Source: an optimization exercise on an open RTL-to-GDS flow (aim: small area). Production flows keep margins and buffers that such runs may drop.
Only simulation tests tie the RTL to the original design; equivalence was not proved.
The series may have gaps, and a smaller design here may also do less where the tests do not look.
Power is estimated from default activity; no workload was simulated.

run_1/pdn.png
The bar under the picture is 50 um long. Pins as bars on the die edge.
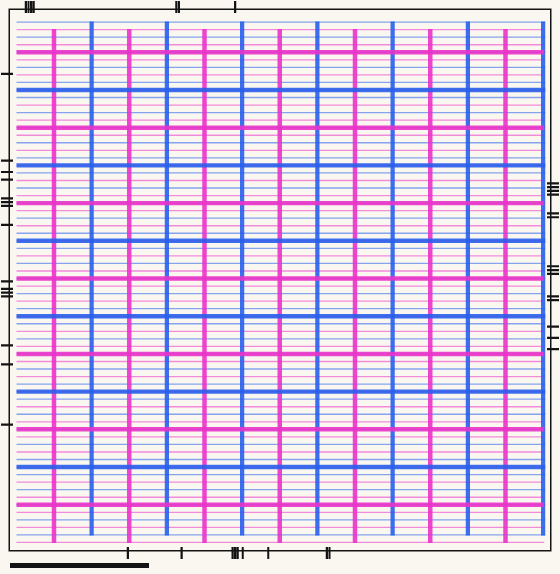
run_1/cell_classes.png
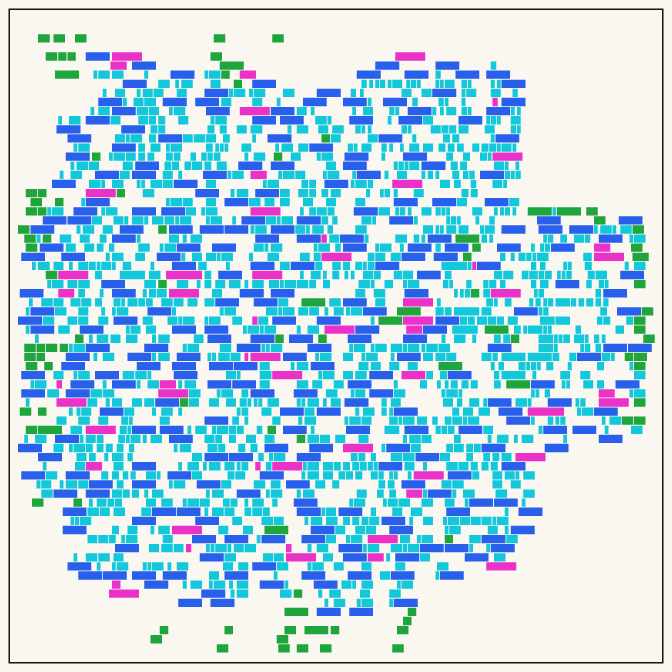
run_1/clock_map.png
The bar under the picture is 50 um long.
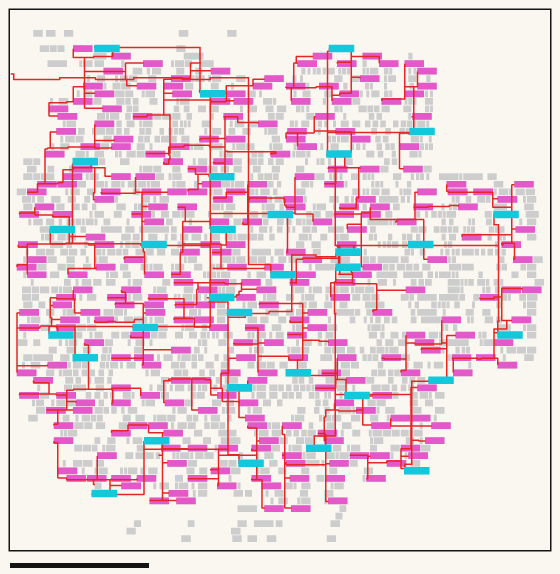
### design/flow/design.v
module cacheline (
    input clk,
    input reset,
    input os_req,
    input [8-1:0] hitmap,
    input user_req,
    input [32-1:0] addr,
    output reg hit
);
    reg [32-1:0] tags [8-1:0];
    reg [8-1:0] metadata;
    reg [8-1:0] valid;
    reg [8-1:0] policy_hitmap;
    wire [8-1:0] plru_policy;
    wire [8-1:0] plru_mask;
    assign plru_mask[4] = !(policy_hitmap[0] && policy_hitmap[1]);
    assign plru_mask[5] = !(policy_hitmap[2] && policy_hitmap[3]);
    assign plru_mask[6] = !(policy_hitmap[4] && policy_hitmap[5]);
    assign plru_mask[7] = !(policy_hitmap[6] && policy_hitmap[7]);
    assign plru_mask[2] = !(!plru_mask[4] && !plru_mask[5]);
    assign plru_mask[3] = !(!plru_mask[6] && !plru_mask[7]);
    assign plru_mask[1] = !(!plru_mask[2] && !plru_mask[3]);
    assign plru_mask[0] = 1'b1;
    assign plru_policy[0] = 1'b0;
    assign plru_policy[4] = policy_hitmap[1];
    assign plru_policy[5] = policy_hitmap[3];
    assign plru_policy[6] = policy_hitmap[5];
    assign plru_policy[7] = policy_hitmap[7];
    assign plru_policy[2] = policy_hitmap[3] || policy_hitmap[2];
    assign plru_policy[3] = policy_hitmap[6] || policy_hitmap[7];
    assign plru_policy[1] = policy_hitmap[6] || policy_hitmap[7] || policy_hitmap[5] || policy_hitmap[4];
    reg [3-1:0] victim_way;
    reg [3-1:0] hit_way;
    wire [32-1:0] tags_0;
    wire [32-1:0] tags_1;
    wire [32-1:0] tags_2;
    wire [32-1:0] tags_3;
    wire [32-1:0] tags_4;
    wire [32-1:0] tags_5;
    wire [32-1:0] tags_6;
    wire [32-1:0] tags_7;
    assign tags_0 = tags[0];
    assign tags_1 = tags[1];
    assign tags_2 = tags[2];
    assign tags_3 = tags[3];
    assign tags_4 = tags[4];
    assign tags_5 = tags[5];
    assign tags_6 = tags[6];
    assign tags_7 = tags[7];
    task switch_domain;
        input [8-1:0] _hitmap; 
        begin
            policy_hitmap[4] = _hitmap[4];
            policy_hitmap[5] = _hitmap[5];
            policy_hitmap[6] = _hitmap[6];
            policy_hitmap[7] = _hitmap[7];
            policy_hitmap[2] = _hitmap[2];
            policy_hitmap[3] = _hitmap[3];
            policy_hitmap[1] = _hitmap[1];
            policy_hitmap[0] = _hitmap[0];
        end
    endtask
    task flush_cache;
        begin
            if (policy_hitmap[0]) begin
                tags[0] = 0;
                valid[0] = 0;
            end
            if (policy_hitmap[1]) begin
                tags[1] = 0;
                valid[1] = 0;
            end
            if (policy_hitmap[2]) begin
                tags[2] = 0;
                valid[2] = 0;
            end
            if (policy_hitmap[3]) begin
                tags[3] = 0;
                valid[3] = 0;
            end
            if (policy_hitmap[4]) begin
                tags[4] = 0;
                valid[4] = 0;
            end
            if (policy_hitmap[5]) begin
                tags[5] = 0;
                valid[5] = 0;
            end
            if (policy_hitmap[6]) begin
                tags[6] = 0;
                valid[6] = 0;
            end
            if (policy_hitmap[7]) begin
                tags[7] = 0;
                valid[7] = 0;
            end
        end
    endtask
    task update_plru_tree;
        input [3-1:0] hit_ways;
        reg [8-1:0] plru_update;
        begin
            plru_update[0] = metadata[0];
            plru_update[1] = metadata[1];
            plru_update[2] = metadata[2];
            plru_update[3] = metadata[3];
            plru_update[4] = metadata[4];
            plru_update[5] = metadata[5];
            plru_update[6] = metadata[6];
            plru_update[7] = metadata[7];
            if (hit_ways == 0) begin
                plru_update[1] = 1;
                plru_update[2] = 1;
                plru_update[4] = 1;
            end
            if (hit_ways == 1) begin
                plru_update[1] = 1;
                plru_update[2] = 1;
                plru_update[4] = 0;
            end
            if (hit_ways == 2) begin
                plru_update[1] = 1;
                plru_update[2] = 0;
                plru_update[5] = 1;
            end
            if (hit_ways == 3) begin
                plru_update[1] = 1;
                plru_update[2] = 0;
                plru_update[5] = 0;
            end
            if (hit_ways == 4) begin
                plru_update[1] = 0;
                plru_update[3] = 1;
                plru_update[6] = 1;
            end
            if (hit_ways == 5) begin
                plru_update[1] = 0;
                plru_update[3] = 1;
                plru_update[6] = 0;
            end
            if (hit_ways == 6) begin
                plru_update[1] = 0;
                plru_update[3] = 0;
                plru_update[7] = 1;
            end
            if (hit_ways == 7) begin
                plru_update[1] = 0;
                plru_update[3] = 0;
                plru_update[7] = 0;
            end
            if (!plru_mask[0]) begin
                metadata[0] = plru_update[0];
            end
            if (!plru_mask[1]) begin
                metadata[1] = plru_update[1];
            end
            if (!plru_mask[2]) begin
                metadata[2] = plru_update[2];
            end
            if (!plru_mask[3]) begin
                metadata[3] = plru_update[3];
            end
            if (!plru_mask[4]) begin
                metadata[4] = plru_update[4];
            end
            if (!plru_mask[5]) begin
                metadata[5] = plru_update[5];
            end
            if (!plru_mask[6]) begin
                metadata[6] = plru_update[6];
            end
            if (!plru_mask[7]) begin
                metadata[7] = plru_update[7];
            end
        end
    endtask
    reg [8-1:0] v_plru_victim;
    task find_plru_victim;
        begin
            v_plru_victim[0] = (metadata[0] && !plru_mask[0]) || (plru_mask[0] && plru_policy[0]);
            v_plru_victim[1] = (metadata[1] && !plru_mask[1]) || (plru_mask[1] && plru_policy[1]);
            v_plru_victim[2] = (metadata[2] && !plru_mask[2]) || (plru_mask[2] && plru_policy[2]);
            v_plru_victim[3] = (metadata[3] && !plru_mask[3]) || (plru_mask[3] && plru_policy[3]);
            v_plru_victim[4] = (metadata[4] && !plru_mask[4]) || (plru_mask[4] && plru_policy[4]);
            v_plru_victim[5] = (metadata[5] && !plru_mask[5]) || (plru_mask[5] && plru_policy[5]);
            v_plru_victim[6] = (metadata[6] && !plru_mask[6]) || (plru_mask[6] && plru_policy[6]);
            v_plru_victim[7] = (metadata[7] && !plru_mask[7]) || (plru_mask[7] && plru_policy[7]);
            if (!v_plru_victim[1]) begin
                if (!v_plru_victim[2]) begin
                    if (!v_plru_victim[4]) begin
                        victim_way = 0;
                    end else begin
                        victim_way = 1;
                    end
                end else begin
                    if (!v_plru_victim[5]) begin
                        victim_way = 2;
                    end else begin
                        victim_way = 3;
                    end
                end
            end else begin
                if (!v_plru_victim[3]) begin
                    if (!v_plru_victim[6]) begin
                        victim_way = 4;
                    end else begin
                        victim_way = 5;
                    end
                end else begin
                    if (!v_plru_victim[7]) begin
                        victim_way = 6;
                    end else begin
                        victim_way = 7;
                    end
                end
            end
        end
    endtask
    task check_hit;
        input [32-1:0] _addr;
        begin
            if (valid[0] && tags[0] == _addr && policy_hitmap[0]) begin
                hit = 1;
                hit_way = 0;
            end else if (valid[1] && tags[1] == _addr && policy_hitmap[1]) begin
                hit = 1;
                hit_way = 1;
            end else if (valid[2] && tags[2] == _addr && policy_hitmap[2]) begin
                hit = 1;
                hit_way = 2;
            end else if (valid[3] && tags[3] == _addr && policy_hitmap[3]) begin
                hit = 1;
                hit_way = 3;
            end else if (valid[4] && tags[4] == _addr && policy_hitmap[4]) begin
                hit = 1;
                hit_way = 4;
            end else if (valid[5] && tags[5] == _addr && policy_hitmap[5]) begin
                hit = 1;
                hit_way = 5;
            end else if (valid[6] && tags[6] == _addr && policy_hitmap[6]) begin
                hit = 1;
                hit_way = 6;
            end else if (valid[7] && tags[7] == _addr && policy_hitmap[7]) begin
                hit = 1;
                hit_way = 7;
            end else begin
                hit = 0;
            end
        end
    endtask
    always @(posedge clk) begin
        if (reset) begin
            tags[0] = 0;
            tags[1] = 0;
            tags[2] = 0;
            tags[3] = 0;
            tags[4] = 0;
            tags[5] = 0;
            tags[6] = 0;
            tags[7] = 0;
            metadata = 0;
            valid = 0;
            policy_hitmap = 0;
            victim_way = 0;
            hit_way = 0;
            hit = 0;
        end else if (os_req) begin
            switch_domain(hitmap);
            hit = 0;
        end else if (user_req) begin
            check_hit(addr);
            if (hit) begin
                update_plru_tree(hit_way);
            end else begin
                find_plru_victim();
                update_plru_tree(victim_way);
                tags[victim_way] = addr;
                valid[victim_way] = 1;
            end
        end
    end
endmodule
### design/flow/run.sh
#!/bin/bash
# synth_recipe.tcl (not shown) runs the flow's synth.tcl, then flattens the netlist and writes it again
# the make line also repeats each setting of config.mk as NAME=value (left out here)
make -C /OpenROAD-flow-scripts/flow DESIGN_CONFIG=/design/flow/config.mk WORK_HOME=/design/flow/orfs CLKGATE_MAP_FILE= SYNTH_SCRIPT=/design/flow/synth_recipe.tcl finish
### design/flow/config.mk
export PLATFORM = sky130hd
export DESIGN_NAME = cacheline
export DESIGN_NICKNAME = cacheline
export VERILOG_FILES = /design/flow/design.v
export SDC_FILE = /design/flow/constraint.sdc
export NUM_CORES = 4
export LEC_CHECK = 0
export CAP_MARGIN = 20
export CORE_MARGIN = 2
export CORE_UTILIZATION = 40
export SLEW_MARGIN = 20
### design/flow/constraint.sdc
create_clock -name core_clock -period 5.0 [get_ports {clk}]
set_input_delay 1.0000 -clock core_clock [delete_from_list [all_inputs] [get_ports {clk}]]
set_output_delay 1.0000 -clock core_clock [all_outputs]
set_load 0.01 [all_outputs]
==> results.txt, run 1 <==
* Reg2reg path depth at 14
* Drt first pass iters at 5
* Vias/cell at 5.42
* # rows at 69
* Post-DP HPWL at 26400 um
* Num CTS Buffers at 31
* WS Path Type: reg2reg
* EDFF count, synth at 0
* Crit-path max cell delay at 490 ps
* Worst setup EP type: flip-flop
* Ports at 45
* Initial antenna violation count at 0
* Clock root buffer: clkbuf_16
* Gr ovfl total at 0
* Vias in the first global route at between 10000 and 15000
* H-tree depth at 1
* Most used cell, CP: or3_1
* Period minus WS final at 4360 ps
* Setup TNS at 0 ps
* Share of cells above drive strength 1 at 7.67%
* R2r setup slk at 640 ps
* Post-CTS Resized at 0
* Maximum clock rate at between 200 and 250 MHz
* Syn_nets at between 1500 and 2000
* Routed WL per cell at 19.4 um
* Ys flop type: dfxtp_1
* Async SR Flop Fraction at 0%
* Fill count at 3528
* Initial DRC Count at 818
* Placer congestion estimate at 0.899
* Syn_area_per_cell at between 9 and 10 sq um
* Worst-path cell with the longest stage delay: dfxtp_1
* Post-route DRC at 0
* Crit start category: flip-flop
* Period utilization at 87.1%
* Synthesized flop and latch total at 282
* Measured slew at the worst slew-check pin at 850 ps
* Final Hold Fails at 0
* Arrival time at the worst endpoint at 4790 ps
* # diodes at 0
* Outcome: complete, no violations
* GRT Util Overall at about a fifth
Back to the opening pictures, pdn.png:
color	net
blue	VDD
magenta	VSS
rows	69
met1 rails	70
signal pins	45

Back to the opening pictures, cell_classes.png:
color	class	cells	share of their area
magenta	clock drivers and dummy loads	55	6.7%
green	other buffers and delay cells	98	6.6%
blue	flip-flops	282	36%
cyan	all other logic	1182	51%

Back to the opening pictures, clock_map.png:
[magenta] flip-flops | count: 282
[cyan] cells driving clock nets | count: 31
[red] clock wires | length: 3750 um
routed clock nets	32
Clock Power Share: 41.5%
Clock net power: 2350 uW
clk_skew: 22.9 ps
clk latency of the worst-skew pair: 580 ps

==> run 1: Yosys cell counts, drive strengths merged, types with 2 or more instances <==
cell type,count,share of area (%)
a211oi,4,0.27
a21oi,50,1.7
a31oi,3,0.13
and3,3,0.13
buf,96,5.0
clkbuf,39,1.0
dfxtp,282,39
ha,6,0.52
inv,7,0.18
mux2i,234,16
nand2,97,2.5
nand2b,5,0.21
nand3,13,0.48
nand3b,2,0.19
nand4,30,1.3
nand4b,2,0.12
nor2,273,7.0
nor2b,5,0.21
nor3,23,0.79
nor4,108,5.1
nor4b,3,0.18
o211ai,2,0.10
o21a,2,0.10
o21ai,13,0.45
o22ai,2,0.086
or2,5,0.21
or3,13,0.56
or4,7,0.36
or4b,2,0.14
xnor2,19,1.1
xor2,238,14
==> run 1: state kept, by name (all words and copies together), names as in the netlist <==
| signal | count |
|---|---|
| metadata | 7 |
| valid | 8 |
| hit | 1 |
| hit_way | 2 |
| tags | 256 |
| policy_hitmap | 8 |
==> run 1: critical path: cells and delay by family, from the launching register on <==
family                     cells  cell delay, ps
AOI/OAI and AO/OA              4            1220
adders and majority gates      1             310
buffers and inverters          3             640
DFF                            1             490
muxes                          1             250
and+or+nand+nor                5            1280
==> run 1: per-layer routing <==
layer,GRT usage (%),part of all wire [%]
met3,2.64,5.9
met4,5.80,2.6
met2,32.6,43
met1,30.1,48
met5,0,0
==> run 1: area by class of cell <==
type,count,area share (%)
multi-input cells,1174,49.0
flip-flops and latches,282,34.5
repair buffers,98,6.35
clock buffers,44,5.70
well taps,461,3.52
clock inverters,11,0.748
inverters,8,0.191
==> run 1: cells in the final DEF, fill, tap and decap left out, drive strengths merged, types with 8 or more instances in the layout <==
cell / count
nor3: 23
clkdlybuf4s50: 43
nand2: 97
a21oi: 50
inv: 8
buf: 54
clkinv: 8
o21ai: 13
clkbuf: 45
nand4: 30
xnor2: 19
xor2: 238
nor4: 108
dfxtp: 282
nand3: 13
mux2i: 234
nor2: 273
or3: 13
==> run 1: metrics by stage <==
stage	hold WS [ps]	util (%)	instance area, sq um	cells	total power [uW]
after floorplan	433	-	14600	1599	3110
after global placement	442	42.9	15300	2023	3340
after detailed placement	446	42.9	15300	2023	3340
after CTS	454	45.8	16400	2078	5690
after global routing	471	45.8	16400	2078	5860
final	454	45.8	16400	2078	5650
==> run 1: worst max-delay path by stage <==
stage / startpoint / endpoint / slack, ps / cells after the start
final: policy_hitmap[6] / tags[2][10] / 640 / 14
after global routing: policy_hitmap[6] / tags[2][19] / 350 / 14
after CTS: policy_hitmap[6] / tags[2][10] / 640 / 14
after detailed placement: addr[19] / tags[0][2] / 270 / 12
after global placement: addr[19] / tags[0][5] / 300 / 12
after floorplan: policy_hitmap[6] / tags[2][10] / 1340 / 15
==> run 1: cells by family (layout without fill, tap and decap cells) <==
family | count (synthesis) | in the layout | synth area share [%]
flip-flops | 282 | 282 | 38.8
buffers and inverters | 143 | 161 | 6.20
multiplexers | 234 | 234 | 16.1
adder cells (fa/ha/maj) | 6 | 6 | 0.516
XOR/XNOR | 257 | 257 | 15.5
AND/OR/NAND/NOR | 592 | 592 | 19.6
AO/OA/AOI/OAI | 85 | 85 | 3.39
==> run 1: power by group <==
group	internal (uW)	switching, uW	leakage [uW]	total (uW)
registers	2350	70.4	0.00228	2420
clock network	1400	952	0.000529	2350
logic	348	538	0.00399	886
==> run 1 -> run 2 <==
==> design/flow/design.v (replaced) <==
module cacheline (
    input clk,
    input reset,
    input os_req,
    input [8-1:0] hitmap,
    input user_req,
    input [32-1:0] addr,
    output reg hit
);
    reg [32-1:0] tag0, tag1, tag2, tag3, tag4, tag5, tag6, tag7;
    reg [7:0] valid;
    reg [7:0] dom;         
    reg [7:1] meta;        
    wire u4 = dom[0] & dom[1];
    wire u5 = dom[2] & dom[3];
    wire u6 = dom[4] & dom[5];
    wire u7 = dom[6] & dom[7];
    wire u2 = u4 & u5;
    wire u3 = u6 & u7;
    wire u1 = u2 & u3;
    wire v1 = u1 ? meta[1] : (dom[4] | dom[5] | dom[6] | dom[7]);
    wire v2 = u2 ? meta[2] : (dom[2] | dom[3]);
    wire v3 = u3 ? meta[3] : (dom[6] | dom[7]);
    wire v4 = u4 ? meta[4] : dom[1];
    wire v5 = u5 ? meta[5] : dom[3];
    wire v6 = u6 ? meta[6] : dom[5];
    wire v7 = u7 ? meta[7] : dom[7];
    wire [7:0] m;
    assign m[0] = valid[0] & dom[0] & (tag0 == addr);
    assign m[1] = valid[1] & dom[1] & (tag1 == addr);
    assign m[2] = valid[2] & dom[2] & (tag2 == addr);
    assign m[3] = valid[3] & dom[3] & (tag3 == addr);
    assign m[4] = valid[4] & dom[4] & (tag4 == addr);
    assign m[5] = valid[5] & dom[5] & (tag5 == addr);
    assign m[6] = valid[6] & dom[6] & (tag6 == addr);
    assign m[7] = valid[7] & dom[7] & (tag7 == addr);
    wire any = |m;
    reg [2:0] hw;
    always @* begin
        casez (m)
            8'b???????1: hw = 3'd0;
            8'b??????10: hw = 3'd1;
            8'b?????100: hw = 3'd2;
            8'b????1000: hw = 3'd3;
            8'b???10000: hw = 3'd4;
            8'b??100000: hw = 3'd5;
            8'b?1000000: hw = 3'd6;
            default:     hw = 3'd7;
        endcase
    end
    wire [2:0] vw;
    assign vw[2] = v1;
    assign vw[1] = v1 ? v3 : v2;
    assign vw[0] = v1 ? (v3 ? v7 : v6) : (v2 ? v5 : v4);
    wire [2:0] aw = any ? hw : vw;
    wire req = !reset && !os_req && user_req;
    wire fill = req && !any;
    wire [7:0] we = fill ? (8'd1 << vw) : 8'd0;
    always @(posedge clk) begin
        if (we[0]) tag0 <= addr;
        if (we[1]) tag1 <= addr;
        if (we[2]) tag2 <= addr;
        if (we[3]) tag3 <= addr;
        if (we[4]) tag4 <= addr;
        if (we[5]) tag5 <= addr;
        if (we[6]) tag6 <= addr;
        if (we[7]) tag7 <= addr;
    end
    always @(posedge clk) begin
        if (reset) begin
            valid <= 8'd0;
            dom <= 8'd0;
            meta <= 7'd0;
            hit <= 1'b0;
        end else if (os_req) begin
            dom <= hitmap;
            hit <= 1'b0;
        end else if (user_req) begin
            hit <= any;
            valid <= valid | we;
            if (u1) meta[1] <= !aw[2];
            if (u2 && !aw[2]) meta[2] <= !aw[1];
            if (u3 && aw[2]) meta[3] <= !aw[1];
            if (u4 && aw[2:1] == 2'd0) meta[4] <= !aw[0];
            if (u5 && aw[2:1] == 2'd1) meta[5] <= !aw[0];
            if (u6 && aw[2:1] == 2'd2) meta[6] <= !aw[0];
            if (u7 && aw[2:1] == 2'd3) meta[7] <= !aw[0];
        end
    end
endmodule
--- a/design/flow/config.mk
+++ b/design/flow/config.mk
@@ -10,2 +10,4 @@
 export CORE_UTILIZATION = 40
+export CTS_BUF_LIST = sky130_fd_sc_hd__clkbuf_4
+export GPL_TIMING_DRIVEN = 0
 export SLEW_MARGIN = 20
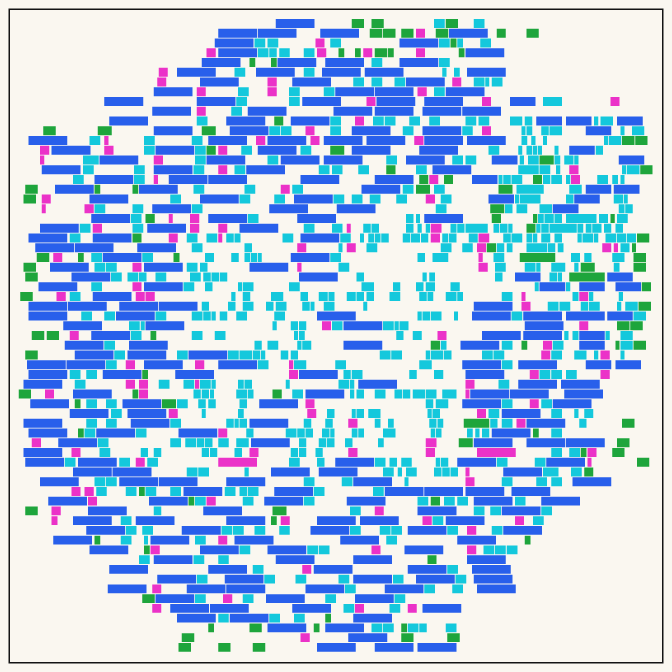
run_2/cell_classes.png
color	class	cells	share of their area
cyan	all other logic	583	30%
blue	flip-flops	280	57%
magenta	clock drivers and dummy loads	130	6.7%
green	other buffers and delay cells	108	6.4%
area of the core: 0.0314 sq mm
utilization after layout: 47.6%

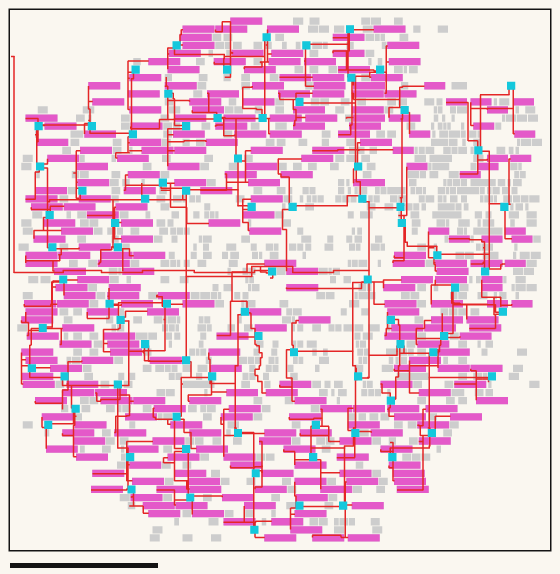
run_2/clock_map.png
The bar under the picture is 50 um long.
[red] clock wires | length: 4000 um
[magenta] flip-flops | count: 280
[cyan] cells driving clock nets | count: 80
routed clock nets	81
flops lie	widely spread
clk latency of the worst-skew pair: 720 ps
Clock Power Share: 40.1%
clk_skew: 40.4 ps
Clock net power: 2060 uW

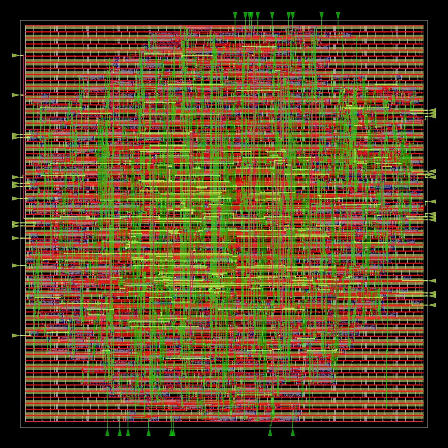
run_2/final_routing.png
vias: 8258
met1 wire length: 17000 um
Routed WL per cell: 26.4 um

==> run 2 against run 1 <==
Against the previous run:
- cell area decreased by 8.8%
- synthesized cell count decreased by 44%
- clock power decreased by 12%
- critical path depth decreased by 3
- die area decreased by 13%
- combinational power decreased by 48%
- clock skew increased by 17 ps
- sequential share of layout area increased by 20 points
- worst setup slack got worse by 290 ps
==> results.txt, run 2 <==
* Outcome: complete, no violations
* Leading area contributor after synthesis: edfxtp_1
* Initial DRC Count at 831
* Worst setup EP type: flip-flop
* Period minus WS final at between 4000 and 5000 ps
* Ys flop type: edfxtp_1
* Final Non-Filler Cells at around 1500
* WS Path Type: in2reg
* Maximum clock rate at between 200 and 250 MHz
* Num CTS Buffers at 80
* Placer congestion estimate at 0.938
* Worst-path cell with the longest stage delay: clkdlybuf4s50_1
* Post-synth top cells: edfxtp_1, xor2_1, xnor2_1, nor4_1
* Fill count at 2857
* Period utilization at 93.0%
* EDFF count, synth at 256
* Placed instance count at 1369
* R2r setup slk at approximately 1100 ps
* Yosys top cell area share at 60.7%
* Arrival time at the worst endpoint at 5030 ps
* Clock root buffer: clkbuf_4
* Crit start category: primary input
* Crit-path max cell delay at 700 ps
* Synthesized flop and latch total at 280
* Post-DP HPWL at 30300 um
* Commonest cells after routing, fill and taps aside: edfxtp_1, xor2_1, clkbuf_4, xnor2_1, nor4_1
* Syn_area_per_cell at between 10 and 15 sq um
* Syn_nets at 946
* Most common cell after layout, fill and taps aside: edfxtp_1
[run 2: cell types whose count changed after synthesis, moves of 67 or more]
cell / before / now
dfxtp_1: 282 / 24
edfxtp_1: 0 / 256
nor2_1: 273 / 38
mux2i_1: 234 / 13
xor2_1: 238 / 156
xnor2_1: 19 / 100
nand2_1: 97 / 28
buf_4: 70 / 3
[run 2: cells by family (layout without fill, tap and decap cells)]
| family | count (synthesis) | count (layout) | synth area share (%) |
|---|---|---|---|
| other cells | 0 | 1 | 0 |
| buf+inv | 51 | 250 | 2.01 |
| compound gates | 39 | 39 | 2.22 |
| flops | 280 | 280 | 64.5 |
| simple gates | 263 | 263 | 12.5 |
| xor+xnor | 256 | 256 | 17.7 |
| mux | 13 | 13 | 1.03 |
[run 2: what timing repair did]
action / 4_1_cts / 5_1_grt
buffers inserted: 3 / 2
gates resized for setup: 4 / 2
setup endpoints to repair: 77 / 106
hold endpoints to repair: 0 / 0
pin swaps: 4 / 1
[run 2: through the flow]
step	worst slack, ps	total power [uW]
after global routing	165	5320
after floorplan	-586	2890
final	352	5130
after detailed placement	-1200	3110
after CTS	0.908	5170
after global placement	-4300	3100
[run 2: worst max-delay path by stage]
stage / slack, ps / cells after the start / to
floorplan: -590 / 10 / tag4[0]
global placement: -4300 / 11 / tag3[24]
detailed placement: -1200 / 14 / tag4[23]
CTS: 0.9 / 12 / tag5[1]
global route: 170 / 12 / tag1[16]
finish: 350 / 11 / tag5[9]
[run 2: area by class of cell]
cell class,count,area (sq um),area share (%)
flip-flops and latches,280,8170,54.7
multi-input cells,571,4330,29.0
clock buffers,108,811,5.43
repair buffers,70,719,4.82
well taps,402,503,3.37
plain buffers,38,205,1.37
clock inverters,22,151,1.01
inverters,12,45.0,0.302
diodes,1,2.50,0.0168
[run 2: worst max-delay path: cells and delay by family]
| kind | cells | cell delay (ps) |
|---|---|---|
| simple gates | 7 | 2340 |
| buf+inv | 3 | 1290 |
| xor+xnor | 1 | 380 |
[run 2: report_power, final]
group          internal, uW  switching, uW  leakage [uW]  total [uW]
sequential             2590           16.9       0.00250        2610
combinational           148            314       0.00186         461
clock                  1100            960      0.000572        2060
total                  3840           1290       0.00494        5130
[run 2: layer usage]
layer	up-vias	GRT usage [%]	routed length, um
li1	3724	-	-
met1	4108	32.5	17000
met2	348	39.6	19000
met3	78	4.39	2550
met4	0	9.19	1160
met5	-	0	0
==> run 2 -> run 3 <==
--- a/design/flow/config.mk
+++ b/design/flow/config.mk
@@ -10,4 +10,2 @@
 export CORE_UTILIZATION = 40
-export CTS_BUF_LIST = sky130_fd_sc_hd__clkbuf_4
-export GPL_TIMING_DRIVEN = 0
 export SLEW_MARGIN = 20
==> run 3 against run 2 <==
Against the previous run:
- still clean on timing, DRC and antenna
- first-iteration DRC count is 13% lower
- worst setup slack better by 320 ps
- largest cell class unchanged
- clock power up 6%
- area after synthesis unchanged
- clock-buffer cell count shrank 67
- final cell count fell by 3.9%
- flip-flop and latch count unchanged
- via count fell by 3.9%
- synthesized cell count is the same
- cell area is 2.3% higher
- largest power group unchanged
==> results.txt, run 3 <==
* Gr ovfl total at 0
* Post-Synth Simple-Gate Area at 12.5%
* Total power at between 5000 and 6000 uW
* Most frequent cell after synthesis: edfxtp_1
* Clock root buffer: clkbuf_16
* Outcome: complete, no violations
* Multi-input logic area at 0.00429 sq mm
* Area of the core at ~0.031 sq mm
* Post-synth top cells: edfxtp_1, xor2_1, xnor2_1, nor4_1
* Most common cell after layout, fill and taps aside: edfxtp_1
* Syn_nets at 946
* Worst slack, placed at 139 ps
* Comb power frac at 8.8%
* Initial DRC Count at 721
* # rows at 65
* Finished Cell Area at 0.0153 sq mm
* Clk_skew at 19.2 ps
* Worst setup EP type: flip-flop
* Period minus WS final at 4330 ps
* Measured slew at the worst slew-check pin at about 940 ps
* WS Path Type: in2reg
* Placer congestion estimate at 0.928
* Share of cells above drive strength 1 at 13.6%
* Post-DP HPWL at 24200 um
* Final Non-Filler Cells at 1445
* # diodes at 0
* Leading area contributor after synthesis: edfxtp_1
* Crit start category: primary input
* Cell Area, Placed at between 0.01 and 0.015 sq mm
* Post-CTS Resized at 0
* Async SR Flop Fraction at 0%
* Setup TNS at 0 ps
* Reg power frac at 49.7%
* Worst setup margin at 668 ps
* Drt first pass iters at 5
* R2r setup slk at 1430 ps
* Placed instance count at 1389
* Num CTS Buffers at 30
* Int Power at 4060 uW
* Maximum clock rate at 231 MHz
* Mux share of post-synthesis cell area at ~1%
* Syn_area_per_cell at 14.0 sq um
* Main area contributors after synthesis: edfxtp_1, xor2_1, xnor2_1, dfxtp_1, nor4_1
* Clock Power Share at 41.5%
* Ys flop type: edfxtp_1
* Adder-cell share of the synthesized area at 0%
* FF+latch area at slightly above 0.008 sq mm
* Post-route DRC at 0
* Commonest cells after routing, fill and taps aside: edfxtp_1, xor2_1, xnor2_1, buf_4, nor4_1
* Yosys top cell area share at 60.7%
* Final Hold Fails at 0
* Synth Area in XOR/XNOR at 17.7%
[run 3: changes by cell type in the layout (fill, tap and decap cells not counted), moves of 9 or more]
cell	change
clkinv_1	-9
buf_4	+42
buf_6	-11
buf_2	-29
clkbuf_16	+31
clkbuf_4	-108
buf_12	+19
[run 3: how the worst max path moves through the flow]
stage | to | depth (start not counted)
2_1_floorplan | tag4[0] | 10
3_3_place_gp | tag5[1] | 9
3_5_place_dp | tag5[26] | 9
4_1_cts | tag5[20] | 9
5_1_grt | tag5[2] | 10
6_report | tag5[12] | 10
[run 3: layout make-up]
cell class / instances / share of cell area [%]
flip-flops and latches: 280 / 53.5
multi-input cells: 571 / 28.1
clock inverters: 15 / 0.795
inverters: 12 / 0.295
well taps: 402 / 3.29
repair buffers: 124 / 8.45
clock buffers: 41 / 5.59
[run 3: stage by stage]
step	util, %	hold WS (ps)
CTS	48.7	459
floorplan	-	426
finish	48.7	456
global route	48.7	475
global placement	45.6	433
detailed placement	45.6	447
[run 3: kinds of logic after synthesis]
logic type,Yosys count
xor+xnor,256
simple gates,263
mux,13
compound gates,39
buf+inv,51
flops,280
[run 3: power by group through the flow]
stage | combinational (uW) | clock (uW) | sequential (uW)
after CTS | 463 | 2220 | 2610
final | 463 | 2180 | 2610
after detailed placement | 461 | 0 | 2660
after floorplan | 233 | 0 | 2650
after global placement | 458 | 0 | 2660
after global routing | 495 | 2310 | 2610
[run 3: worst max-delay path, cell delays in order]
cell and delay (ps):
clkdlybuf4s50_1 630, buf_4 350, xor2_1 220, nor4_1 80, nand4_1 110, nor3_1 120
nor4_1 560, nand3_1 200, or2_2 430, nor2_4 760
[run 3: per-layer routing]
| layer | track usage [%] | share of wire, % | up-vias |
|---|---|---|---|
| li1 | - | - | 3605 |
| met4 | 7.52 | 3.7 | 0 |
| met1 | 30.4 | 46 | 3914 |
| met3 | 3.71 | 7.1 | 78 |
| met2 | 31.7 | 43 | 340 |
| met5 | 0 | 0 | - |
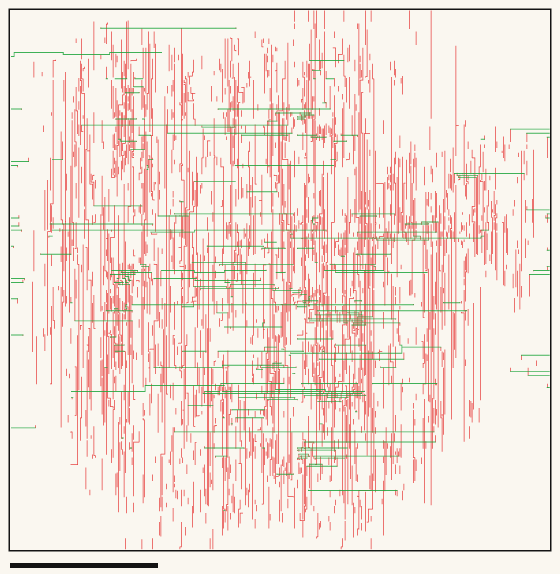
run_3/metal_stack.png
The bar under the picture is 50 um long. Two of the layers only.
color	layer	wire length
green	met3	2460 um
red	met2	15000 um
Routed WL per cell: 23.8 um
GRT Util Overall: 21.0%
vias: 7937
Detailed Route WL: 34500 um

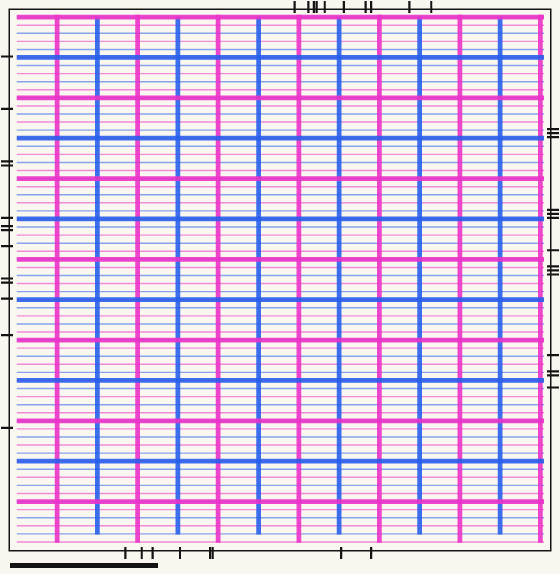
run_3/pdn.png
The bar under the picture is 50 um long. Pins as bars on the die edge.
color	net
blue	VDD
magenta	VSS
met4 straps	13
rows	65

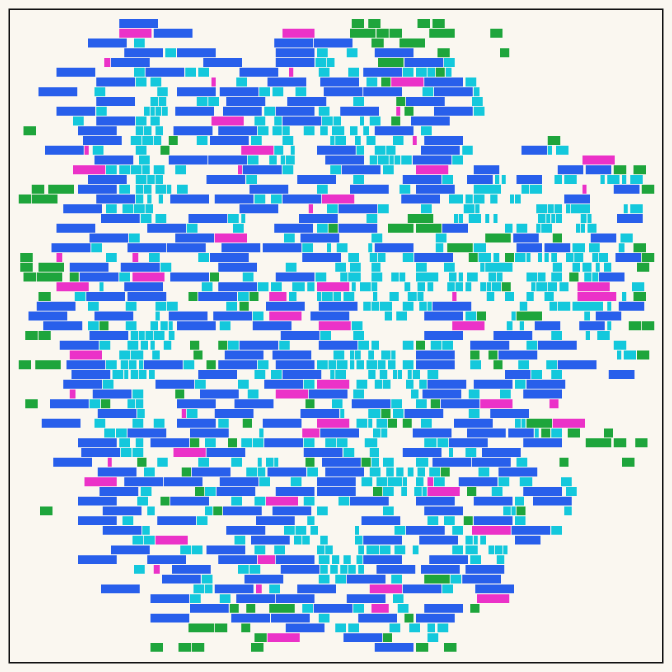
run_3/cell_classes.png
color	class	cells	share of their area
blue	flip-flops	280	55%
magenta	clock drivers and dummy loads	56	6.6%
cyan	all other logic	583	29%
green	other buffers and delay cells	124	8.7%

==> run 3 -> run 4 <==
==> design/flow/flow/run.sh (new file) <==
#!/bin/bash
# Layout flow: the standard synthesis and layout, with two changes after
# synthesis: ports are buffered with a small buffer instead of the resizer's
# default pick, and clock-tree synthesis uses large clusters of clkbuf_16
# leaves without dummy balancing loads. Each step's full log is in
# orfs/logs/; the make output goes to synth.log and layout.log here.
set -euo pipefail
PORT_BUF=${PORT_BUF:-sky130_fd_sc_hd__buf_2}
CTS="-sink_clustering_enable -repair_clock_nets -dont_use_dummy_load -buf_list {sky130_fd_sc_hd__clkbuf_16} -sink_clustering_size 25 -sink_clustering_max_diameter 100"
bash standard.sh synth > synth.log 2>&1
bash standard.sh "BUFFER_PORTS_ARGS=-buffer_cell $PORT_BUF" "CTS_ARGS=$CTS" finish > layout.log 2>&1
==> design/flow/standard.sh (new file) <==
#!/bin/bash
# synth_recipe.tcl (not shown) runs the flow's synth.tcl, then flattens the netlist and writes it again
# the make line also repeats each setting of config.mk as NAME=value (left out here)
make -C /OpenROAD-flow-scripts/flow DESIGN_CONFIG=/design/flow/config.mk WORK_HOME=/design/flow/orfs CLKGATE_MAP_FILE= SYNTH_SCRIPT=/design/flow/synth_recipe.tcl "${@:-finish}"
--- a/design/flow/config.mk
+++ b/design/flow/config.mk
@@ -10,2 +10,3 @@
 export CORE_UTILIZATION = 40
+export GPL_TIMING_DRIVEN = 0
 export SLEW_MARGIN = 20
removed: design/flow/run.sh
==> run 4 against run 3 <==
Against the previous run:
- worst setup slack lost 430 ps
- sequential share of layout area grew 4.4 points
- core utilization shrank 3.7 points
- critical path type unchanged
- largest power group unchanged
==> results.txt, run 4 <==
* Maximum clock rate at 210 MHz
* EDFF count, synth at approximately 260
* WS Path Type: in2reg
* Vias at 7714
* Vias/cell at 5.55
* Drt first pass iters at 5
* Outcome: complete, no violations
* Worst-path cell with the longest stage delay: or4b_2
* Post-DP HPWL at 29800 um
* FF+latch area at 0.00817 sq mm
* Vias in the first global route at 7356
* Detailed Route WL at 38000 um
* Total power at 4310 uW
* Clk_skew at roughly 60 ps
* Most frequent cell after synthesis: edfxtp_1
* Synthesized flop and latch total at between 200 and 300
* Period utilization at 95.2%
* Cell Area, Placed at around 0.014 sq mm
* Post-route DRC at 0
* Syn_area_per_cell at 14.0 sq um
* # diodes at 0
* Initial antenna violation count at 0
* Multi-input logic area at between 0.004 and 0.005 sq mm
* Main area contributors after synthesis: edfxtp_1, xor2_1, xnor2_1, dfxtp_1, nor4_1
* Mapped Area at 0.0127 sq mm
* Crit start category: primary input
* Period minus WS final at 4760 ps
* Post-synth top cells: edfxtp_1, xor2_1, xnor2_1, nor4_1
* Clock root buffer: clkbuf_16
* Worst path cell trace: buf_2 > buf_2 > xnor2_1 > or4b_2 > nor4_1 > and4_1 > nor4_2 > nand3_1 > or2_2 > clkbuf_1 > nor3_4 > buf_6 > buf_4 > buf_4
* Ports at 45
* Arrival time at the worst endpoint at 5040 ps
* Share of cells above drive strength 1 at between 10% and 20%
* Leading area contributor after synthesis: edfxtp_1
* Syn_nets at 946
* Ys flop type: edfxtp_1
* Final Hold Fails at 0
* Routed WL per cell at 27.4 um
* Worst setup EP type: flip-flop
* Num CTS Buffers at 15
* Clk latency of the worst-skew pair at approximately 530 ps
* Most common cell after layout, fill and taps aside: edfxtp_1
* Finished Cell Area at 0.0141 sq mm
* Crit-path max cell delay at around 640 ps
* Yosys top cell area share at about 61%
* Worst setup path start: addr[13]
* GRT Util Overall at between 20% and 30%
* Commonest cells after routing, fill and taps aside: edfxtp_1, xor2_1, xnor2_1, buf_2, nor4_1
* Initial DRC Count at 842
* Placer congestion estimate at 0.954
run 4: kinds of logic (layout without fill, tap and decap cells):
family,count (synthesis),in the layout,share of synthesized area [%]
AO/OA/AOI/OAI,39,39,2.22
XOR/XNOR,256,256,17.7
buffers and inverters,51,137,2.01
flip-flops,280,280,64.5
multiplexers,13,13,1.03
AND/OR/NAND/NOR,263,263,12.5
run 4: area by class of cell:
type                       count  area share, %
timing repair buffer          71           3.62
multi-input combinational    571           30.5
inverter                      12          0.319
buffer                        39           1.48
sequential                   280           57.8
tap                          402           3.56
clock buffer                  15           2.66
run 4: power breakdown:
part	switching [uW]	leakage (uW)	total (uW)	internal [uW]
sequential	16.1	0.00250	2600	2590
combinational	308	0.00186	440	131
clock	727	0.000185	1270	541
total	1050	0.00455	4310	3260
run 4: path summary, 6_finish.rpt:
kind | depth (start not counted) | endpoint | slack (ps)
max | 14 | tag4[15] | 240
min | 2 | valid[4] | 460
min reg2reg | 2 | valid[4] | 460
max reg2reg | 12 | tag4[15] | 720
run 4: timing repair:
item                                    4_1_cts  5_1_grt
pin swaps                                     0        1
gates resized for setup                       1        2
setup buffers                                 0        4
endpoints found under the setup margin        8       46
run 4: metal layers:
metal  track usage (%)  up-vias  share of wire (%)
li1                  -     3518                  -
met1              32.5     3832                 43
met2              36.6      306                 46
met3              3.73       58                7.2
met4              7.81        0                3.7
met5                 0        -                  0
run 4: worst max-delay path: cells and delay by family:
kind	cells	cell delay, ps
AND/OR/NAND/NOR	7	1910
buffers and inverters	6	1480
XOR/XNOR	1	630
run 4: through the flow:
stage / worst slack, ps / util (%) / instances / hold WS, ps / setup TNS [ps]
after floorplan: -586 / - / 902 / 426 / -62750
after global placement: -3900 / 42.7 / 1347 / 438 / -639550
after detailed placement: -561 / 43.6 / 1371 / 450 / -35200
after CTS: 43.2 / 44.9 / 1386 / 459 / 0
after global routing: 42.2 / 45.0 / 1390 / 495 / 0
final: 238 / 45.0 / 1390 / 456 / 0
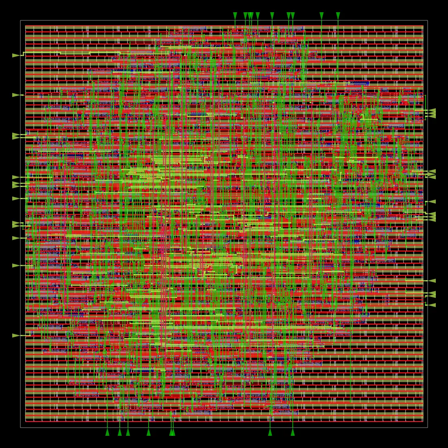
run_4/final_routing.png
Routed met2 length: 17400 um
max layer used: met4

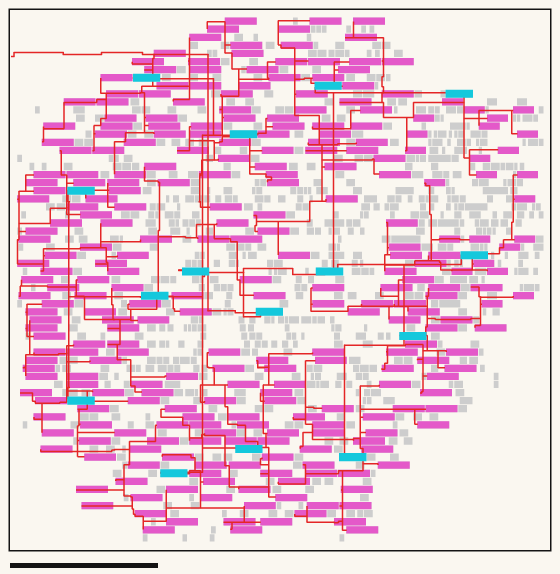
run_4/clock_map.png
The bar under the picture is 50 um long.
[red] clock wires | length: 3300 um
[magenta] flip-flops | count: 280
[cyan] cells driving clock nets | count: 15
routed clock nets	16

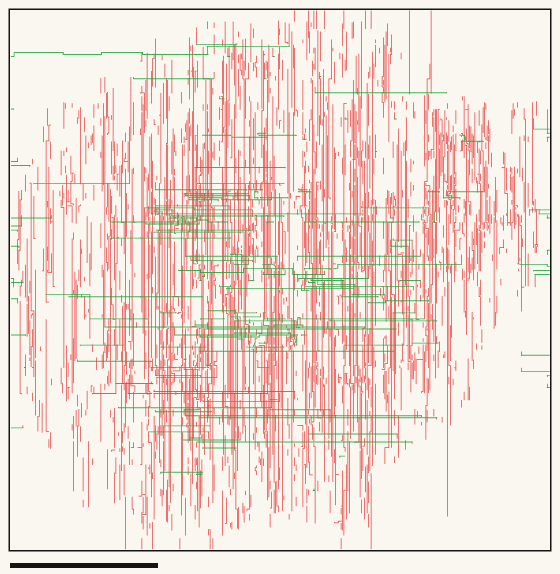
run_4/metal_stack.png
The bar under the picture is 50 um long. Two of the layers only.
color	layer	wire length
green	met3	2740 um
red	met2	17400 um

run_4/cell_classes.png
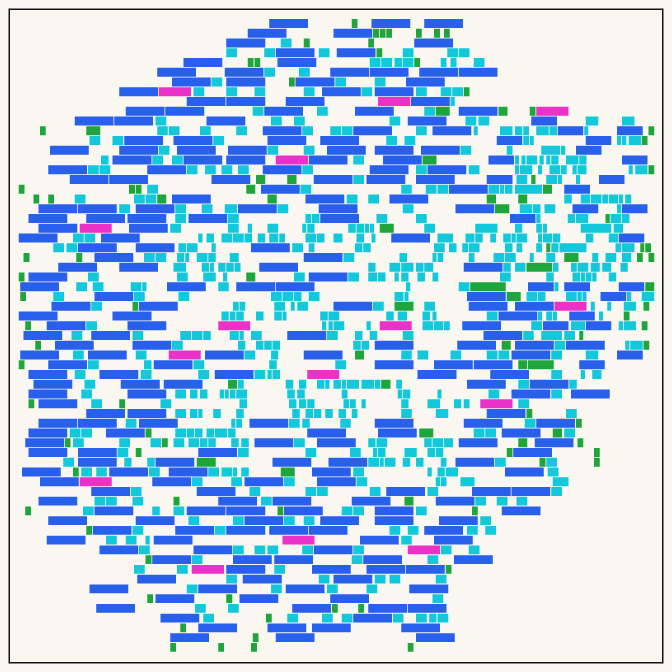

==> run 4 -> run 5 <==
--- a/design/flow/design.v
+++ b/design/flow/design.v
@@ -28,10 +28,19 @@
     wire [7:0] m;
-    assign m[0] = valid[0] & dom[0] & (tag0 == addr);
-    assign m[1] = valid[1] & dom[1] & (tag1 == addr);
-    assign m[2] = valid[2] & dom[2] & (tag2 == addr);
-    assign m[3] = valid[3] & dom[3] & (tag3 == addr);
-    assign m[4] = valid[4] & dom[4] & (tag4 == addr);
-    assign m[5] = valid[5] & dom[5] & (tag5 == addr);
-    assign m[6] = valid[6] & dom[6] & (tag6 == addr);
-    assign m[7] = valid[7] & dom[7] & (tag7 == addr);
+    wire [7:0] e;
+    cacheline_tageq eq0 (.a(tag0), .b(addr), .eq(e[0]));
+    assign m[0] = valid[0] & dom[0] & e[0];
+    cacheline_tageq eq1 (.a(tag1), .b(addr), .eq(e[1]));
+    assign m[1] = valid[1] & dom[1] & e[1];
+    cacheline_tageq eq2 (.a(tag2), .b(addr), .eq(e[2]));
+    assign m[2] = valid[2] & dom[2] & e[2];
+    cacheline_tageq eq3 (.a(tag3), .b(addr), .eq(e[3]));
+    assign m[3] = valid[3] & dom[3] & e[3];
+    cacheline_tageq eq4 (.a(tag4), .b(addr), .eq(e[4]));
+    assign m[4] = valid[4] & dom[4] & e[4];
+    cacheline_tageq eq5 (.a(tag5), .b(addr), .eq(e[5]));
+    assign m[5] = valid[5] & dom[5] & e[5];
+    cacheline_tageq eq6 (.a(tag6), .b(addr), .eq(e[6]));
+    assign m[6] = valid[6] & dom[6] & e[6];
+    cacheline_tageq eq7 (.a(tag7), .b(addr), .eq(e[7]));
+    assign m[7] = valid[7] & dom[7] & e[7];
     wire any = |m;
@@ -90 +99,8 @@
 endmodule
+module cacheline_tageq (
+    input [32-1:0] a,
+    input [32-1:0] b,
+    output eq
+);
+    assign eq = (a == b);
+endmodule
--- a/design/flow/config.mk
+++ b/design/flow/config.mk
@@ -12 +12,2 @@
 export SLEW_MARGIN = 20
+export SYNTH_HIERARCHICAL = 1
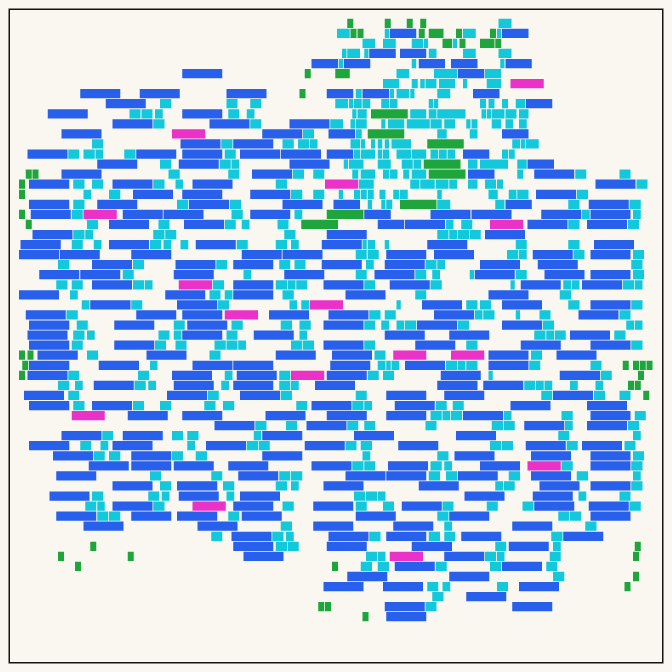
run_5/cell_classes.png
color	class	cells	share of their area
cyan	all other logic	475	29%
green	other buffers and delay cells	55	3.7%
magenta	cells driving clock nets	15	2.9%
blue	flip-flops	280	64%

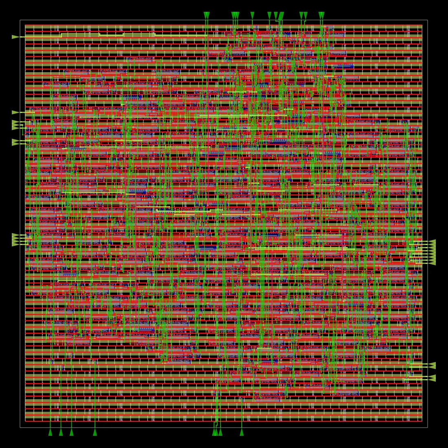
run_5/final_routing.png
Routed WL per cell: 17.9 um
Detailed Route WL: 21700 um

==> run 5 against run 4 <==
Against the previous run:
- worst setup slack improved by 1200 ps
- clock-buffer cell count unchanged
- via count down 24%
- global-route usage fell by 8.8 points
- hold slack improved by 2.0 ps
- clock skew shrank 21 ps
- core utilization is essentially flat
- cell area decreased by 6.3%
- register-to-register slack better by 1100 ps
- combinational power is 36% lower
- non-clock buffer count down 55
- largest cell class unchanged
- highest routed layer unchanged
==> results.txt, run 5 <==
* Post-route DRC at 0
* Async SR Flop Fraction at 0%
* H-tree depth at 1
* Multi-input logic area at ~0.0037 sq mm
* Period minus WS final at between 3000 and 4000 ps
* Fill count at roughly 2600
* Comb power frac at under 10%
* # rows at 63
* Area of the core at roughly 0.029 sq mm
* Syn_area_per_cell at 15.6 sq um
* Initial DRC Count at 388
* Main area contributors after synthesis: edfxtp_1, xor2_1, dfxtp_1, nor4_1, nor2_1
* Final Hold Fails at 0
* # diodes at 0
* Period utilization at 72.1%
* GRT Util Overall at 14.3%
* Worst slack, placed at 787 ps
* Met2 Track Usage GR at 23.8%
* Reg power frac at 63.6%
* Worst setup EP type: flip-flop
* Placed instance count at 1200
* Post-CTS Resized at 0
* Post-DP HPWL at 14100 um
* Outcome: complete, no violations
* Mapped Area at 0.0119 sq mm
* Setup TNS at 0 ps
* Synthesized flop and latch total at 280
* WS Path Type: in2reg
* Syn_nets at ~800
* Met1 Resource Use GR at 20.0%
* WHS Path Cells at 2
* Switch share at 21.2%
* Placer congestion estimate at 0.763
* Initial antenna violation count at 0
* Utilization after layout at 45.0%
* Worst setup margin at 1400 ps
* Clock root buffer: clkbuf_16
* Worst setup path start: addr[24]
* Maximum clock rate at 277 MHz
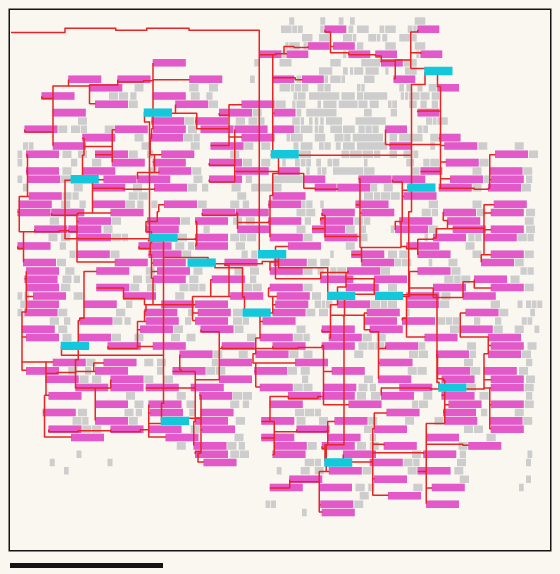
run_5/clock_map.png
The bar under the picture is 50 um long.
[magenta] flip-flops | count: 280
[red] clock wires | length: 2910 um
[cyan] cells driving clock nets | count: 15
routed clock nets	16
Clock Power Share: 29.6%
clk_skew: 39.3 ps
Clock net power: 1210 uW
clk latency of the worst-skew pair: 490 ps

run 5: kinds of logic after synthesis:
logic type	after synthesis	synth area share, %
DFF	280	68.8
xor gates and xnor gates	256	18.9
and+or+nand+nor	166	8.09
AOI/OAI and AO/OA	38	2.76
muxes	12	1.01
buffers and inverters	8	0.485
run 5: critical path: stages:
cell     delay (ps)
buf_2           330
xor2_1          120
nor4_1          510
nand4_1         340
nor2_1          260
nand3_1         180
and4_2          230
nand4_1         160
nor2_1           80
nand2_1         180
nor2_4          160
buf_16          250
run 5: how the worst min path moves through the flow:
stage / start / slack [ps] / end
2_1_floorplan: valid[6] / 430 / valid[6]
3_3_place_gp: valid[6] / 440 / valid[6]
3_5_place_dp: meta[4] / 450 / meta[4]
4_1_cts: meta[4] / 460 / meta[4]
5_1_grt: meta[4] / 510 / meta[4]
6_report: meta[4] / 460 / meta[4]
run 5: Yosys stat by module, one instance, submodules excluded:
module / flops+latches / copies in the design / cells / area [sq um]
cacheline: 280 / 1 / 416 / 9100
cacheline_tageq: 0 / 8 / 43 / 347
run 5: power groups by stage:
stage | clock network, uW | registers [uW] | logic (uW)
after global routing | 1330 | 2600 | 315
after global placement | 0 | 2650 | 272
after floorplan | 0 | 2650 | 146
after detailed placement | 0 | 2650 | 288
final | 1210 | 2600 | 280
after CTS | 1270 | 2600 | 289
run 5: layer usage:
layer  vias up  routed length (um)
met3        24                 786
met1      2833               10200
met4         0                 391
met2        71               10400
met5         -                   0
li1       2959                   -
run 5: final cells by class:
| class | instances | area share, % |
|---|---|---|
| buffer | 5 | 0.350 |
| clock buffer | 15 | 2.84 |
| inverter | 3 | 0.0851 |
| multi-input combinational | 472 | 28.0 |
| sequential | 280 | 61.7 |
| tap | 390 | 3.69 |
| timing repair buffer | 50 | 3.25 |
run 5: metrics by stage:
step	instance area (sq um)	total power [uW]
floorplan	11900	2790
global placement	12600	2920
detailed placement	12900	2940
CTS	13200	4150
finish	13200	4080
global route	13200	4250
run_5/metal_stack.png
The bar under the picture is 50 um long. Two of the layers only.
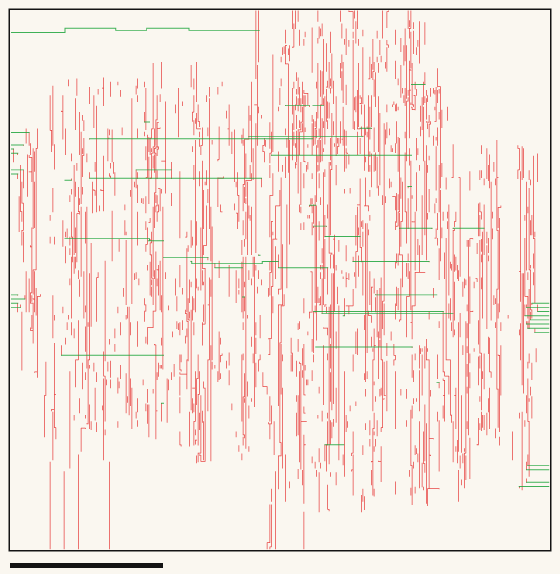

==> run 5 -> run 6 <==
==> design/flow/run.sh (new file) <==
#!/bin/bash
# synth_recipe.tcl (not shown) runs the flow's synth.tcl, then flattens the netlist and writes it again
# the make line also repeats each setting of config.mk as NAME=value (left out here)
make -C /OpenROAD-flow-scripts/flow DESIGN_CONFIG=/design/flow/config.mk WORK_HOME=/design/flow/orfs CLKGATE_MAP_FILE= SYNTH_SCRIPT=/design/flow/synth_recipe.tcl finish
--- a/design/flow/config.mk
+++ b/design/flow/config.mk
@@ -10,2 +10,5 @@
 export CORE_UTILIZATION = 40
+export CTS_BUF_LIST = sky130_fd_sc_hd__clkbuf_16
+export CTS_CLUSTER_DIAMETER = 100
+export CTS_CLUSTER_SIZE = 25
 export GPL_TIMING_DRIVEN = 0
removed: design/flow/flow/run.sh
removed: design/flow/standard.sh
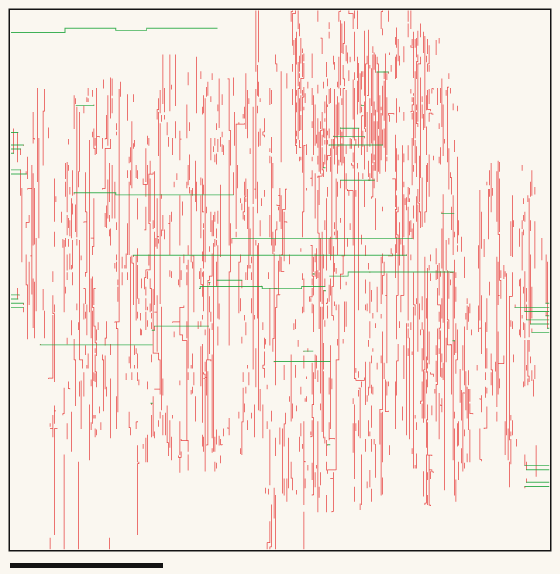
run_6/metal_stack.png
The bar under the picture is 50 um long. Two of the layers only.
color	layer	wire length
red	met2	10500 um
green	met3	600 um

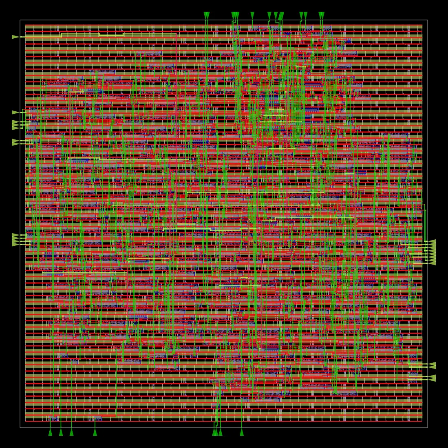
run_6/final_routing.png
vias: 5985
Routed WL per cell: 17.8 um
Detailed Route WL: 21800 um

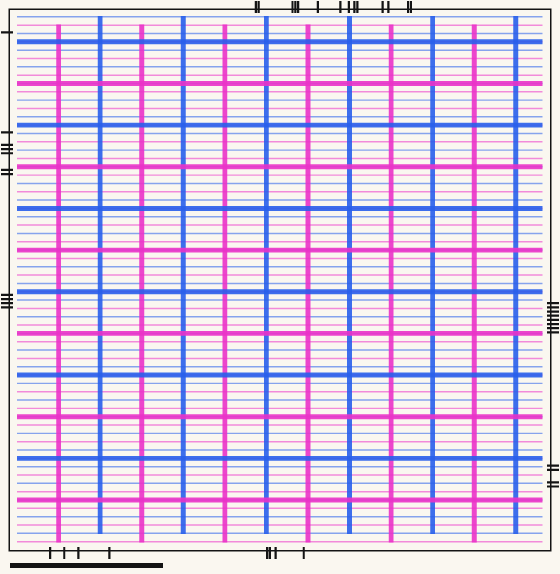
run_6/pdn.png
The bar under the picture is 50 um long. Pins as bars on the die edge.
color	net
blue	VDD
magenta	VSS
met5 straps	12
signal pins	45
met1 rails	64
worst vdd ir: 0.267 mV
area of the core: 0.0294 sq mm

==> run 6 against run 5 <==
Against the previous run:
- largest cell class unchanged
- flip-flop and latch count unchanged
- clock power up 5%
- highest routed layer unchanged
- hold slack better by 13 ps
- critical endpoint is now tag6[22]
- largest power group unchanged
==> results.txt, run 6 <==
* Outcome: complete, no violations
* Reg2reg path depth at 11
* Mapped Area at roughly 0.012 sq mm
* Measured slew at the worst slew-check pin at 965 ps
* Gr ovfl total at 0
* Placer congestion estimate at 0.763
* Post-synth top cells: edfxtp_1, xor2_1, nor4_1, nor2_1, dfxtp_1
* Syn_nets at 804
* Hold_sp: meta[4]
* Worst r2r dst: valid[7]
* Commonest cells after routing, fill and taps aside: xor2_1, edfxtp_1, nor4_1, clkdlybuf4s50_1, nor2_1
* Crit start category: primary input
* Final Hold Fails at 0
* Leading area contributor after synthesis: edfxtp_1
* Synthesized flop and latch total at 280
* Postcts setup bufs at 0
* WHS Path Cells at 2
* Initial antenna violation count at 0
* Ports at 45
* Async SR Flop Fraction at 0%
* Maximum clock rate at approximately 230 MHz
* Post-CTS Resized at 0
* Ys flop type: edfxtp_1
* Fill count at between 2000 and 3000
* Multi-input logic area at around 0.0037 sq mm
* Clk latency of the worst-skew pair at 490 ps
* Total power at approximately 4200 uW
* Worst slack, placed at between 100 and 150 ps
* Arrival time at the worst endpoint at roughly 4500 ps
* Final hold slack at between 400 and 500 ps
* Clock root buffer: clkbuf_16
* Finished Cell Area at 0.0135 sq mm
* Post-route DRC at 0
* EDFF count, synth at 256
* Worst setup EP type: flip-flop
* Initial DRC Count at 411
* R2r setup slk at 1780 ps
* Setup TNS at 0 ps
* Vias in the first global route at 5966
* Cell Area, Placed at 0.0131 sq mm
* Period utilization at 86.6%
* Worst hold endpoint: meta[4]
* GRT Util Overall at 14.3%
* Worst setup margin at 670 ps
* Yosys top cell area share at 64.7%
* Main area contributors after synthesis: edfxtp_1, xor2_1, dfxtp_1, nor4_1, nor2_1
* WS Path Type: in2reg
* Share of cells above drive strength 1 at 7.07%
run 6: worst max path at each step:
stage	startpoint	endpoint	slack, ps	depth (start not counted)
2_1_floorplan	addr[27]	tag4[0]	900	9
3_3_place_gp	addr[24]	tag4[27]	-1440	10
3_5_place_dp	addr[28]	tag6[27]	110	11
4_1_cts	addr[24]	tag6[22]	610	11
5_1_grt	addr[24]	tag6[27]	390	11
6_report	addr[24]	tag6[22]	670	11
run 6: layout make-up:
cell class                      instances  area share [%]
Sequential cell                       280            60.6
Multi-Input combinational cell        472            27.5
Timing Repair Buffer                   50            4.70
Tap cell                              390            3.62
Clock buffer                           15            2.78
Clock inverter                         10           0.380
Buffer                                  5           0.343
Inverter                                3          0.0835
run 6: per-layer routing:
layer	GRT usage (%)	up-vias	share of wire, %
li1	-	2965	-
met1	20.2	2937	47
met2	24.1	61	48
met3	1.59	22	2.8
met4	2.93	0	1.8
met5	0	-	0
run 6: power by group:
group | internal (uW) | switching (uW) | total, uW
registers | 2580 | 15.2 | 2600
logic | 116 | 181 | 296
clock network | 560 | 710 | 1270
total | 3260 | 906 | 4160
run 6: critical path: stages:
cell	delay, ps
clkdlybuf4s50_1	980
xor2_1	200
nor4_1	110
nand4_1	180
nor2_1	70
and3_1	210
nor2b_2	260
nand4_1	230
or3_1	480
nor2_4	530
buf_16	230
run 6: per-module statistics from Yosys (local to each module, per instance):
| module | area, sq um | flops+latches |
|---|---|---|
| cacheline_tageq | 347 | 0 |
| cacheline | 9100 | 280 |
run 6: stage by stage:
stage	cells	util (%)
after floorplan	760	-
after global placement	1192	43.5
after detailed placement	1200	44.4
after CTS	1225	45.9
after global routing	1225	45.9
final	1225	45.9
run 6: kinds of logic after synthesis:
logic type             share of synthesized area, %
XOR/XNOR                                       18.9
flip-flops                                     68.8
AND/OR/NAND/NOR                                8.09
buffers and inverters                         0.485
multiplexers                                   1.01
AO/OA/AOI/OAI                                  2.76
run_6/cell_classes.png
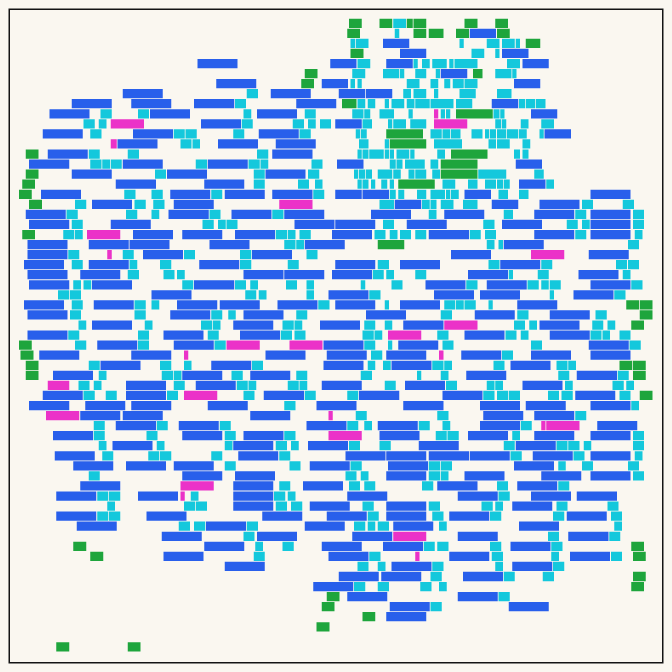

==> run 6 -> run 7 <==
==> design/flow/flow/run.sh (new file) <==
#!/bin/bash
# Layout flow: the standard synthesis (standard.sh synth, unchanged), then
# the standard layout steps with these changes:
#  - ports are buffered with a small buffer instead of the resizer's default
#    pick (a slow delay cell);
#  - clock-tree synthesis uses clusters of clkbuf_16 leaves and no dummy
#    balancing loads;
#  - the largest plain buffers are kept out of the post-synthesis repair steps.
# Each ORFS step writes its full log under orfs/logs/; make's own output goes
# to synth.log and layout.log in this folder.
set -euo pipefail
PORT_BUF=sky130_fd_sc_hd__buf_1
CTS="-sink_clustering_enable -repair_clock_nets -dont_use_dummy_load -buf_list {sky130_fd_sc_hd__clkbuf_16} -sink_clustering_size 30 -sink_clustering_max_diameter 100"
PLATFORM_DONT_USE="sky130_fd_sc_hd__probe_p_8 sky130_fd_sc_hd__probec_p_8 sky130_fd_sc_hd__lpflow_bleeder_1 sky130_fd_sc_hd__lpflow_clkbufkapwr_1 sky130_fd_sc_hd__lpflow_clkbufkapwr_16 sky130_fd_sc_hd__lpflow_clkbufkapwr_2 sky130_fd_sc_hd__lpflow_clkbufkapwr_4 sky130_fd_sc_hd__lpflow_clkbufkapwr_8 sky130_fd_sc_hd__lpflow_clkinvkapwr_1 sky130_fd_sc_hd__lpflow_clkinvkapwr_16 sky130_fd_sc_hd__lpflow_clkinvkapwr_2 sky130_fd_sc_hd__lpflow_clkinvkapwr_4 sky130_fd_sc_hd__lpflow_clkinvkapwr_8 sky130_fd_sc_hd__lpflow_decapkapwr_12 sky130_fd_sc_hd__lpflow_decapkapwr_3 sky130_fd_sc_hd__lpflow_decapkapwr_4 sky130_fd_sc_hd__lpflow_decapkapwr_6 sky130_fd_sc_hd__lpflow_decapkapwr_8 sky130_fd_sc_hd__lpflow_inputiso0n_1 sky130_fd_sc_hd__lpflow_inputiso0p_1 sky130_fd_sc_hd__lpflow_inputiso1n_1 sky130_fd_sc_hd__lpflow_inputiso1p_1 sky130_fd_sc_hd__lpflow_inputisolatch_1 sky130_fd_sc_hd__lpflow_isobufsrc_1 sky130_fd_sc_hd__lpflow_isobufsrc_16 sky130_fd_sc_hd__lpflow_isobufsrc_2 sky130_fd_sc_hd__lpflow_isobufsrc_4 sky130_fd_sc_hd__lpflow_isobufsrc_8 sky130_fd_sc_hd__lpflow_isobufsrckapwr_16 sky130_fd_sc_hd__lpflow_lsbuf_lh_hl_isowell_tap_1 sky130_fd_sc_hd__lpflow_lsbuf_lh_hl_isowell_tap_2 sky130_fd_sc_hd__lpflow_lsbuf_lh_hl_isowell_tap_4 sky130_fd_sc_hd__lpflow_lsbuf_lh_isowell_4 sky130_fd_sc_hd__lpflow_lsbuf_lh_isowell_tap_1 sky130_fd_sc_hd__lpflow_lsbuf_lh_isowell_tap_2 sky130_fd_sc_hd__lpflow_lsbuf_lh_isowell_tap_4"
EXTRA_DONT_USE=""
bash standard.sh synth > synth.log 2>&1
bash standard.sh "BUFFER_PORTS_ARGS=-buffer_cell $PORT_BUF" "CTS_ARGS=$CTS" "DONT_USE_CELLS=$PLATFORM_DONT_USE $EXTRA_DONT_USE" finish > layout.log 2>&1
==> design/flow/standard.sh (new file) <==
#!/bin/bash
# synth_recipe.tcl (not shown) runs the flow's synth.tcl, then flattens the netlist and writes it again
# the make line also repeats each setting of config.mk as NAME=value (left out here)
make -C /OpenROAD-flow-scripts/flow DESIGN_CONFIG=/design/flow/config.mk WORK_HOME=/design/flow/orfs CLKGATE_MAP_FILE= SYNTH_SCRIPT=/design/flow/synth_recipe.tcl "${@:-finish}"
--- a/design/flow/config.mk
+++ b/design/flow/config.mk
@@ -10,5 +10,2 @@
 export CORE_UTILIZATION = 40
-export CTS_BUF_LIST = sky130_fd_sc_hd__clkbuf_16
-export CTS_CLUSTER_DIAMETER = 100
-export CTS_CLUSTER_SIZE = 25
 export GPL_TIMING_DRIVEN = 0
removed: design/flow/run.sh
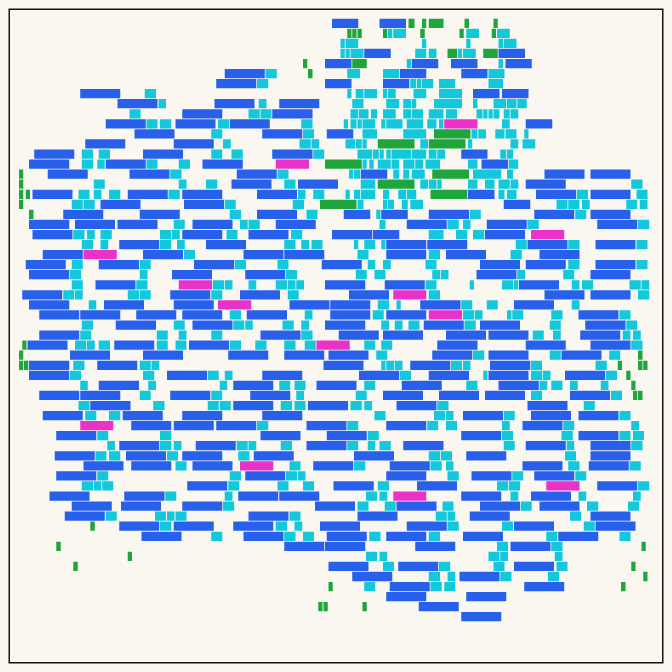
run_7/cell_classes.png
color	class	cells	share of their area
cyan	all other logic	475	29%
green	other buffers and delay cells	55	3.4%
blue	flip-flops	280	65%
magenta	cells driving clock nets	13	2.6%

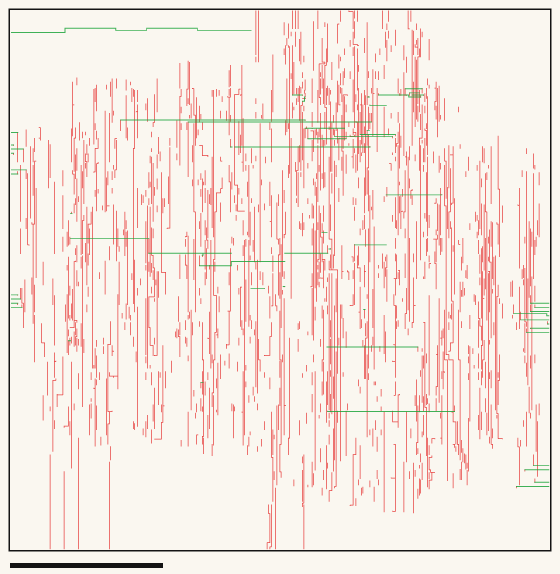
run_7/metal_stack.png
The bar under the picture is 50 um long. Two of the layers only.
color	layer	wire length
red	met2	10200 um
green	met3	649 um
Routed WL per cell: 17.8 um
vias: 5915

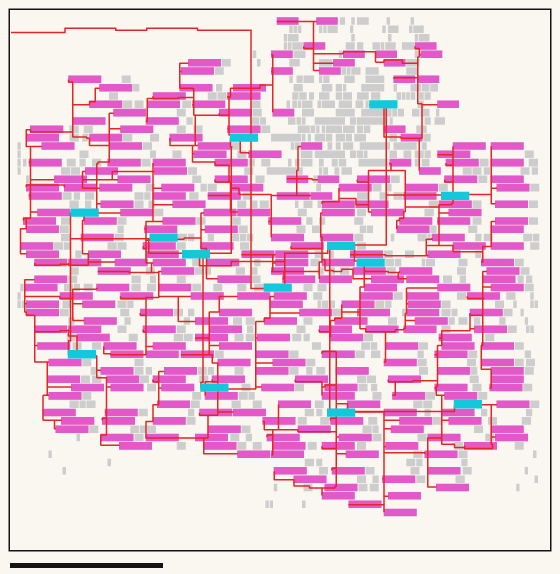
run_7/clock_map.png
The bar under the picture is 50 um long.
[cyan] cells driving clock nets | count: 13
[magenta] flip-flops | count: 280
[red] clock wires | length: 2860 um
routed clock nets	14
Clock net power: 1130 uW
Clock Power Share: 28.2%
clk latency of the worst-skew pair: 480 ps
clk_skew: 33.6 ps

==> run 7 against run 6 <==
Against the previous run:
- maximum frequency up 9.1%
- die area unchanged
- clock power shrank 11%
- routed wire length shrank 1.2%
- largest cell class unchanged
- combinational power is 7.1% lower
- area after synthesis unchanged
- total power shrank 3.9%
- flip-flop and latch count unchanged
- clock-buffer cell count shrank 2
- worst setup slack better by 360 ps
- still clean
==> results.txt, run 7 <==
* Yosys top cell area share at around 65%
* Post-route DRC at 0
* Final Hold Fails at 0
* H-tree depth at 1
* # diodes at 0
* Crit start category: primary input
* Async SR Flop Fraction at 0%
* Utilization after layout at 44.6%
* Maximum clock rate at 252 MHz
* Worst setup margin at 1030 ps
* Setup TNS at 0 ps
* Postcts setup bufs at 0
* Final hold slack at between 400 and 500 ps
* Arrival time at the worst endpoint at roughly 4200 ps
* Worst path cell trace: buf_1 > xor2_1 > nor4_1 > nand4_1 > nor2_1 > and3_2 > a31oi_4 > nand4_1 > or3_1 > nor2_4 > buf_16
* Ys flop type: edfxtp_1
* Main area contributors after synthesis: edfxtp_1, xor2_1, dfxtp_1, nor4_1, nor2_1
* Detailed Route WL at 21500 um
* WS Path Type: in2reg
* Ports at 45
* Placed instance count at 1200
* Share of cells above drive strength 1 at 6.68%
* Worst-path cell with the longest stage delay: buf_1
* Leading area contributor after synthesis: edfxtp_1
* Final Non-Filler Cells at approximately 1200
* Outcome: complete, no violations
* Worst vdd ir at roughly 0.24 mV
* EDFF count, synth at 256
* Syn_area_per_cell at about 16 sq um
* Vias/cell at 4.88
* Drt first pass iters at 6
* Most used cell, CP: nand4_1
* Mapped Area at 0.0119 sq mm
* Gr ovfl total at 0
* Post-CTS Resized at 0
* Crit-path max cell delay at 680 ps
run 7: changes by cell type in the layout (fill, tap and decap cells not counted), sizes merged:
cell,delta
buf,+42
clkbuf,-2
clkdlybuf4s50,-42
clkinv,-1
inv,-9
run 7: power breakdown:
part	internal, uW	total, uW	switching [uW]
registers	2580	2600	15.2
clock network	472	1130	658
logic	93.8	275	181
run 7: modules after synthesis (local to each module, per instance):
module           area [sq um]  flip-flops and latches  times used  cells inside
cacheline                9100                     280           1           416
cacheline_tageq           347                       0           8            43
run 7: final cells by class:
type,count,area (sq um)
fill,2599,16300
sequential,280,8170
multi-input combinational,472,3710
tap,390,488
timing repair buffer,50,378
clock buffer,13,325
buffer,5,46.3
inverter,3,11.3
run 7: path summary, 6_finish.rpt:
check	endpoint	start	slack (ps)	cells after the start
worst max-delay path	tag4[23]	addr[9]	1030	11
worst min-delay path	valid[4]	valid[4]	470	1
worst max register to register	tag4[23]	tag6[1]	1870	10
worst min register to register	valid[4]	valid[4]	470	1
run 7: critical path: cells and delay by family:
family,cells,cell delay [ps]
AOI/OAI and AO/OA,1,240
xor gates and xnor gates,1,200
buffers and inverters,2,910
and+or+nand+nor,7,1800
run 7: logic make-up (layout without fill, tap and decap cells):
| group | count (synthesis) | after routing | synth area share (%) |
|---|---|---|---|
| multiplexers | 12 | 12 | 1.01 |
| AO/OA/AOI/OAI | 38 | 38 | 2.76 |
| buffers and inverters | 8 | 71 | 0.485 |
| XOR/XNOR | 256 | 256 | 18.9 |
| flip-flops | 280 | 280 | 68.8 |
| AND/OR/NAND/NOR | 166 | 166 | 8.09 |
run 7: per-stage QoR:
step                      cell area, sq um  power [uW]
final                                13100        4000
after global routing                 13100        4160
after CTS                            13100        4040
after detailed placement             12800        2930
after global placement               12500        2920
after floorplan                      11900        2790
run 7: per-layer routing:
metal	global-route usage (%)	share of wire, %
met1	19.8	48
met2	23.6	47
met3	2.02	3.0
met4	3.24	2.0
met5	0	0
==> run 7 -> run 8 <==
--- a/design/flow/flow/run.sh
+++ b/design/flow/flow/run.sh
@@ -12,5 +12,5 @@
 PORT_BUF=sky130_fd_sc_hd__buf_1
-CTS="-sink_clustering_enable -repair_clock_nets -dont_use_dummy_load -buf_list {sky130_fd_sc_hd__clkbuf_16} -sink_clustering_size 30 -sink_clustering_max_diameter 100"
+CTS="-sink_clustering_enable -repair_clock_nets -dont_use_dummy_load -buf_list {sky130_fd_sc_hd__clkbuf_16} -sink_clustering_size 25 -sink_clustering_max_diameter 100"
 PLATFORM_DONT_USE="sky130_fd_sc_hd__probe_p_8 sky130_fd_sc_hd__probec_p_8 sky130_fd_sc_hd__lpflow_bleeder_1 sky130_fd_sc_hd__lpflow_clkbufkapwr_1 sky130_fd_sc_hd__lpflow_clkbufkapwr_16 sky130_fd_sc_hd__lpflow_clkbufkapwr_2 sky130_fd_sc_hd__lpflow_clkbufkapwr_4 sky130_fd_sc_hd__lpflow_clkbufkapwr_8 sky130_fd_sc_hd__lpflow_clkinvkapwr_1 sky130_fd_sc_hd__lpflow_clkinvkapwr_16 sky130_fd_sc_hd__lpflow_clkinvkapwr_2 sky130_fd_sc_hd__lpflow_clkinvkapwr_4 sky130_fd_sc_hd__lpflow_clkinvkapwr_8 sky130_fd_sc_hd__lpflow_decapkapwr_12 sky130_fd_sc_hd__lpflow_decapkapwr_3 sky130_fd_sc_hd__lpflow_decapkapwr_4 sky130_fd_sc_hd__lpflow_decapkapwr_6 sky130_fd_sc_hd__lpflow_decapkapwr_8 sky130_fd_sc_hd__lpflow_inputiso0n_1 sky130_fd_sc_hd__lpflow_inputiso0p_1 sky130_fd_sc_hd__lpflow_inputiso1n_1 sky130_fd_sc_hd__lpflow_inputiso1p_1 sky130_fd_sc_hd__lpflow_inputisolatch_1 sky130_fd_sc_hd__lpflow_isobufsrc_1 sky130_fd_sc_hd__lpflow_isobufsrc_16 sky130_fd_sc_hd__lpflow_isobufsrc_2 sky130_fd_sc_hd__lpflow_isobufsrc_4 sky130_fd_sc_hd__lpflow_isobufsrc_8 sky130_fd_sc_hd__lpflow_isobufsrckapwr_16 sky130_fd_sc_hd__lpflow_lsbuf_lh_hl_isowell_tap_1 sky130_fd_sc_hd__lpflow_lsbuf_lh_hl_isowell_tap_2 sky130_fd_sc_hd__lpflow_lsbuf_lh_hl_isowell_tap_4 sky130_fd_sc_hd__lpflow_lsbuf_lh_isowell_4 sky130_fd_sc_hd__lpflow_lsbuf_lh_isowell_tap_1 sky130_fd_sc_hd__lpflow_lsbuf_lh_isowell_tap_2 sky130_fd_sc_hd__lpflow_lsbuf_lh_isowell_tap_4"
-EXTRA_DONT_USE=""
+EXTRA_DONT_USE="sky130_fd_sc_hd__buf_8 sky130_fd_sc_hd__buf_12 sky130_fd_sc_hd__buf_16 sky130_fd_sc_hd__bufbuf_8 sky130_fd_sc_hd__bufbuf_16 sky130_fd_sc_hd__buf_6"
 bash standard.sh synth > synth.log 2>&1
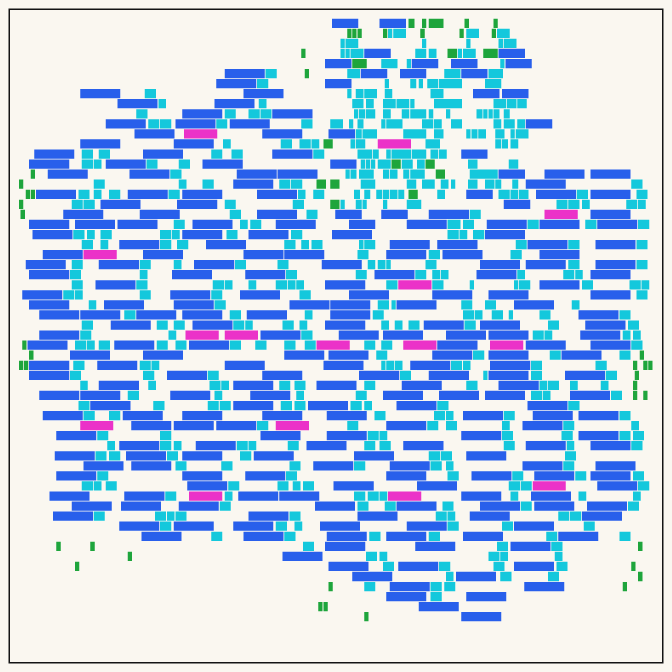
run_8/cell_classes.png
color	class	cells	share of their area
blue	flip-flops	280	65%
cyan	all other logic	475	30%
magenta	cells driving clock nets	15	3.0%
green	other buffers and delay cells	55	2.1%

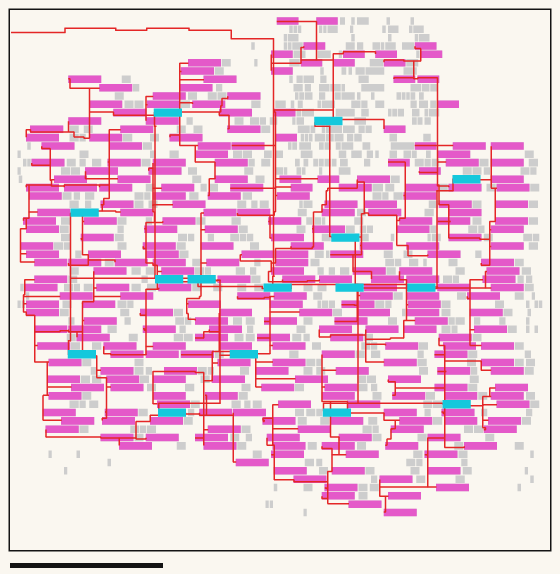
run_8/clock_map.png
The bar under the picture is 50 um long.
[cyan] cells driving clock nets | count: 15
[magenta] flip-flops | count: 280
[red] clock wires | length: 2910 um
routed clock nets	16
Clock Power Share: 29.6%
clk_skew: 42.1 ps
Clock net power: 1210 uW
clk latency of the worst-skew pair: 490 ps

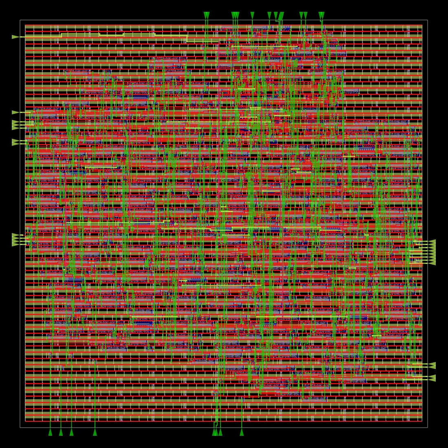
run_8/final_routing.png
met3 wire length: 622 um
Detailed Route WL: 21600 um

==> run 8 against run 7 <==
Against the previous run:
- highest routed layer unchanged
- register-to-register slack got worse by 90 ps
- still clean on timing, DRC and antenna
- clock skew rose by 8.5 ps
- largest power group unchanged
- first-iteration DRC count fell by 11%
- global-route usage barely moved
- core utilization fell by 0.37 points
- combinational power fell by 2%
==> results.txt, run 8 <==
* Crit-path max cell delay at 670 ps
* Post-route DRC at 0
* Final Hold Fails at 0
* Post-DP HPWL at 14100 um
* Commonest cells after routing, fill and taps aside: xor2_1, edfxtp_1, nor4_1, buf_1, nor2_1
* Most used cell, CP: nand4_1
* Async SR Flop Fraction at 0%
* Routed WL per cell at 17.8 um
* Worst path cell trace: buf_1 > xor2_1 > nor4_1 > nand4_1 > nor2_1 > and3_2 > a31oi_4 > nand4_1 > or3_1 > nor2_4 > buf_4
* Utilization after layout at 44.3%
* Crit start category: primary input
* H-tree depth at 1
* Vias at 5894
* Syn_area_per_cell at about 16 sq um
* Synthesized flop and latch total at 280
* WS Path Type: in2reg
* Post-synth top cells: edfxtp_1, xor2_1, nor4_1, nor2_1, dfxtp_1
* Worst-path cell with the longest stage delay: buf_1
* # diodes at 0
* Ports at 45
* Syn_nets at between 800 and 900
* Period minus WS final at 4090 ps
* Postcts setup bufs at 0
* GRT Util Overall at 14.2%
* Worst setup path start: addr[1]
* Mapped Area at ~0.012 sq mm
* Initial DRC Count at 347
* Initial antenna violation count at 0
* Post-CTS Resized at 0
* Num CTS Buffers at 15
* Share of cells above drive strength 1 at between 6 and 7%
* Worst vdd ir at around 0.22 mV
* Worst setup EP type: flip-flop
* Outcome: complete, no violations
* R2r setup slk at 1780 ps
* Placer congestion estimate at between 0.7 and 0.8
* Total power at 4080 uW
* Main area contributors after synthesis: edfxtp_1, xor2_1, dfxtp_1, nor4_1, nor2_1
* Arrival time at the worst endpoint at 4260 ps
* Maximum clock rate at 244 MHz
* Reg2reg start: tag6[25]
* # rows at 63
* Vias/cell at 4.85
==> run 8: cell counts after synthesis <==
Identical to the previous run, type by type.
==> run 8: per-module statistics from Yosys (local to each module, per instance) <==
| module | cells | flops+latches | times used | cell area (sq um) |
|---|---|---|---|---|
| cacheline_tageq | 43 | 0 | 8 | 347 |
| cacheline | 416 | 280 | 1 | 9100 |
==> run 8: cells by family (layout without fill, tap and decap cells) <==
kind of cell,Yosys count,after routing,share of synthesized area [%]
flops,280,280,68.8
simple gates,166,166,8.09
buf+inv,8,73,0.485
mux,12,12,1.01
compound gates,38,38,2.76
xor+xnor,256,256,18.9
==> run 8: path summary, 6_finish.rpt <==
kind	endpoint	cells after the start
min reg2reg	meta[5]	2
min	meta[5]	2
max reg2reg	tag4[26]	10
max	tag4[26]	11
==> run 8: metal layers <==
| layer | track usage [%] | vias up | routed length [um] |
|---|---|---|---|
| met3 | 1.70 | 17 | 622 |
| met1 | 20.0 | 2845 | 10300 |
| met4 | 2.58 | 0 | 332 |
| li1 | - | 2953 | - |
| met2 | 24.1 | 79 | 10300 |
| met5 | 0 | - | 0 |
==> run 8: worst max-delay path: cells and delay by family <==
| family | cells | cell delay (ps) |
|---|---|---|
| AND/OR/NAND/NOR | 7 | 1740 |
| buffers and inverters | 2 | 1040 |
| AO/OA/AOI/OAI | 1 | 230 |
| XOR/XNOR | 1 | 200 |
==> run 8: power breakdown <==
part / internal [uW] / switching (uW)
Combinational: 89.5 / 181
Sequential: 2580 / 15.1
Clock: 540 / 669
==> run 8: final cells by class <==
type                            count  area (sq um)  area share [%]
Tap cell                          390           488            3.75
Clock buffer                       15           375            2.88
Timing Repair Buffer               50           218            1.67
Buffer                              5          46.3           0.356
Sequential cell                   280          8170            62.7
Inverter                            3          11.3          0.0865
Multi-Input combinational cell    472          3710            28.5
==> run 8: metrics by stage <==
stage,hold WS [ps],cells,area (sq um),worst slack (ps)
global route,499,1215,13000,617
finish,467,1215,13000,909
floorplan,433,760,11900,903
detailed placement,449,1200,12600,294
global placement,439,1192,12500,-1110
CTS,466,1215,13000,827
==> run 9: a larger rewrite; changed files in full <==
==> design/flow/design.v <==
module cacheline (
    input clk,
    input reset,
    input os_req,
    input [8-1:0] hitmap,
    input user_req,
    input [32-1:0] addr,
    output reg hit
);
    reg [32-1:0] tag0, tag1, tag2, tag3, tag4, tag5, tag6, tag7;
    reg [7:0] valid;
    reg [7:0] dom;         
    reg [7:1] meta;        
    wire [7:0] act = valid & dom;
    wire [7:0] m;          
    cacheline_match c0 (.tag(tag0), .addr(addr), .act(act[0]), .m(m[0]));
    cacheline_match c1 (.tag(tag1), .addr(addr), .act(act[1]), .m(m[1]));
    cacheline_match c2 (.tag(tag2), .addr(addr), .act(act[2]), .m(m[2]));
    cacheline_match c3 (.tag(tag3), .addr(addr), .act(act[3]), .m(m[3]));
    cacheline_match c4 (.tag(tag4), .addr(addr), .act(act[4]), .m(m[4]));
    cacheline_match c5 (.tag(tag5), .addr(addr), .act(act[5]), .m(m[5]));
    cacheline_match c6 (.tag(tag6), .addr(addr), .act(act[6]), .m(m[6]));
    cacheline_match c7 (.tag(tag7), .addr(addr), .act(act[7]), .m(m[7]));
    wire [7:0] we;
    wire [7:0] valid_nx, dom_nx;
    wire [7:1] meta_nx;
    wire hit_nx;
    cacheline_ctrl ctrl (
        .reset(reset), .os_req(os_req), .hitmap(hitmap), .user_req(user_req),
        .m(m), .valid(valid), .dom(dom), .meta(meta), .hit(hit),
        .we(we), .valid_nx(valid_nx), .dom_nx(dom_nx), .meta_nx(meta_nx), .hit_nx(hit_nx)
    );
    always @(posedge clk) begin
        if (we[0]) tag0 <= addr;
        if (we[1]) tag1 <= addr;
        if (we[2]) tag2 <= addr;
        if (we[3]) tag3 <= addr;
        if (we[4]) tag4 <= addr;
        if (we[5]) tag5 <= addr;
        if (we[6]) tag6 <= addr;
        if (we[7]) tag7 <= addr;
        valid <= valid_nx;
        dom <= dom_nx;
        meta <= meta_nx;
        hit <= hit_nx;
    end
endmodule
module cacheline_match (
    input [32-1:0] tag,
    input [32-1:0] addr,
    input act,
    output m
);
    assign m = act & (tag == addr);
endmodule
module cacheline_ctrl (
    input reset,
    input os_req,
    input [7:0] hitmap,
    input user_req,
    input [7:0] m,
    input [7:0] valid,
    input [7:0] dom,
    input [7:1] meta,
    input hit,
    output [7:0] we,
    output [7:0] valid_nx,
    output [7:0] dom_nx,
    output [7:1] meta_nx,
    output hit_nx
);
    wire u4 = dom[0] & dom[1];
    wire u5 = dom[2] & dom[3];
    wire u6 = dom[4] & dom[5];
    wire u7 = dom[6] & dom[7];
    wire u2 = u4 & u5;
    wire u3 = u6 & u7;
    wire u1 = u2 & u3;
    wire v1 = u1 ? meta[1] : (dom[4] | dom[5] | dom[6] | dom[7]);
    wire v2 = u2 ? meta[2] : (dom[2] | dom[3]);
    wire v3 = u3 ? meta[3] : (dom[6] | dom[7]);
    wire v4 = u4 ? meta[4] : dom[1];
    wire v5 = u5 ? meta[5] : dom[3];
    wire v6 = u6 ? meta[6] : dom[5];
    wire v7 = u7 ? meta[7] : dom[7];
    wire any = |m;
    wire req = !reset && !os_req && user_req;
    wire [7:0] vic;
    assign vic[0] = !v1 & !v2 & !v4;
    assign vic[1] = !v1 & !v2 &  v4;
    assign vic[2] = !v1 &  v2 & !v5;
    assign vic[3] = !v1 &  v2 &  v5;
    assign vic[4] =  v1 & !v3 & !v6;
    assign vic[5] =  v1 & !v3 &  v6;
    assign vic[6] =  v1 &  v3 & !v7;
    assign vic[7] =  v1 &  v3 &  v7;
    assign we = (req && !any) ? vic : 8'd0;
    wire h01 = m[0] | m[1];
    wire h23 = m[2] | m[3];
    wire h45 = m[4] | m[5];
    wire hL = h01 | h23;
    wire aL   = any ? hL : !v1;                                  
    wire a01  = any ? h01 : (!v1 & !v2);                         
    wire a23  = any ? (!h01 & h23) : (!v1 & v2);                 
    wire a45  = any ? (!hL & h45) : (v1 & !v3);                  
    wire a67  = any ? (!hL & !h45) : (v1 & v3);                  
    wire a0   = any ? m[0] : !v4;                                
    wire a2   = any ? m[2] : !v5;
    wire a4   = any ? m[4] : !v6;
    wire a6   = any ? m[6] : !v7;
    wire a0123 = aL;
    wire a01_in_L = any ? h01 : !v2;                             
    wire a45_in_R = any ? h45 : !v3;                             
    wire [7:1] upd;
    wire [7:1] val;
    assign upd[1] = u1;              assign val[1] = a0123;
    assign upd[2] = u2 & aL;         assign val[2] = a01_in_L;
    assign upd[3] = u3 & !aL;        assign val[3] = a45_in_R;
    assign upd[4] = u4 & a01;        assign val[4] = a0;
    assign upd[5] = u5 & a23;        assign val[5] = a2;
    assign upd[6] = u6 & a45;        assign val[6] = a4;
    assign upd[7] = u7 & a67;        assign val[7] = a6;
    assign meta_nx  = reset ? 7'd0 : (req ? ((upd & val) | (~upd & meta)) : meta);
    assign valid_nx = reset ? 8'd0 : (valid | we);
    assign dom_nx   = reset ? 8'd0 : (os_req ? hitmap : dom);
    assign hit_nx   = !reset && !os_req && (user_req ? any : hit);
endmodule
==> design/flow/flow/run.sh <==
#!/bin/bash
# Layout flow: the standard synthesis (standard.sh synth, unchanged), then
# the standard layout steps with these changes:
#  - ports are buffered with a small buffer instead of the resizer's default
#    pick (a slow delay cell);
#  - clock-tree synthesis uses clusters of clkbuf_16 leaves and no dummy
#    balancing loads;
#  - the largest plain buffers are kept out of the post-synthesis repair steps.
# Each ORFS step writes its full log under orfs/logs/; make's own output goes
# to synth.log and layout.log in this folder.
set -euo pipefail
PORT_BUF=sky130_fd_sc_hd__buf_1
CTS="-sink_clustering_enable -repair_clock_nets -dont_use_dummy_load -buf_list {sky130_fd_sc_hd__clkbuf_16} -sink_clustering_size 30 -sink_clustering_max_diameter 100"
PLATFORM_DONT_USE="sky130_fd_sc_hd__probe_p_8 sky130_fd_sc_hd__probec_p_8 sky130_fd_sc_hd__lpflow_bleeder_1 sky130_fd_sc_hd__lpflow_clkbufkapwr_1 sky130_fd_sc_hd__lpflow_clkbufkapwr_16 sky130_fd_sc_hd__lpflow_clkbufkapwr_2 sky130_fd_sc_hd__lpflow_clkbufkapwr_4 sky130_fd_sc_hd__lpflow_clkbufkapwr_8 sky130_fd_sc_hd__lpflow_clkinvkapwr_1 sky130_fd_sc_hd__lpflow_clkinvkapwr_16 sky130_fd_sc_hd__lpflow_clkinvkapwr_2 sky130_fd_sc_hd__lpflow_clkinvkapwr_4 sky130_fd_sc_hd__lpflow_clkinvkapwr_8 sky130_fd_sc_hd__lpflow_decapkapwr_12 sky130_fd_sc_hd__lpflow_decapkapwr_3 sky130_fd_sc_hd__lpflow_decapkapwr_4 sky130_fd_sc_hd__lpflow_decapkapwr_6 sky130_fd_sc_hd__lpflow_decapkapwr_8 sky130_fd_sc_hd__lpflow_inputiso0n_1 sky130_fd_sc_hd__lpflow_inputiso0p_1 sky130_fd_sc_hd__lpflow_inputiso1n_1 sky130_fd_sc_hd__lpflow_inputiso1p_1 sky130_fd_sc_hd__lpflow_inputisolatch_1 sky130_fd_sc_hd__lpflow_isobufsrc_1 sky130_fd_sc_hd__lpflow_isobufsrc_16 sky130_fd_sc_hd__lpflow_isobufsrc_2 sky130_fd_sc_hd__lpflow_isobufsrc_4 sky130_fd_sc_hd__lpflow_isobufsrc_8 sky130_fd_sc_hd__lpflow_isobufsrckapwr_16 sky130_fd_sc_hd__lpflow_lsbuf_lh_hl_isowell_tap_1 sky130_fd_sc_hd__lpflow_lsbuf_lh_hl_isowell_tap_2 sky130_fd_sc_hd__lpflow_lsbuf_lh_hl_isowell_tap_4 sky130_fd_sc_hd__lpflow_lsbuf_lh_isowell_4 sky130_fd_sc_hd__lpflow_lsbuf_lh_isowell_tap_1 sky130_fd_sc_hd__lpflow_lsbuf_lh_isowell_tap_2 sky130_fd_sc_hd__lpflow_lsbuf_lh_isowell_tap_4"
EXTRA_DONT_USE="sky130_fd_sc_hd__buf_8 sky130_fd_sc_hd__buf_12 sky130_fd_sc_hd__buf_16 sky130_fd_sc_hd__bufbuf_8 sky130_fd_sc_hd__bufbuf_16 sky130_fd_sc_hd__buf_6"
bash standard.sh synth > synth.log 2>&1
bash standard.sh "BUFFER_PORTS_ARGS=-buffer_cell $PORT_BUF" "CTS_ARGS=$CTS" "DONT_USE_CELLS=$PLATFORM_DONT_USE $EXTRA_DONT_USE" finish > layout.log 2>&1
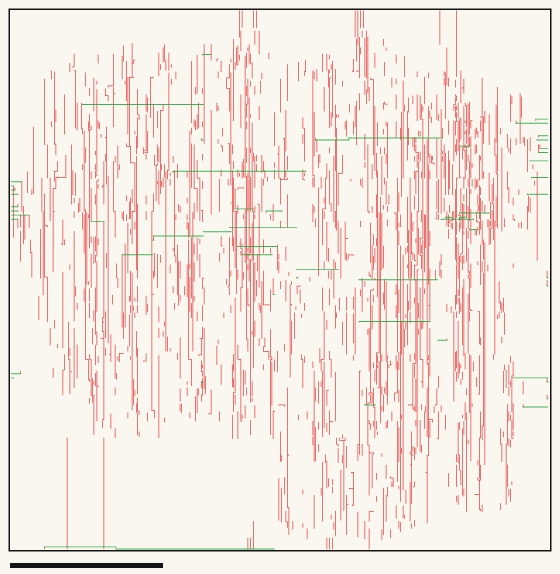
run_9/metal_stack.png
The bar under the picture is 50 um long. Two of the layers only.
color	layer	wire length
red	met2	9690 um
green	met3	486 um

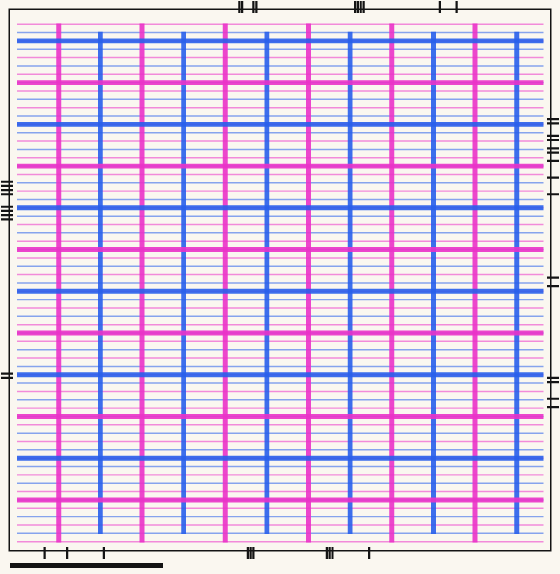
run_9/pdn.png
The bar under the picture is 50 um long. Pins as bars on the die edge.
color	net
blue	VDD
magenta	VSS
met5 straps	12
met4 straps	12
met1 rails	63
signal pins	45
Die H: 176 um
area of the core: 0.0289 sq mm

==> run 9 against run 8 <==
Against the previous run:
- total power is 2.9% lower
- routed wire length shrank 2.9%
- largest cell class unchanged
- clock skew decreased by 9.4 ps
- highest routed layer unchanged
- core utilization up 0.43 points
==> results.txt, run 9 <==
* Outcome: complete, no violations
* Ys flop type: edfxtp_1
* Async SR Flop Fraction at 0%
* Worst vdd ir at approximately 0.20 mV
* Syn_nets at 804
* Adder-cell share of the synthesized area at 0%
* Initial antenna violation count at 0
* Share of cells above drive strength 1 at 7.37%
* R2r setup slk at 1570 ps
* # rows at 62
* EDFF count, synth at 256
* Synth Area in XOR/XNOR at 18.9%
* Crit-path max cell delay at 640 ps
* Mux share of post-synthesis cell area at less than 1%
* Gr ovfl total at 0
* Initial DRC Count at 430
* Clk_skew at 32.7 ps
* Final Non-Filler Cells at 1212
* Clock root buffer: clkbuf_16
* Worst path cell trace: buf_1 > xor2_1 > nor4_1 > nand4_1 > nor3_2 > nor4_1 > nand3_1 > nor4_4 > buf_2 > buf_4
* Ports at 45
* Post-Synth Simple-Gate Area at about 8.7%
* Main area contributors after synthesis: edfxtp_1, xor2_1, dfxtp_1, nor4_1, nor2_1
* Commonest cells after routing, fill and taps aside: edfxtp_1, xor2_1, nor4_1, buf_1, nor2_1
* Vias/cell at 4.85
* Vias in the first global route at between 5000 and 6000
* Most used cell, CP: nor4_1
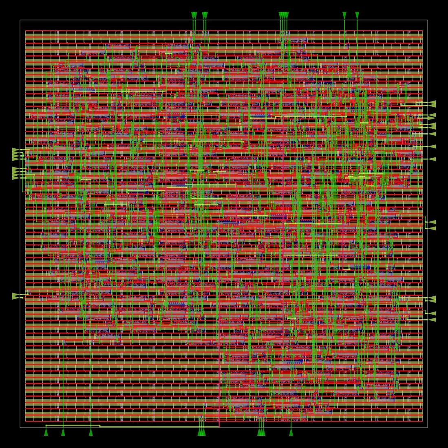
run_9/final_routing.png
GRT Util Overall: 13.7%
Routed WL per cell: 17.3 um
Detailed Route WL: 21000 um
met3 wire length: 486 um
vias: 5884

==> run 9: changes by cell type after synthesis, sizes merged, moves of 8 or more <==
cell,change
nand4,-12
xnor2,+8
nor2,-10
nor3,+16
nand3,+13
and2,+8
xor2,-8
==> run 9: path summary, 6_finish.rpt <==
kind                    to  cells after the start
hold reg to reg   valid[3]                      2
setup / recovery  tag3[18]                     10
hold / removal    valid[3]                      2
setup reg to reg  tag3[18]                      9
==> run 9: routing by layer <==
| layer | vias to the layer above | wire, um | GRT usage (%) |
|---|---|---|---|
| li1 | 2940 | - | - |
| met1 | 2853 | 10500 | 20.2 |
| met2 | 74 | 9690 | 22.2 |
| met3 | 17 | 486 | 1.61 |
| met4 | 0 | 314 | 2.79 |
| met5 | - | 0 | 0 |
==> run 9: area by class of cell <==
cell class              instances  area [sq um]
plain buffers                   5          22.5
clock buffers                  13           325
fillers                      2592         16000
inverters                       4          15.0
multi-input cells             471          3680
flip-flops and latches        280          8170
well taps                     384           480
repair buffers                 55           246
==> run 9: cells by family after synthesis <==
logic type | after synthesis
compound gates | 34
buf+inv | 9
mux | 11
flops | 280
simple gates | 170
xor+xnor | 256
==> run 9: Yosys stat by module, one instance, submodules excluded <==
module,flops+latches,cells inside,times used
cacheline,280,288,1
cacheline_ctrl,0,120,1
cacheline_match,0,44,8
==> run 9: critical path: cells and delay by family <==
kind                      cells  cell delay, ps
buffers and inverters         3            1260
xor gates and xnor gates      1             200
and+or+nand+nor               6            1980
==> run 9: stage by stage <==
| step | instance area, sq um | worst slack [ps] | utilization, % | total power, uW | TNS, ps |
|---|---|---|---|---|---|
| 5_1_grt | 12900 | 492 | 44.7 | 4110 | 0 |
| 4_1_cts | 12900 | 743 | 44.7 | 4020 | 0 |
| 3_3_place_gp | 12500 | -1800 | 43.1 | 2890 | -233560 |
| 2_1_floorplan | 11800 | 558 | - | 2770 | 0 |
| 6_report | 12900 | 723 | 44.7 | 3960 | 0 |
| 3_5_place_dp | 12600 | 229 | 43.6 | 2890 | 0 |
==> run 9: power by group <==
| group | internal, uW | total [uW] | switching (uW) |
|---|---|---|---|
| Combinational | 81.0 | 240 | 159 |
| Clock | 472 | 1120 | 652 |
| Sequential | 2580 | 2590 | 13.6 |
==> run 9 -> run 10 <==
--- a/design/flow/config.mk
+++ b/design/flow/config.mk
@@ -7,3 +7,3 @@
 export LEC_CHECK = 0
-export CAP_MARGIN = 20
+export CAP_MARGIN = 5
 export CORE_MARGIN = 2
@@ -11,3 +11,3 @@
 export GPL_TIMING_DRIVEN = 0
-export SLEW_MARGIN = 20
+export SLEW_MARGIN = 5
 export SYNTH_HIERARCHICAL = 1
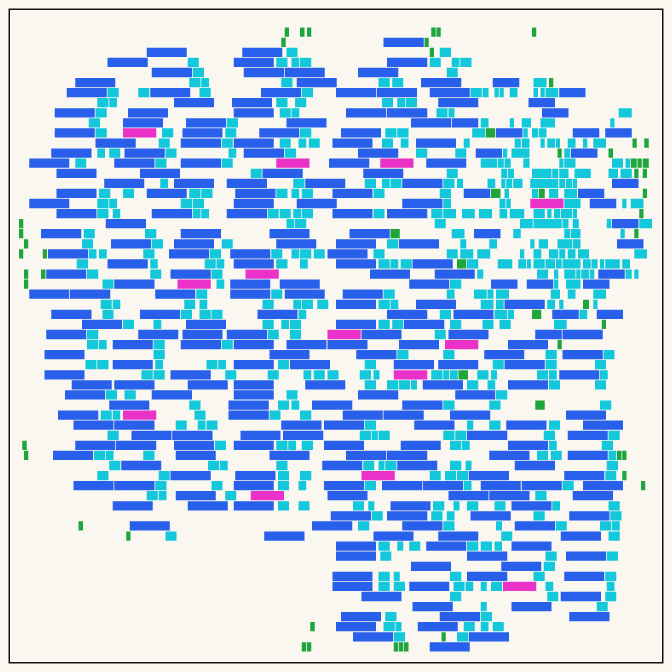
run_10/cell_classes.png
color	class	cells	share of their area
cyan	all other logic	475	30%
blue	flip-flops	280	66%
magenta	cells driving clock nets	13	2.6%
green	other buffers and delay cells	56	1.9%
utilization after layout: 44.6%
# rows: 62
Seq/total area: 63.3%

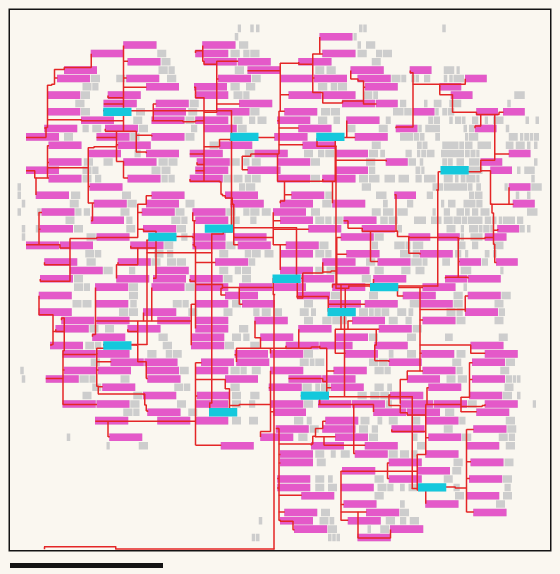
run_10/clock_map.png
The bar under the picture is 50 um long.
[red] clock wires | length: 3010 um
[magenta] flip-flops | count: 280
[cyan] cells driving clock nets | count: 13
flops lie	widely spread
clk_skew: 41.6 ps
Clock Power Share: 28.5%

==> run 10 against run 9 <==
Against the previous run:
- worst setup slack improved by 14 ps
- largest power group unchanged
- critical path depth unchanged
- clock-buffer cell count unchanged
- hold slack improved by 6.3 ps
- flip-flop and latch count unchanged
- largest cell class unchanged
==> results.txt, run 10 <==
* Outcome: complete, no violations
* Reg power frac at 65.4%
* H-tree depth at 1
* Worst setup margin at 737 ps
* Worst vdd ir at around 0.20 mV
* Top delay family on crit path: simple AND/OR/NAND/NOR gates
* Routed WL per cell at 17.5 um
* Initial DRC Count at approximately 490
* Crit start category: primary input
* Commonest cells after routing, fill and taps aside: edfxtp_1, xor2_1, nor4_1, buf_1, nor2_1
* Gr ovfl total at 0
* Post-route DRC at 0
* Comb power frac at 6.0%
* EDFF count, synth at 256
* Num CTS Buffers at 13
* Vias in the first global route at about 5700
* Post-CTS Resized at 0
* Main area contributors after synthesis: edfxtp_1, xor2_1, dfxtp_1, nor4_1, nor2_1
* Post-DP HPWL at approximately 14000 um
* Worst-path cell with the longest stage delay: buf_1
* Worst path cell trace: buf_1 > xor2_1 > nor4_1 > nand4_1 > nor3_2 > nor4_1 > nand3_1 > nor4_4 > buf_2 > buf_4
* Drt first pass iters at 5
* Measured slew at the worst slew-check pin at 955 ps
* Crit-path max cell delay at 690 ps
* Clock root buffer: clkbuf_16
* Worst slack, placed at 223 ps
* Async SR Flop Fraction at 0%
* Share of cells above drive strength 1 at 6.92%
* GRT Util Overall at 13.9%
* Mapped Area at 0.0118 sq mm
* NetSw at about 830 uW
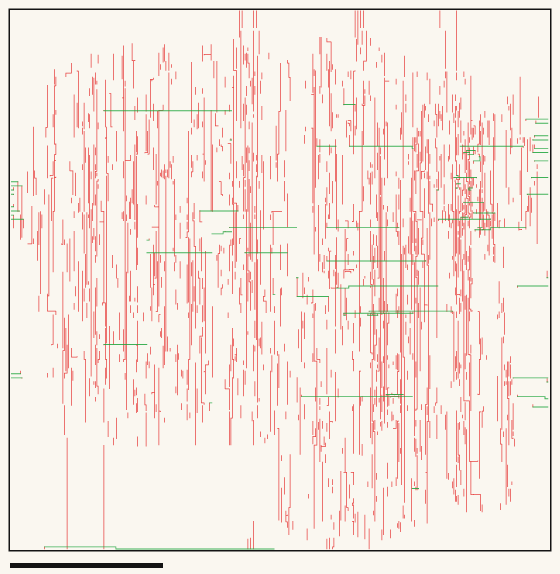
run_10/metal_stack.png
The bar under the picture is 50 um long. Two of the layers only.
color	layer	wire length
green	met3	635 um
red	met2	9740 um

==> run 10: worst reg2reg max path: stages, from the launching register on <==
cell and delay [ps]:
edfxtp_1 400, xor2_1 150, nor4_1 110, nand4_1 230, nor3_2 120, nor4_1 560
nand3_1 350, nor4_4 620, buf_2 340, buf_4 270
==> run 10: power by group through the flow <==
| stage | Sequential [uW] | Clock, uW | Combinational (uW) |
|---|---|---|---|
| CTS | 2590 | 1190 | 248 |
| finish | 2590 | 1130 | 240 |
| global route | 2600 | 1250 | 273 |
| global placement | 2650 | 0 | 239 |
| floorplan | 2640 | 0 | 127 |
| detailed placement | 2650 | 0 | 247 |
==> run 10: stage by stage <==
step | area, sq um | power [uW] | std cells | util (%) | hold slack, ps
detailed placement | 12600 | 2890 | 1195 | 43.5 | 455
CTS | 12900 | 4030 | 1208 | 44.6 | 482
global route | 12900 | 4120 | 1208 | 44.6 | 502
global placement | 12500 | 2890 | 1187 | 43.1 | 444
finish | 12900 | 3960 | 1208 | 44.6 | 477
floorplan | 11800 | 2770 | 760 | - | 429
==> run 10: cell families after synthesis <==
kind of cell | count (synthesis) | synth area share (%)
multiplexers | 11 | 0.952
buffers and inverters | 9 | 0.317
AND/OR/NAND/NOR | 170 | 8.69
AO/OA/AOI/OAI | 34 | 2.06
flip-flops | 280 | 69.0
XOR/XNOR | 256 | 18.9
==> run 10: layout make-up <==
type / count / area (sq um) / share of cell area (%)
plain buffers: 5 / 22.5 / 0.174
well taps: 384 / 480 / 3.72
inverters: 4 / 15.0 / 0.116
repair buffers: 51 / 219 / 1.70
flip-flops and latches: 280 / 8170 / 63.3
clock buffers: 13 / 325 / 2.52
multi-input cells: 471 / 3680 / 28.5
==> run 10: routing by layer <==
metal | GRT usage [%] | share of wire (%)
met1 | 20.4 | 49
met2 | 22.2 | 46
met3 | 1.81 | 3.0
met4 | 3.13 | 1.8
met5 | 0 | 0
==> run 10: path summary, 6_finish.rpt <==
check	from	endpoint	slack (ps)	depth (start not counted)
worst max-delay path	addr[16]	tag3[19]	740	10
worst min-delay path	valid[3]	valid[3]	480	2
worst max register to register	tag0[25]	tag3[19]	1560	9
worst min register to register	valid[3]	valid[3]	480	2
==> run 10: per-module statistics from Yosys, one instance, submodules excluded <==
module / copies in the design / cell area (sq um)
cacheline_ctrl: 1 / 772
cacheline_match: 8 / 355
cacheline: 1 / 8220
==> run 10 -> run 11 <==
--- a/design/flow/flow/run.sh
+++ b/design/flow/flow/run.sh
@@ -7,3 +7,5 @@
 #    balancing loads;
-#  - the largest plain buffers are kept out of the post-synthesis repair steps.
+#  - the largest plain buffers are kept out of the post-synthesis repair steps;
+#  - after the placement-stage repair, cells are sized down where timing has
+#    slack (flow/recover.tcl).
 # Each ORFS step writes its full log under orfs/logs/; make's own output goes
@@ -16,2 +18,2 @@
 bash standard.sh synth > synth.log 2>&1
-bash standard.sh "BUFFER_PORTS_ARGS=-buffer_cell $PORT_BUF" "CTS_ARGS=$CTS" "DONT_USE_CELLS=$PLATFORM_DONT_USE $EXTRA_DONT_USE" finish > layout.log 2>&1
+bash standard.sh "POST_RESIZE_TCL=$(pwd)/flow/recover.tcl" "BUFFER_PORTS_ARGS=-buffer_cell $PORT_BUF" "CTS_ARGS=$CTS" "DONT_USE_CELLS=$PLATFORM_DONT_USE $EXTRA_DONT_USE" finish > layout.log 2>&1
==> design/flow/flow/recover.tcl (new file) <==
# After the placement-stage repair: size cells down wherever timing has slack.
log_cmd repair_timing -recover_power 100 -setup_margin 0.2 -verbose
--- a/design/flow/config.mk
+++ b/design/flow/config.mk
@@ -7,3 +7,3 @@
 export LEC_CHECK = 0
-export CAP_MARGIN = 5
+export CAP_MARGIN = 20
 export CORE_MARGIN = 2
@@ -11,3 +11,3 @@
 export GPL_TIMING_DRIVEN = 0
-export SLEW_MARGIN = 5
+export SLEW_MARGIN = 20
 export SYNTH_HIERARCHICAL = 1
==> run 11 against run 10 <==
Against the previous run:
- still clean on timing, DRC and antenna
- first-iteration DRC count shrank 19%
- combinational power about the same
- die area did not move
- worst setup slack lost 180 ps
- final cell count up 0.33%
- largest cell class unchanged
==> results.txt, run 11 <==
* Outcome: complete, no violations
* Worst hold endpoint: valid[7]
* Mapped Area at 0.0118 sq mm
* Clk latency of the worst-skew pair at between 400 and 500 ps
* Leading area contributor after synthesis: edfxtp_1
* Initial DRC Count at 396
* Setup TNS at 0 ps
* Ports at 45
* Clk sinks at 280
* Reg2reg start: tag0[25]
* Num CTS Buffers at 13
* Routed WL per cell at 17.4 um
* FF+latch area at 0.00817 sq mm
* Yosys top cell area share at 65.0%
* Placer congestion estimate at 0.807
* Most frequent cell after synthesis: edfxtp_1
* Share of cells above drive strength 1 at around 6%
* Post-CTS Resized at 0
* R2r setup slk at 1380 ps
* Measured slew at the worst slew-check pin at 928 ps
* Clock root buffer: clkbuf_16
* Multi-input logic area at ~0.0036 sq mm
* # diodes at 0
* Final Hold Fails at 0
* Worst path cell trace: clkbuf_1 > xor2_1 > nor4_1 > nand4_1 > nor3_1 > nor4_1 > nand3_1 > nor4_4 > clkbuf_1
* Reg2reg path depth at 8
* Worst vdd ir at ~0.17 mV
* Worst r2r dst: tag6[30]
* Syn_nets at 804
* Post-DP HPWL at 14100 um
* Vias in the first global route at approximately 5700
* Syn_area_per_cell at 15.6 sq um
* Utilization after layout at between 40% and 50%
* Gr ovfl total at 0
* Crit-path max cell delay at 640 ps
* WHS Path Cells at 2
* CP bufs+invs at 2
* Postcts setup bufs at 0
* Post-route DRC at 0
* Period utilization at 88.9%
* Top delay family on crit path: simple AND/OR/NAND/NOR gates
* Period minus WS final at between 4000 and 5000 ps
* Async SR Flop Fraction at 0%
* EDFF count, synth at around 260
* Most common cell after layout, fill and taps aside: edfxtp_1
* Drt first pass iters at 6
* Post-synth top cells: edfxtp_1, xor2_1, nor4_1, nor2_1, dfxtp_1
* Ys flop type: edfxtp_1
* Fill count at about 2600
* Worst-path cell with the longest stage delay: clkbuf_1
* # rows at 62
* Hold_sp: valid[7]
* H-tree depth at 1
* Synthesized flop and latch total at 280
* Vias/cell at between 4 and 5
* Arrival time at the worst endpoint at 4520 ps
run 11: power breakdown:
| group | total (uW) | internal [uW] | switching [uW] |
|---|---|---|---|
| clock | 1130 | 472 | 655 |
| sequential | 2590 | 2580 | 13.6 |
| combinational | 239 | 80.2 | 159 |
| total | 3960 | 3130 | 827 |
run 11: worst max-delay path by stage:
stage / start / end / slack (ps) / cells past startpoint
2_1_floorplan: addr[28] / tag6[0] / 560 / 7
3_3_place_gp: addr[4] / tag3[4] / -1800 / 8
3_5_place_dp: addr[4] / tag7[2] / 100 / 10
4_1_cts: addr[25] / tag7[11] / 540 / 10
5_1_grt: addr[1] / tag7[11] / 270 / 10
6_report: addr[25] / tag6[30] / 560 / 9
run 11: metrics by stage:
step	hold WS, ps	instance area (sq um)	setup slack [ps]	total power [uW]	cells
after global placement	444	12500	-1800	2890	1187
after detailed placement	453	12600	103	2890	1199
final	476	12900	557	3960	1212
after global routing	505	12900	274	4110	1212
after floorplan	429	11800	558	2770	760
after CTS	480	12900	539	4020	1212
run 11: cell type report:
type                            instances  share of cell area, %
Sequential cell                       280                   63.4
Multi-Input combinational cell        471                   28.3
Tap cell                              384                   3.73
Clock buffer                           13                   2.52
Timing Repair Buffer                   55                   1.82
Buffer                                  5                  0.165
Inverter                                4                  0.117
run 11: modules after synthesis (local to each module, per instance):
| module | times used | cells inside |
|---|---|---|
| cacheline | 1 | 288 |
| cacheline_match | 8 | 44 |
| cacheline_ctrl | 1 | 120 |
run 11: logic make-up after synthesis:
kind of cell	count (synthesis)	synth area share, %
muxes	11	0.952
and+or+nand+nor	170	8.69
xor gates and xnor gates	256	18.9
AOI/OAI and AO/OA	34	2.06
DFF	280	69.0
buffers and inverters	9	0.317
run 11: routing by layer:
| layer | wire length [um] | global-route usage, % | vias to the layer above |
|---|---|---|---|
| li1 | - | - | 2945 |
| met1 | 10400 | 20.5 | 2850 |
| met2 | 9660 | 22.2 | 78 |
| met3 | 581 | 1.72 | 19 |
| met4 | 393 | 3.00 | 0 |
| met5 | 0 | 0 | - |
run 11: worst register-to-register path: cells and delay by family, from the launching register on:
family | cells | cell delay, ps
xor+xnor | 1 | 150
buf+inv | 1 | 640
flops | 1 | 400
simple gates | 6 | 2030
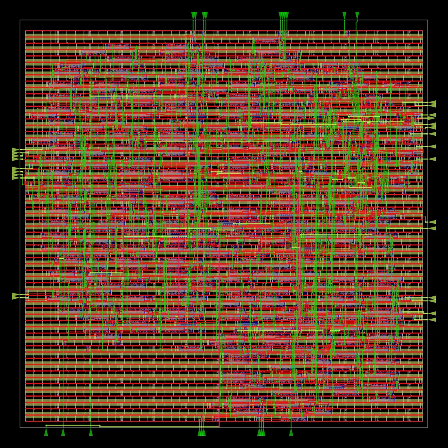
run_11/final_routing.png
met3 wire length: 581 um
Detailed Route WL: 21100 um
vias: 5892
GRT Util Overall: 13.9%

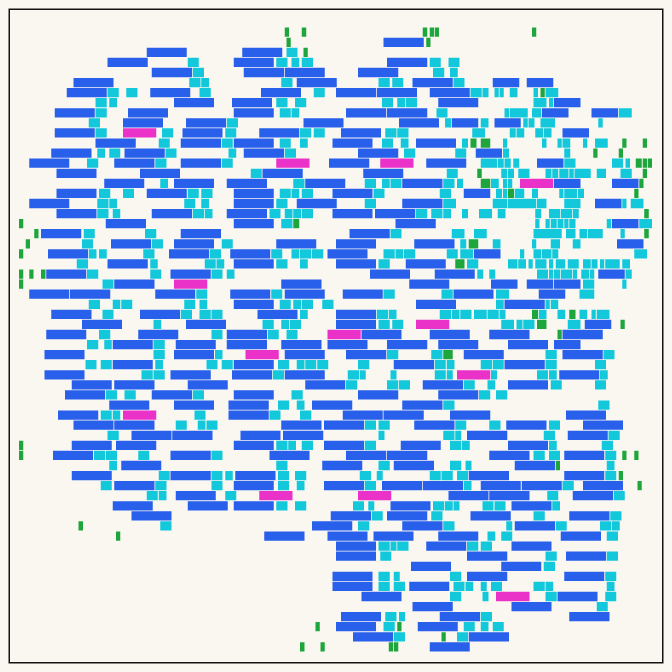
run_11/cell_classes.png
color	class	cells	share of their area
magenta	cells driving clock nets	13	2.6%
green	other buffers and delay cells	60	2.1%
cyan	all other logic	475	29%
blue	flip-flops	280	66%

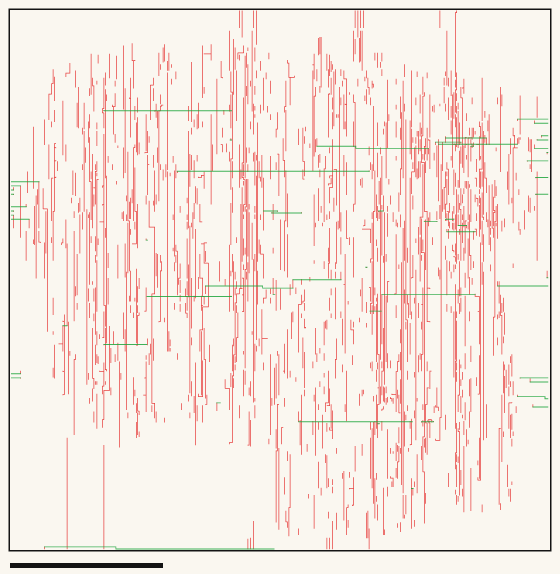
run_11/metal_stack.png
The bar under the picture is 50 um long. Two of the layers only.
color	layer	wire length
red	met2	9660 um
green	met3	582 um


==> layout pictures side by side <==
The routed nets.
image #1
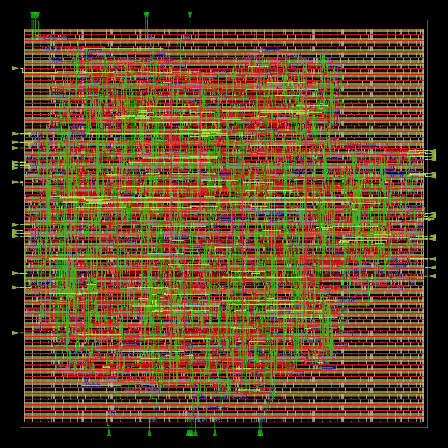
image #2
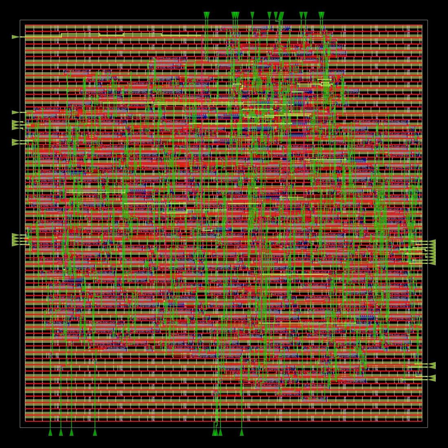
image #3
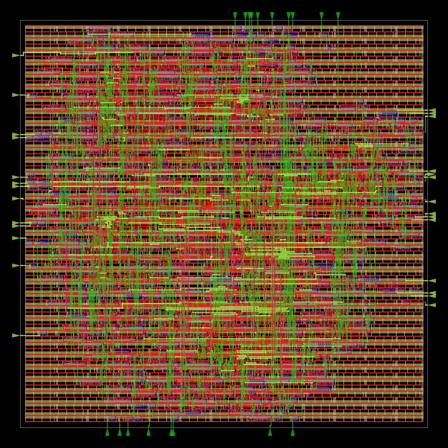
image #4
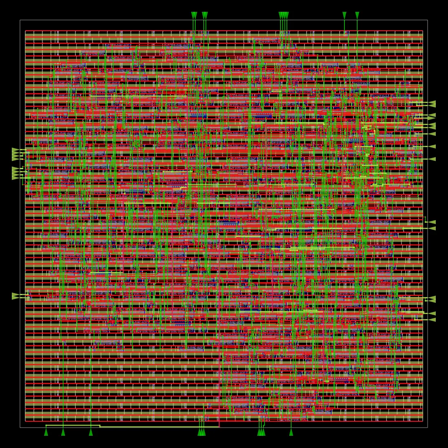
image #3: run 3
image #2: run 7
image #4: run 10
image #1: run 1
Of these, most wire: image #1


==> screenshots <==
Clock network drawn from the DEF.
The bar under the picture is 50 um long.
panel A
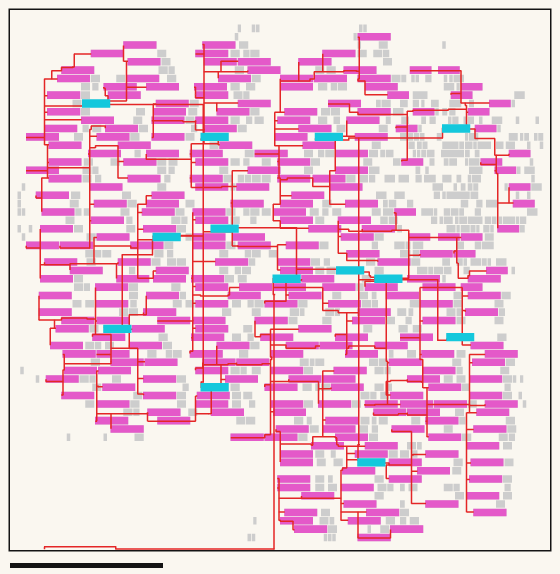
panel B
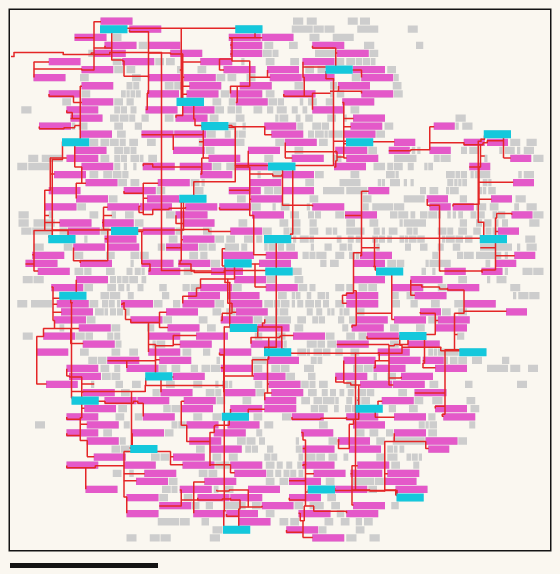
Panel B comes from run 3.
Panel A comes from run 9.

[re-timing with driven ports]
The flow's constraints put no driver on any port. The routed layouts listed below were extracted and timed again, unchanged, in two steps.
Step 1 sets driving cells, clkbuf_16 on the clock port and buf_2 on the other inputs (assumed; they add their load-dependent delay and slew).
Step 2, shift: input delay + t, output delay - t, t = (earliest + latest rising clock arrival at the registers) / 2. This alone moves slack from input paths to output paths.
Slacks: ideal / step 1 / step 2; pairs: ideal / step 1.
run | t, ns | setup slack, ns | worst hold slack (ns) | worst setup path at the end | pins driven straight from the clock port
run 1 | 0.625 | 0.643 / 0.643 / 0.221 | 0.454 / 0.454 / 0.454 | input to register | 1
run 2 | 0.738 | 0.352 / 0.371 / -0.367 | 0.458 / 0.458 / 0.458 | input to register | 1
run 3 | 0.599 | 0.668 / 0.695 / 0.097 | 0.456 / 0.456 / 0.456 | input to register | 1
run 4 | 0.549 | 0.238 / 0.261 / -0.288 | 0.456 / 0.456 / 0.456 | input to register | 1
run 5 | 0.516 | 1.396 / 1.408 / 0.892 | 0.458 / 0.458 / 0.458 | input to register | 1
run 6 | 0.522 | 0.670 / 0.694 / 0.172 | 0.471 / 0.471 / 0.471 | input to register | 1
run 7 | 0.515 | 1.032 / 1.046 / 0.531 | 0.467 / 0.467 / 0.467 | input to register | 1
run 8 | 0.515 | 0.909 / 0.932 / 0.417 | 0.467 / 0.467 / 0.467 | input to register | 1
run 9 | 0.514 | 0.723 / 0.726 / 0.212 | 0.470 / 0.470 / 0.470 | input to register | 1
run 10 | 0.512 | 0.737 / 0.744 / 0.232 | 0.477 / 0.477 / 0.477 | input to register | 1
run 11 | 0.512 | 0.557 / 0.561 / 0.049 | 0.476 / 0.476 / 0.476 | input to register | 1
With both steps, setup timing fails in run 2 and run 4, where it was met with ideal ports. The setup slack of run 2, which loses most, moves by +0.019 ns with the drivers and by -0.719 ns with both steps.
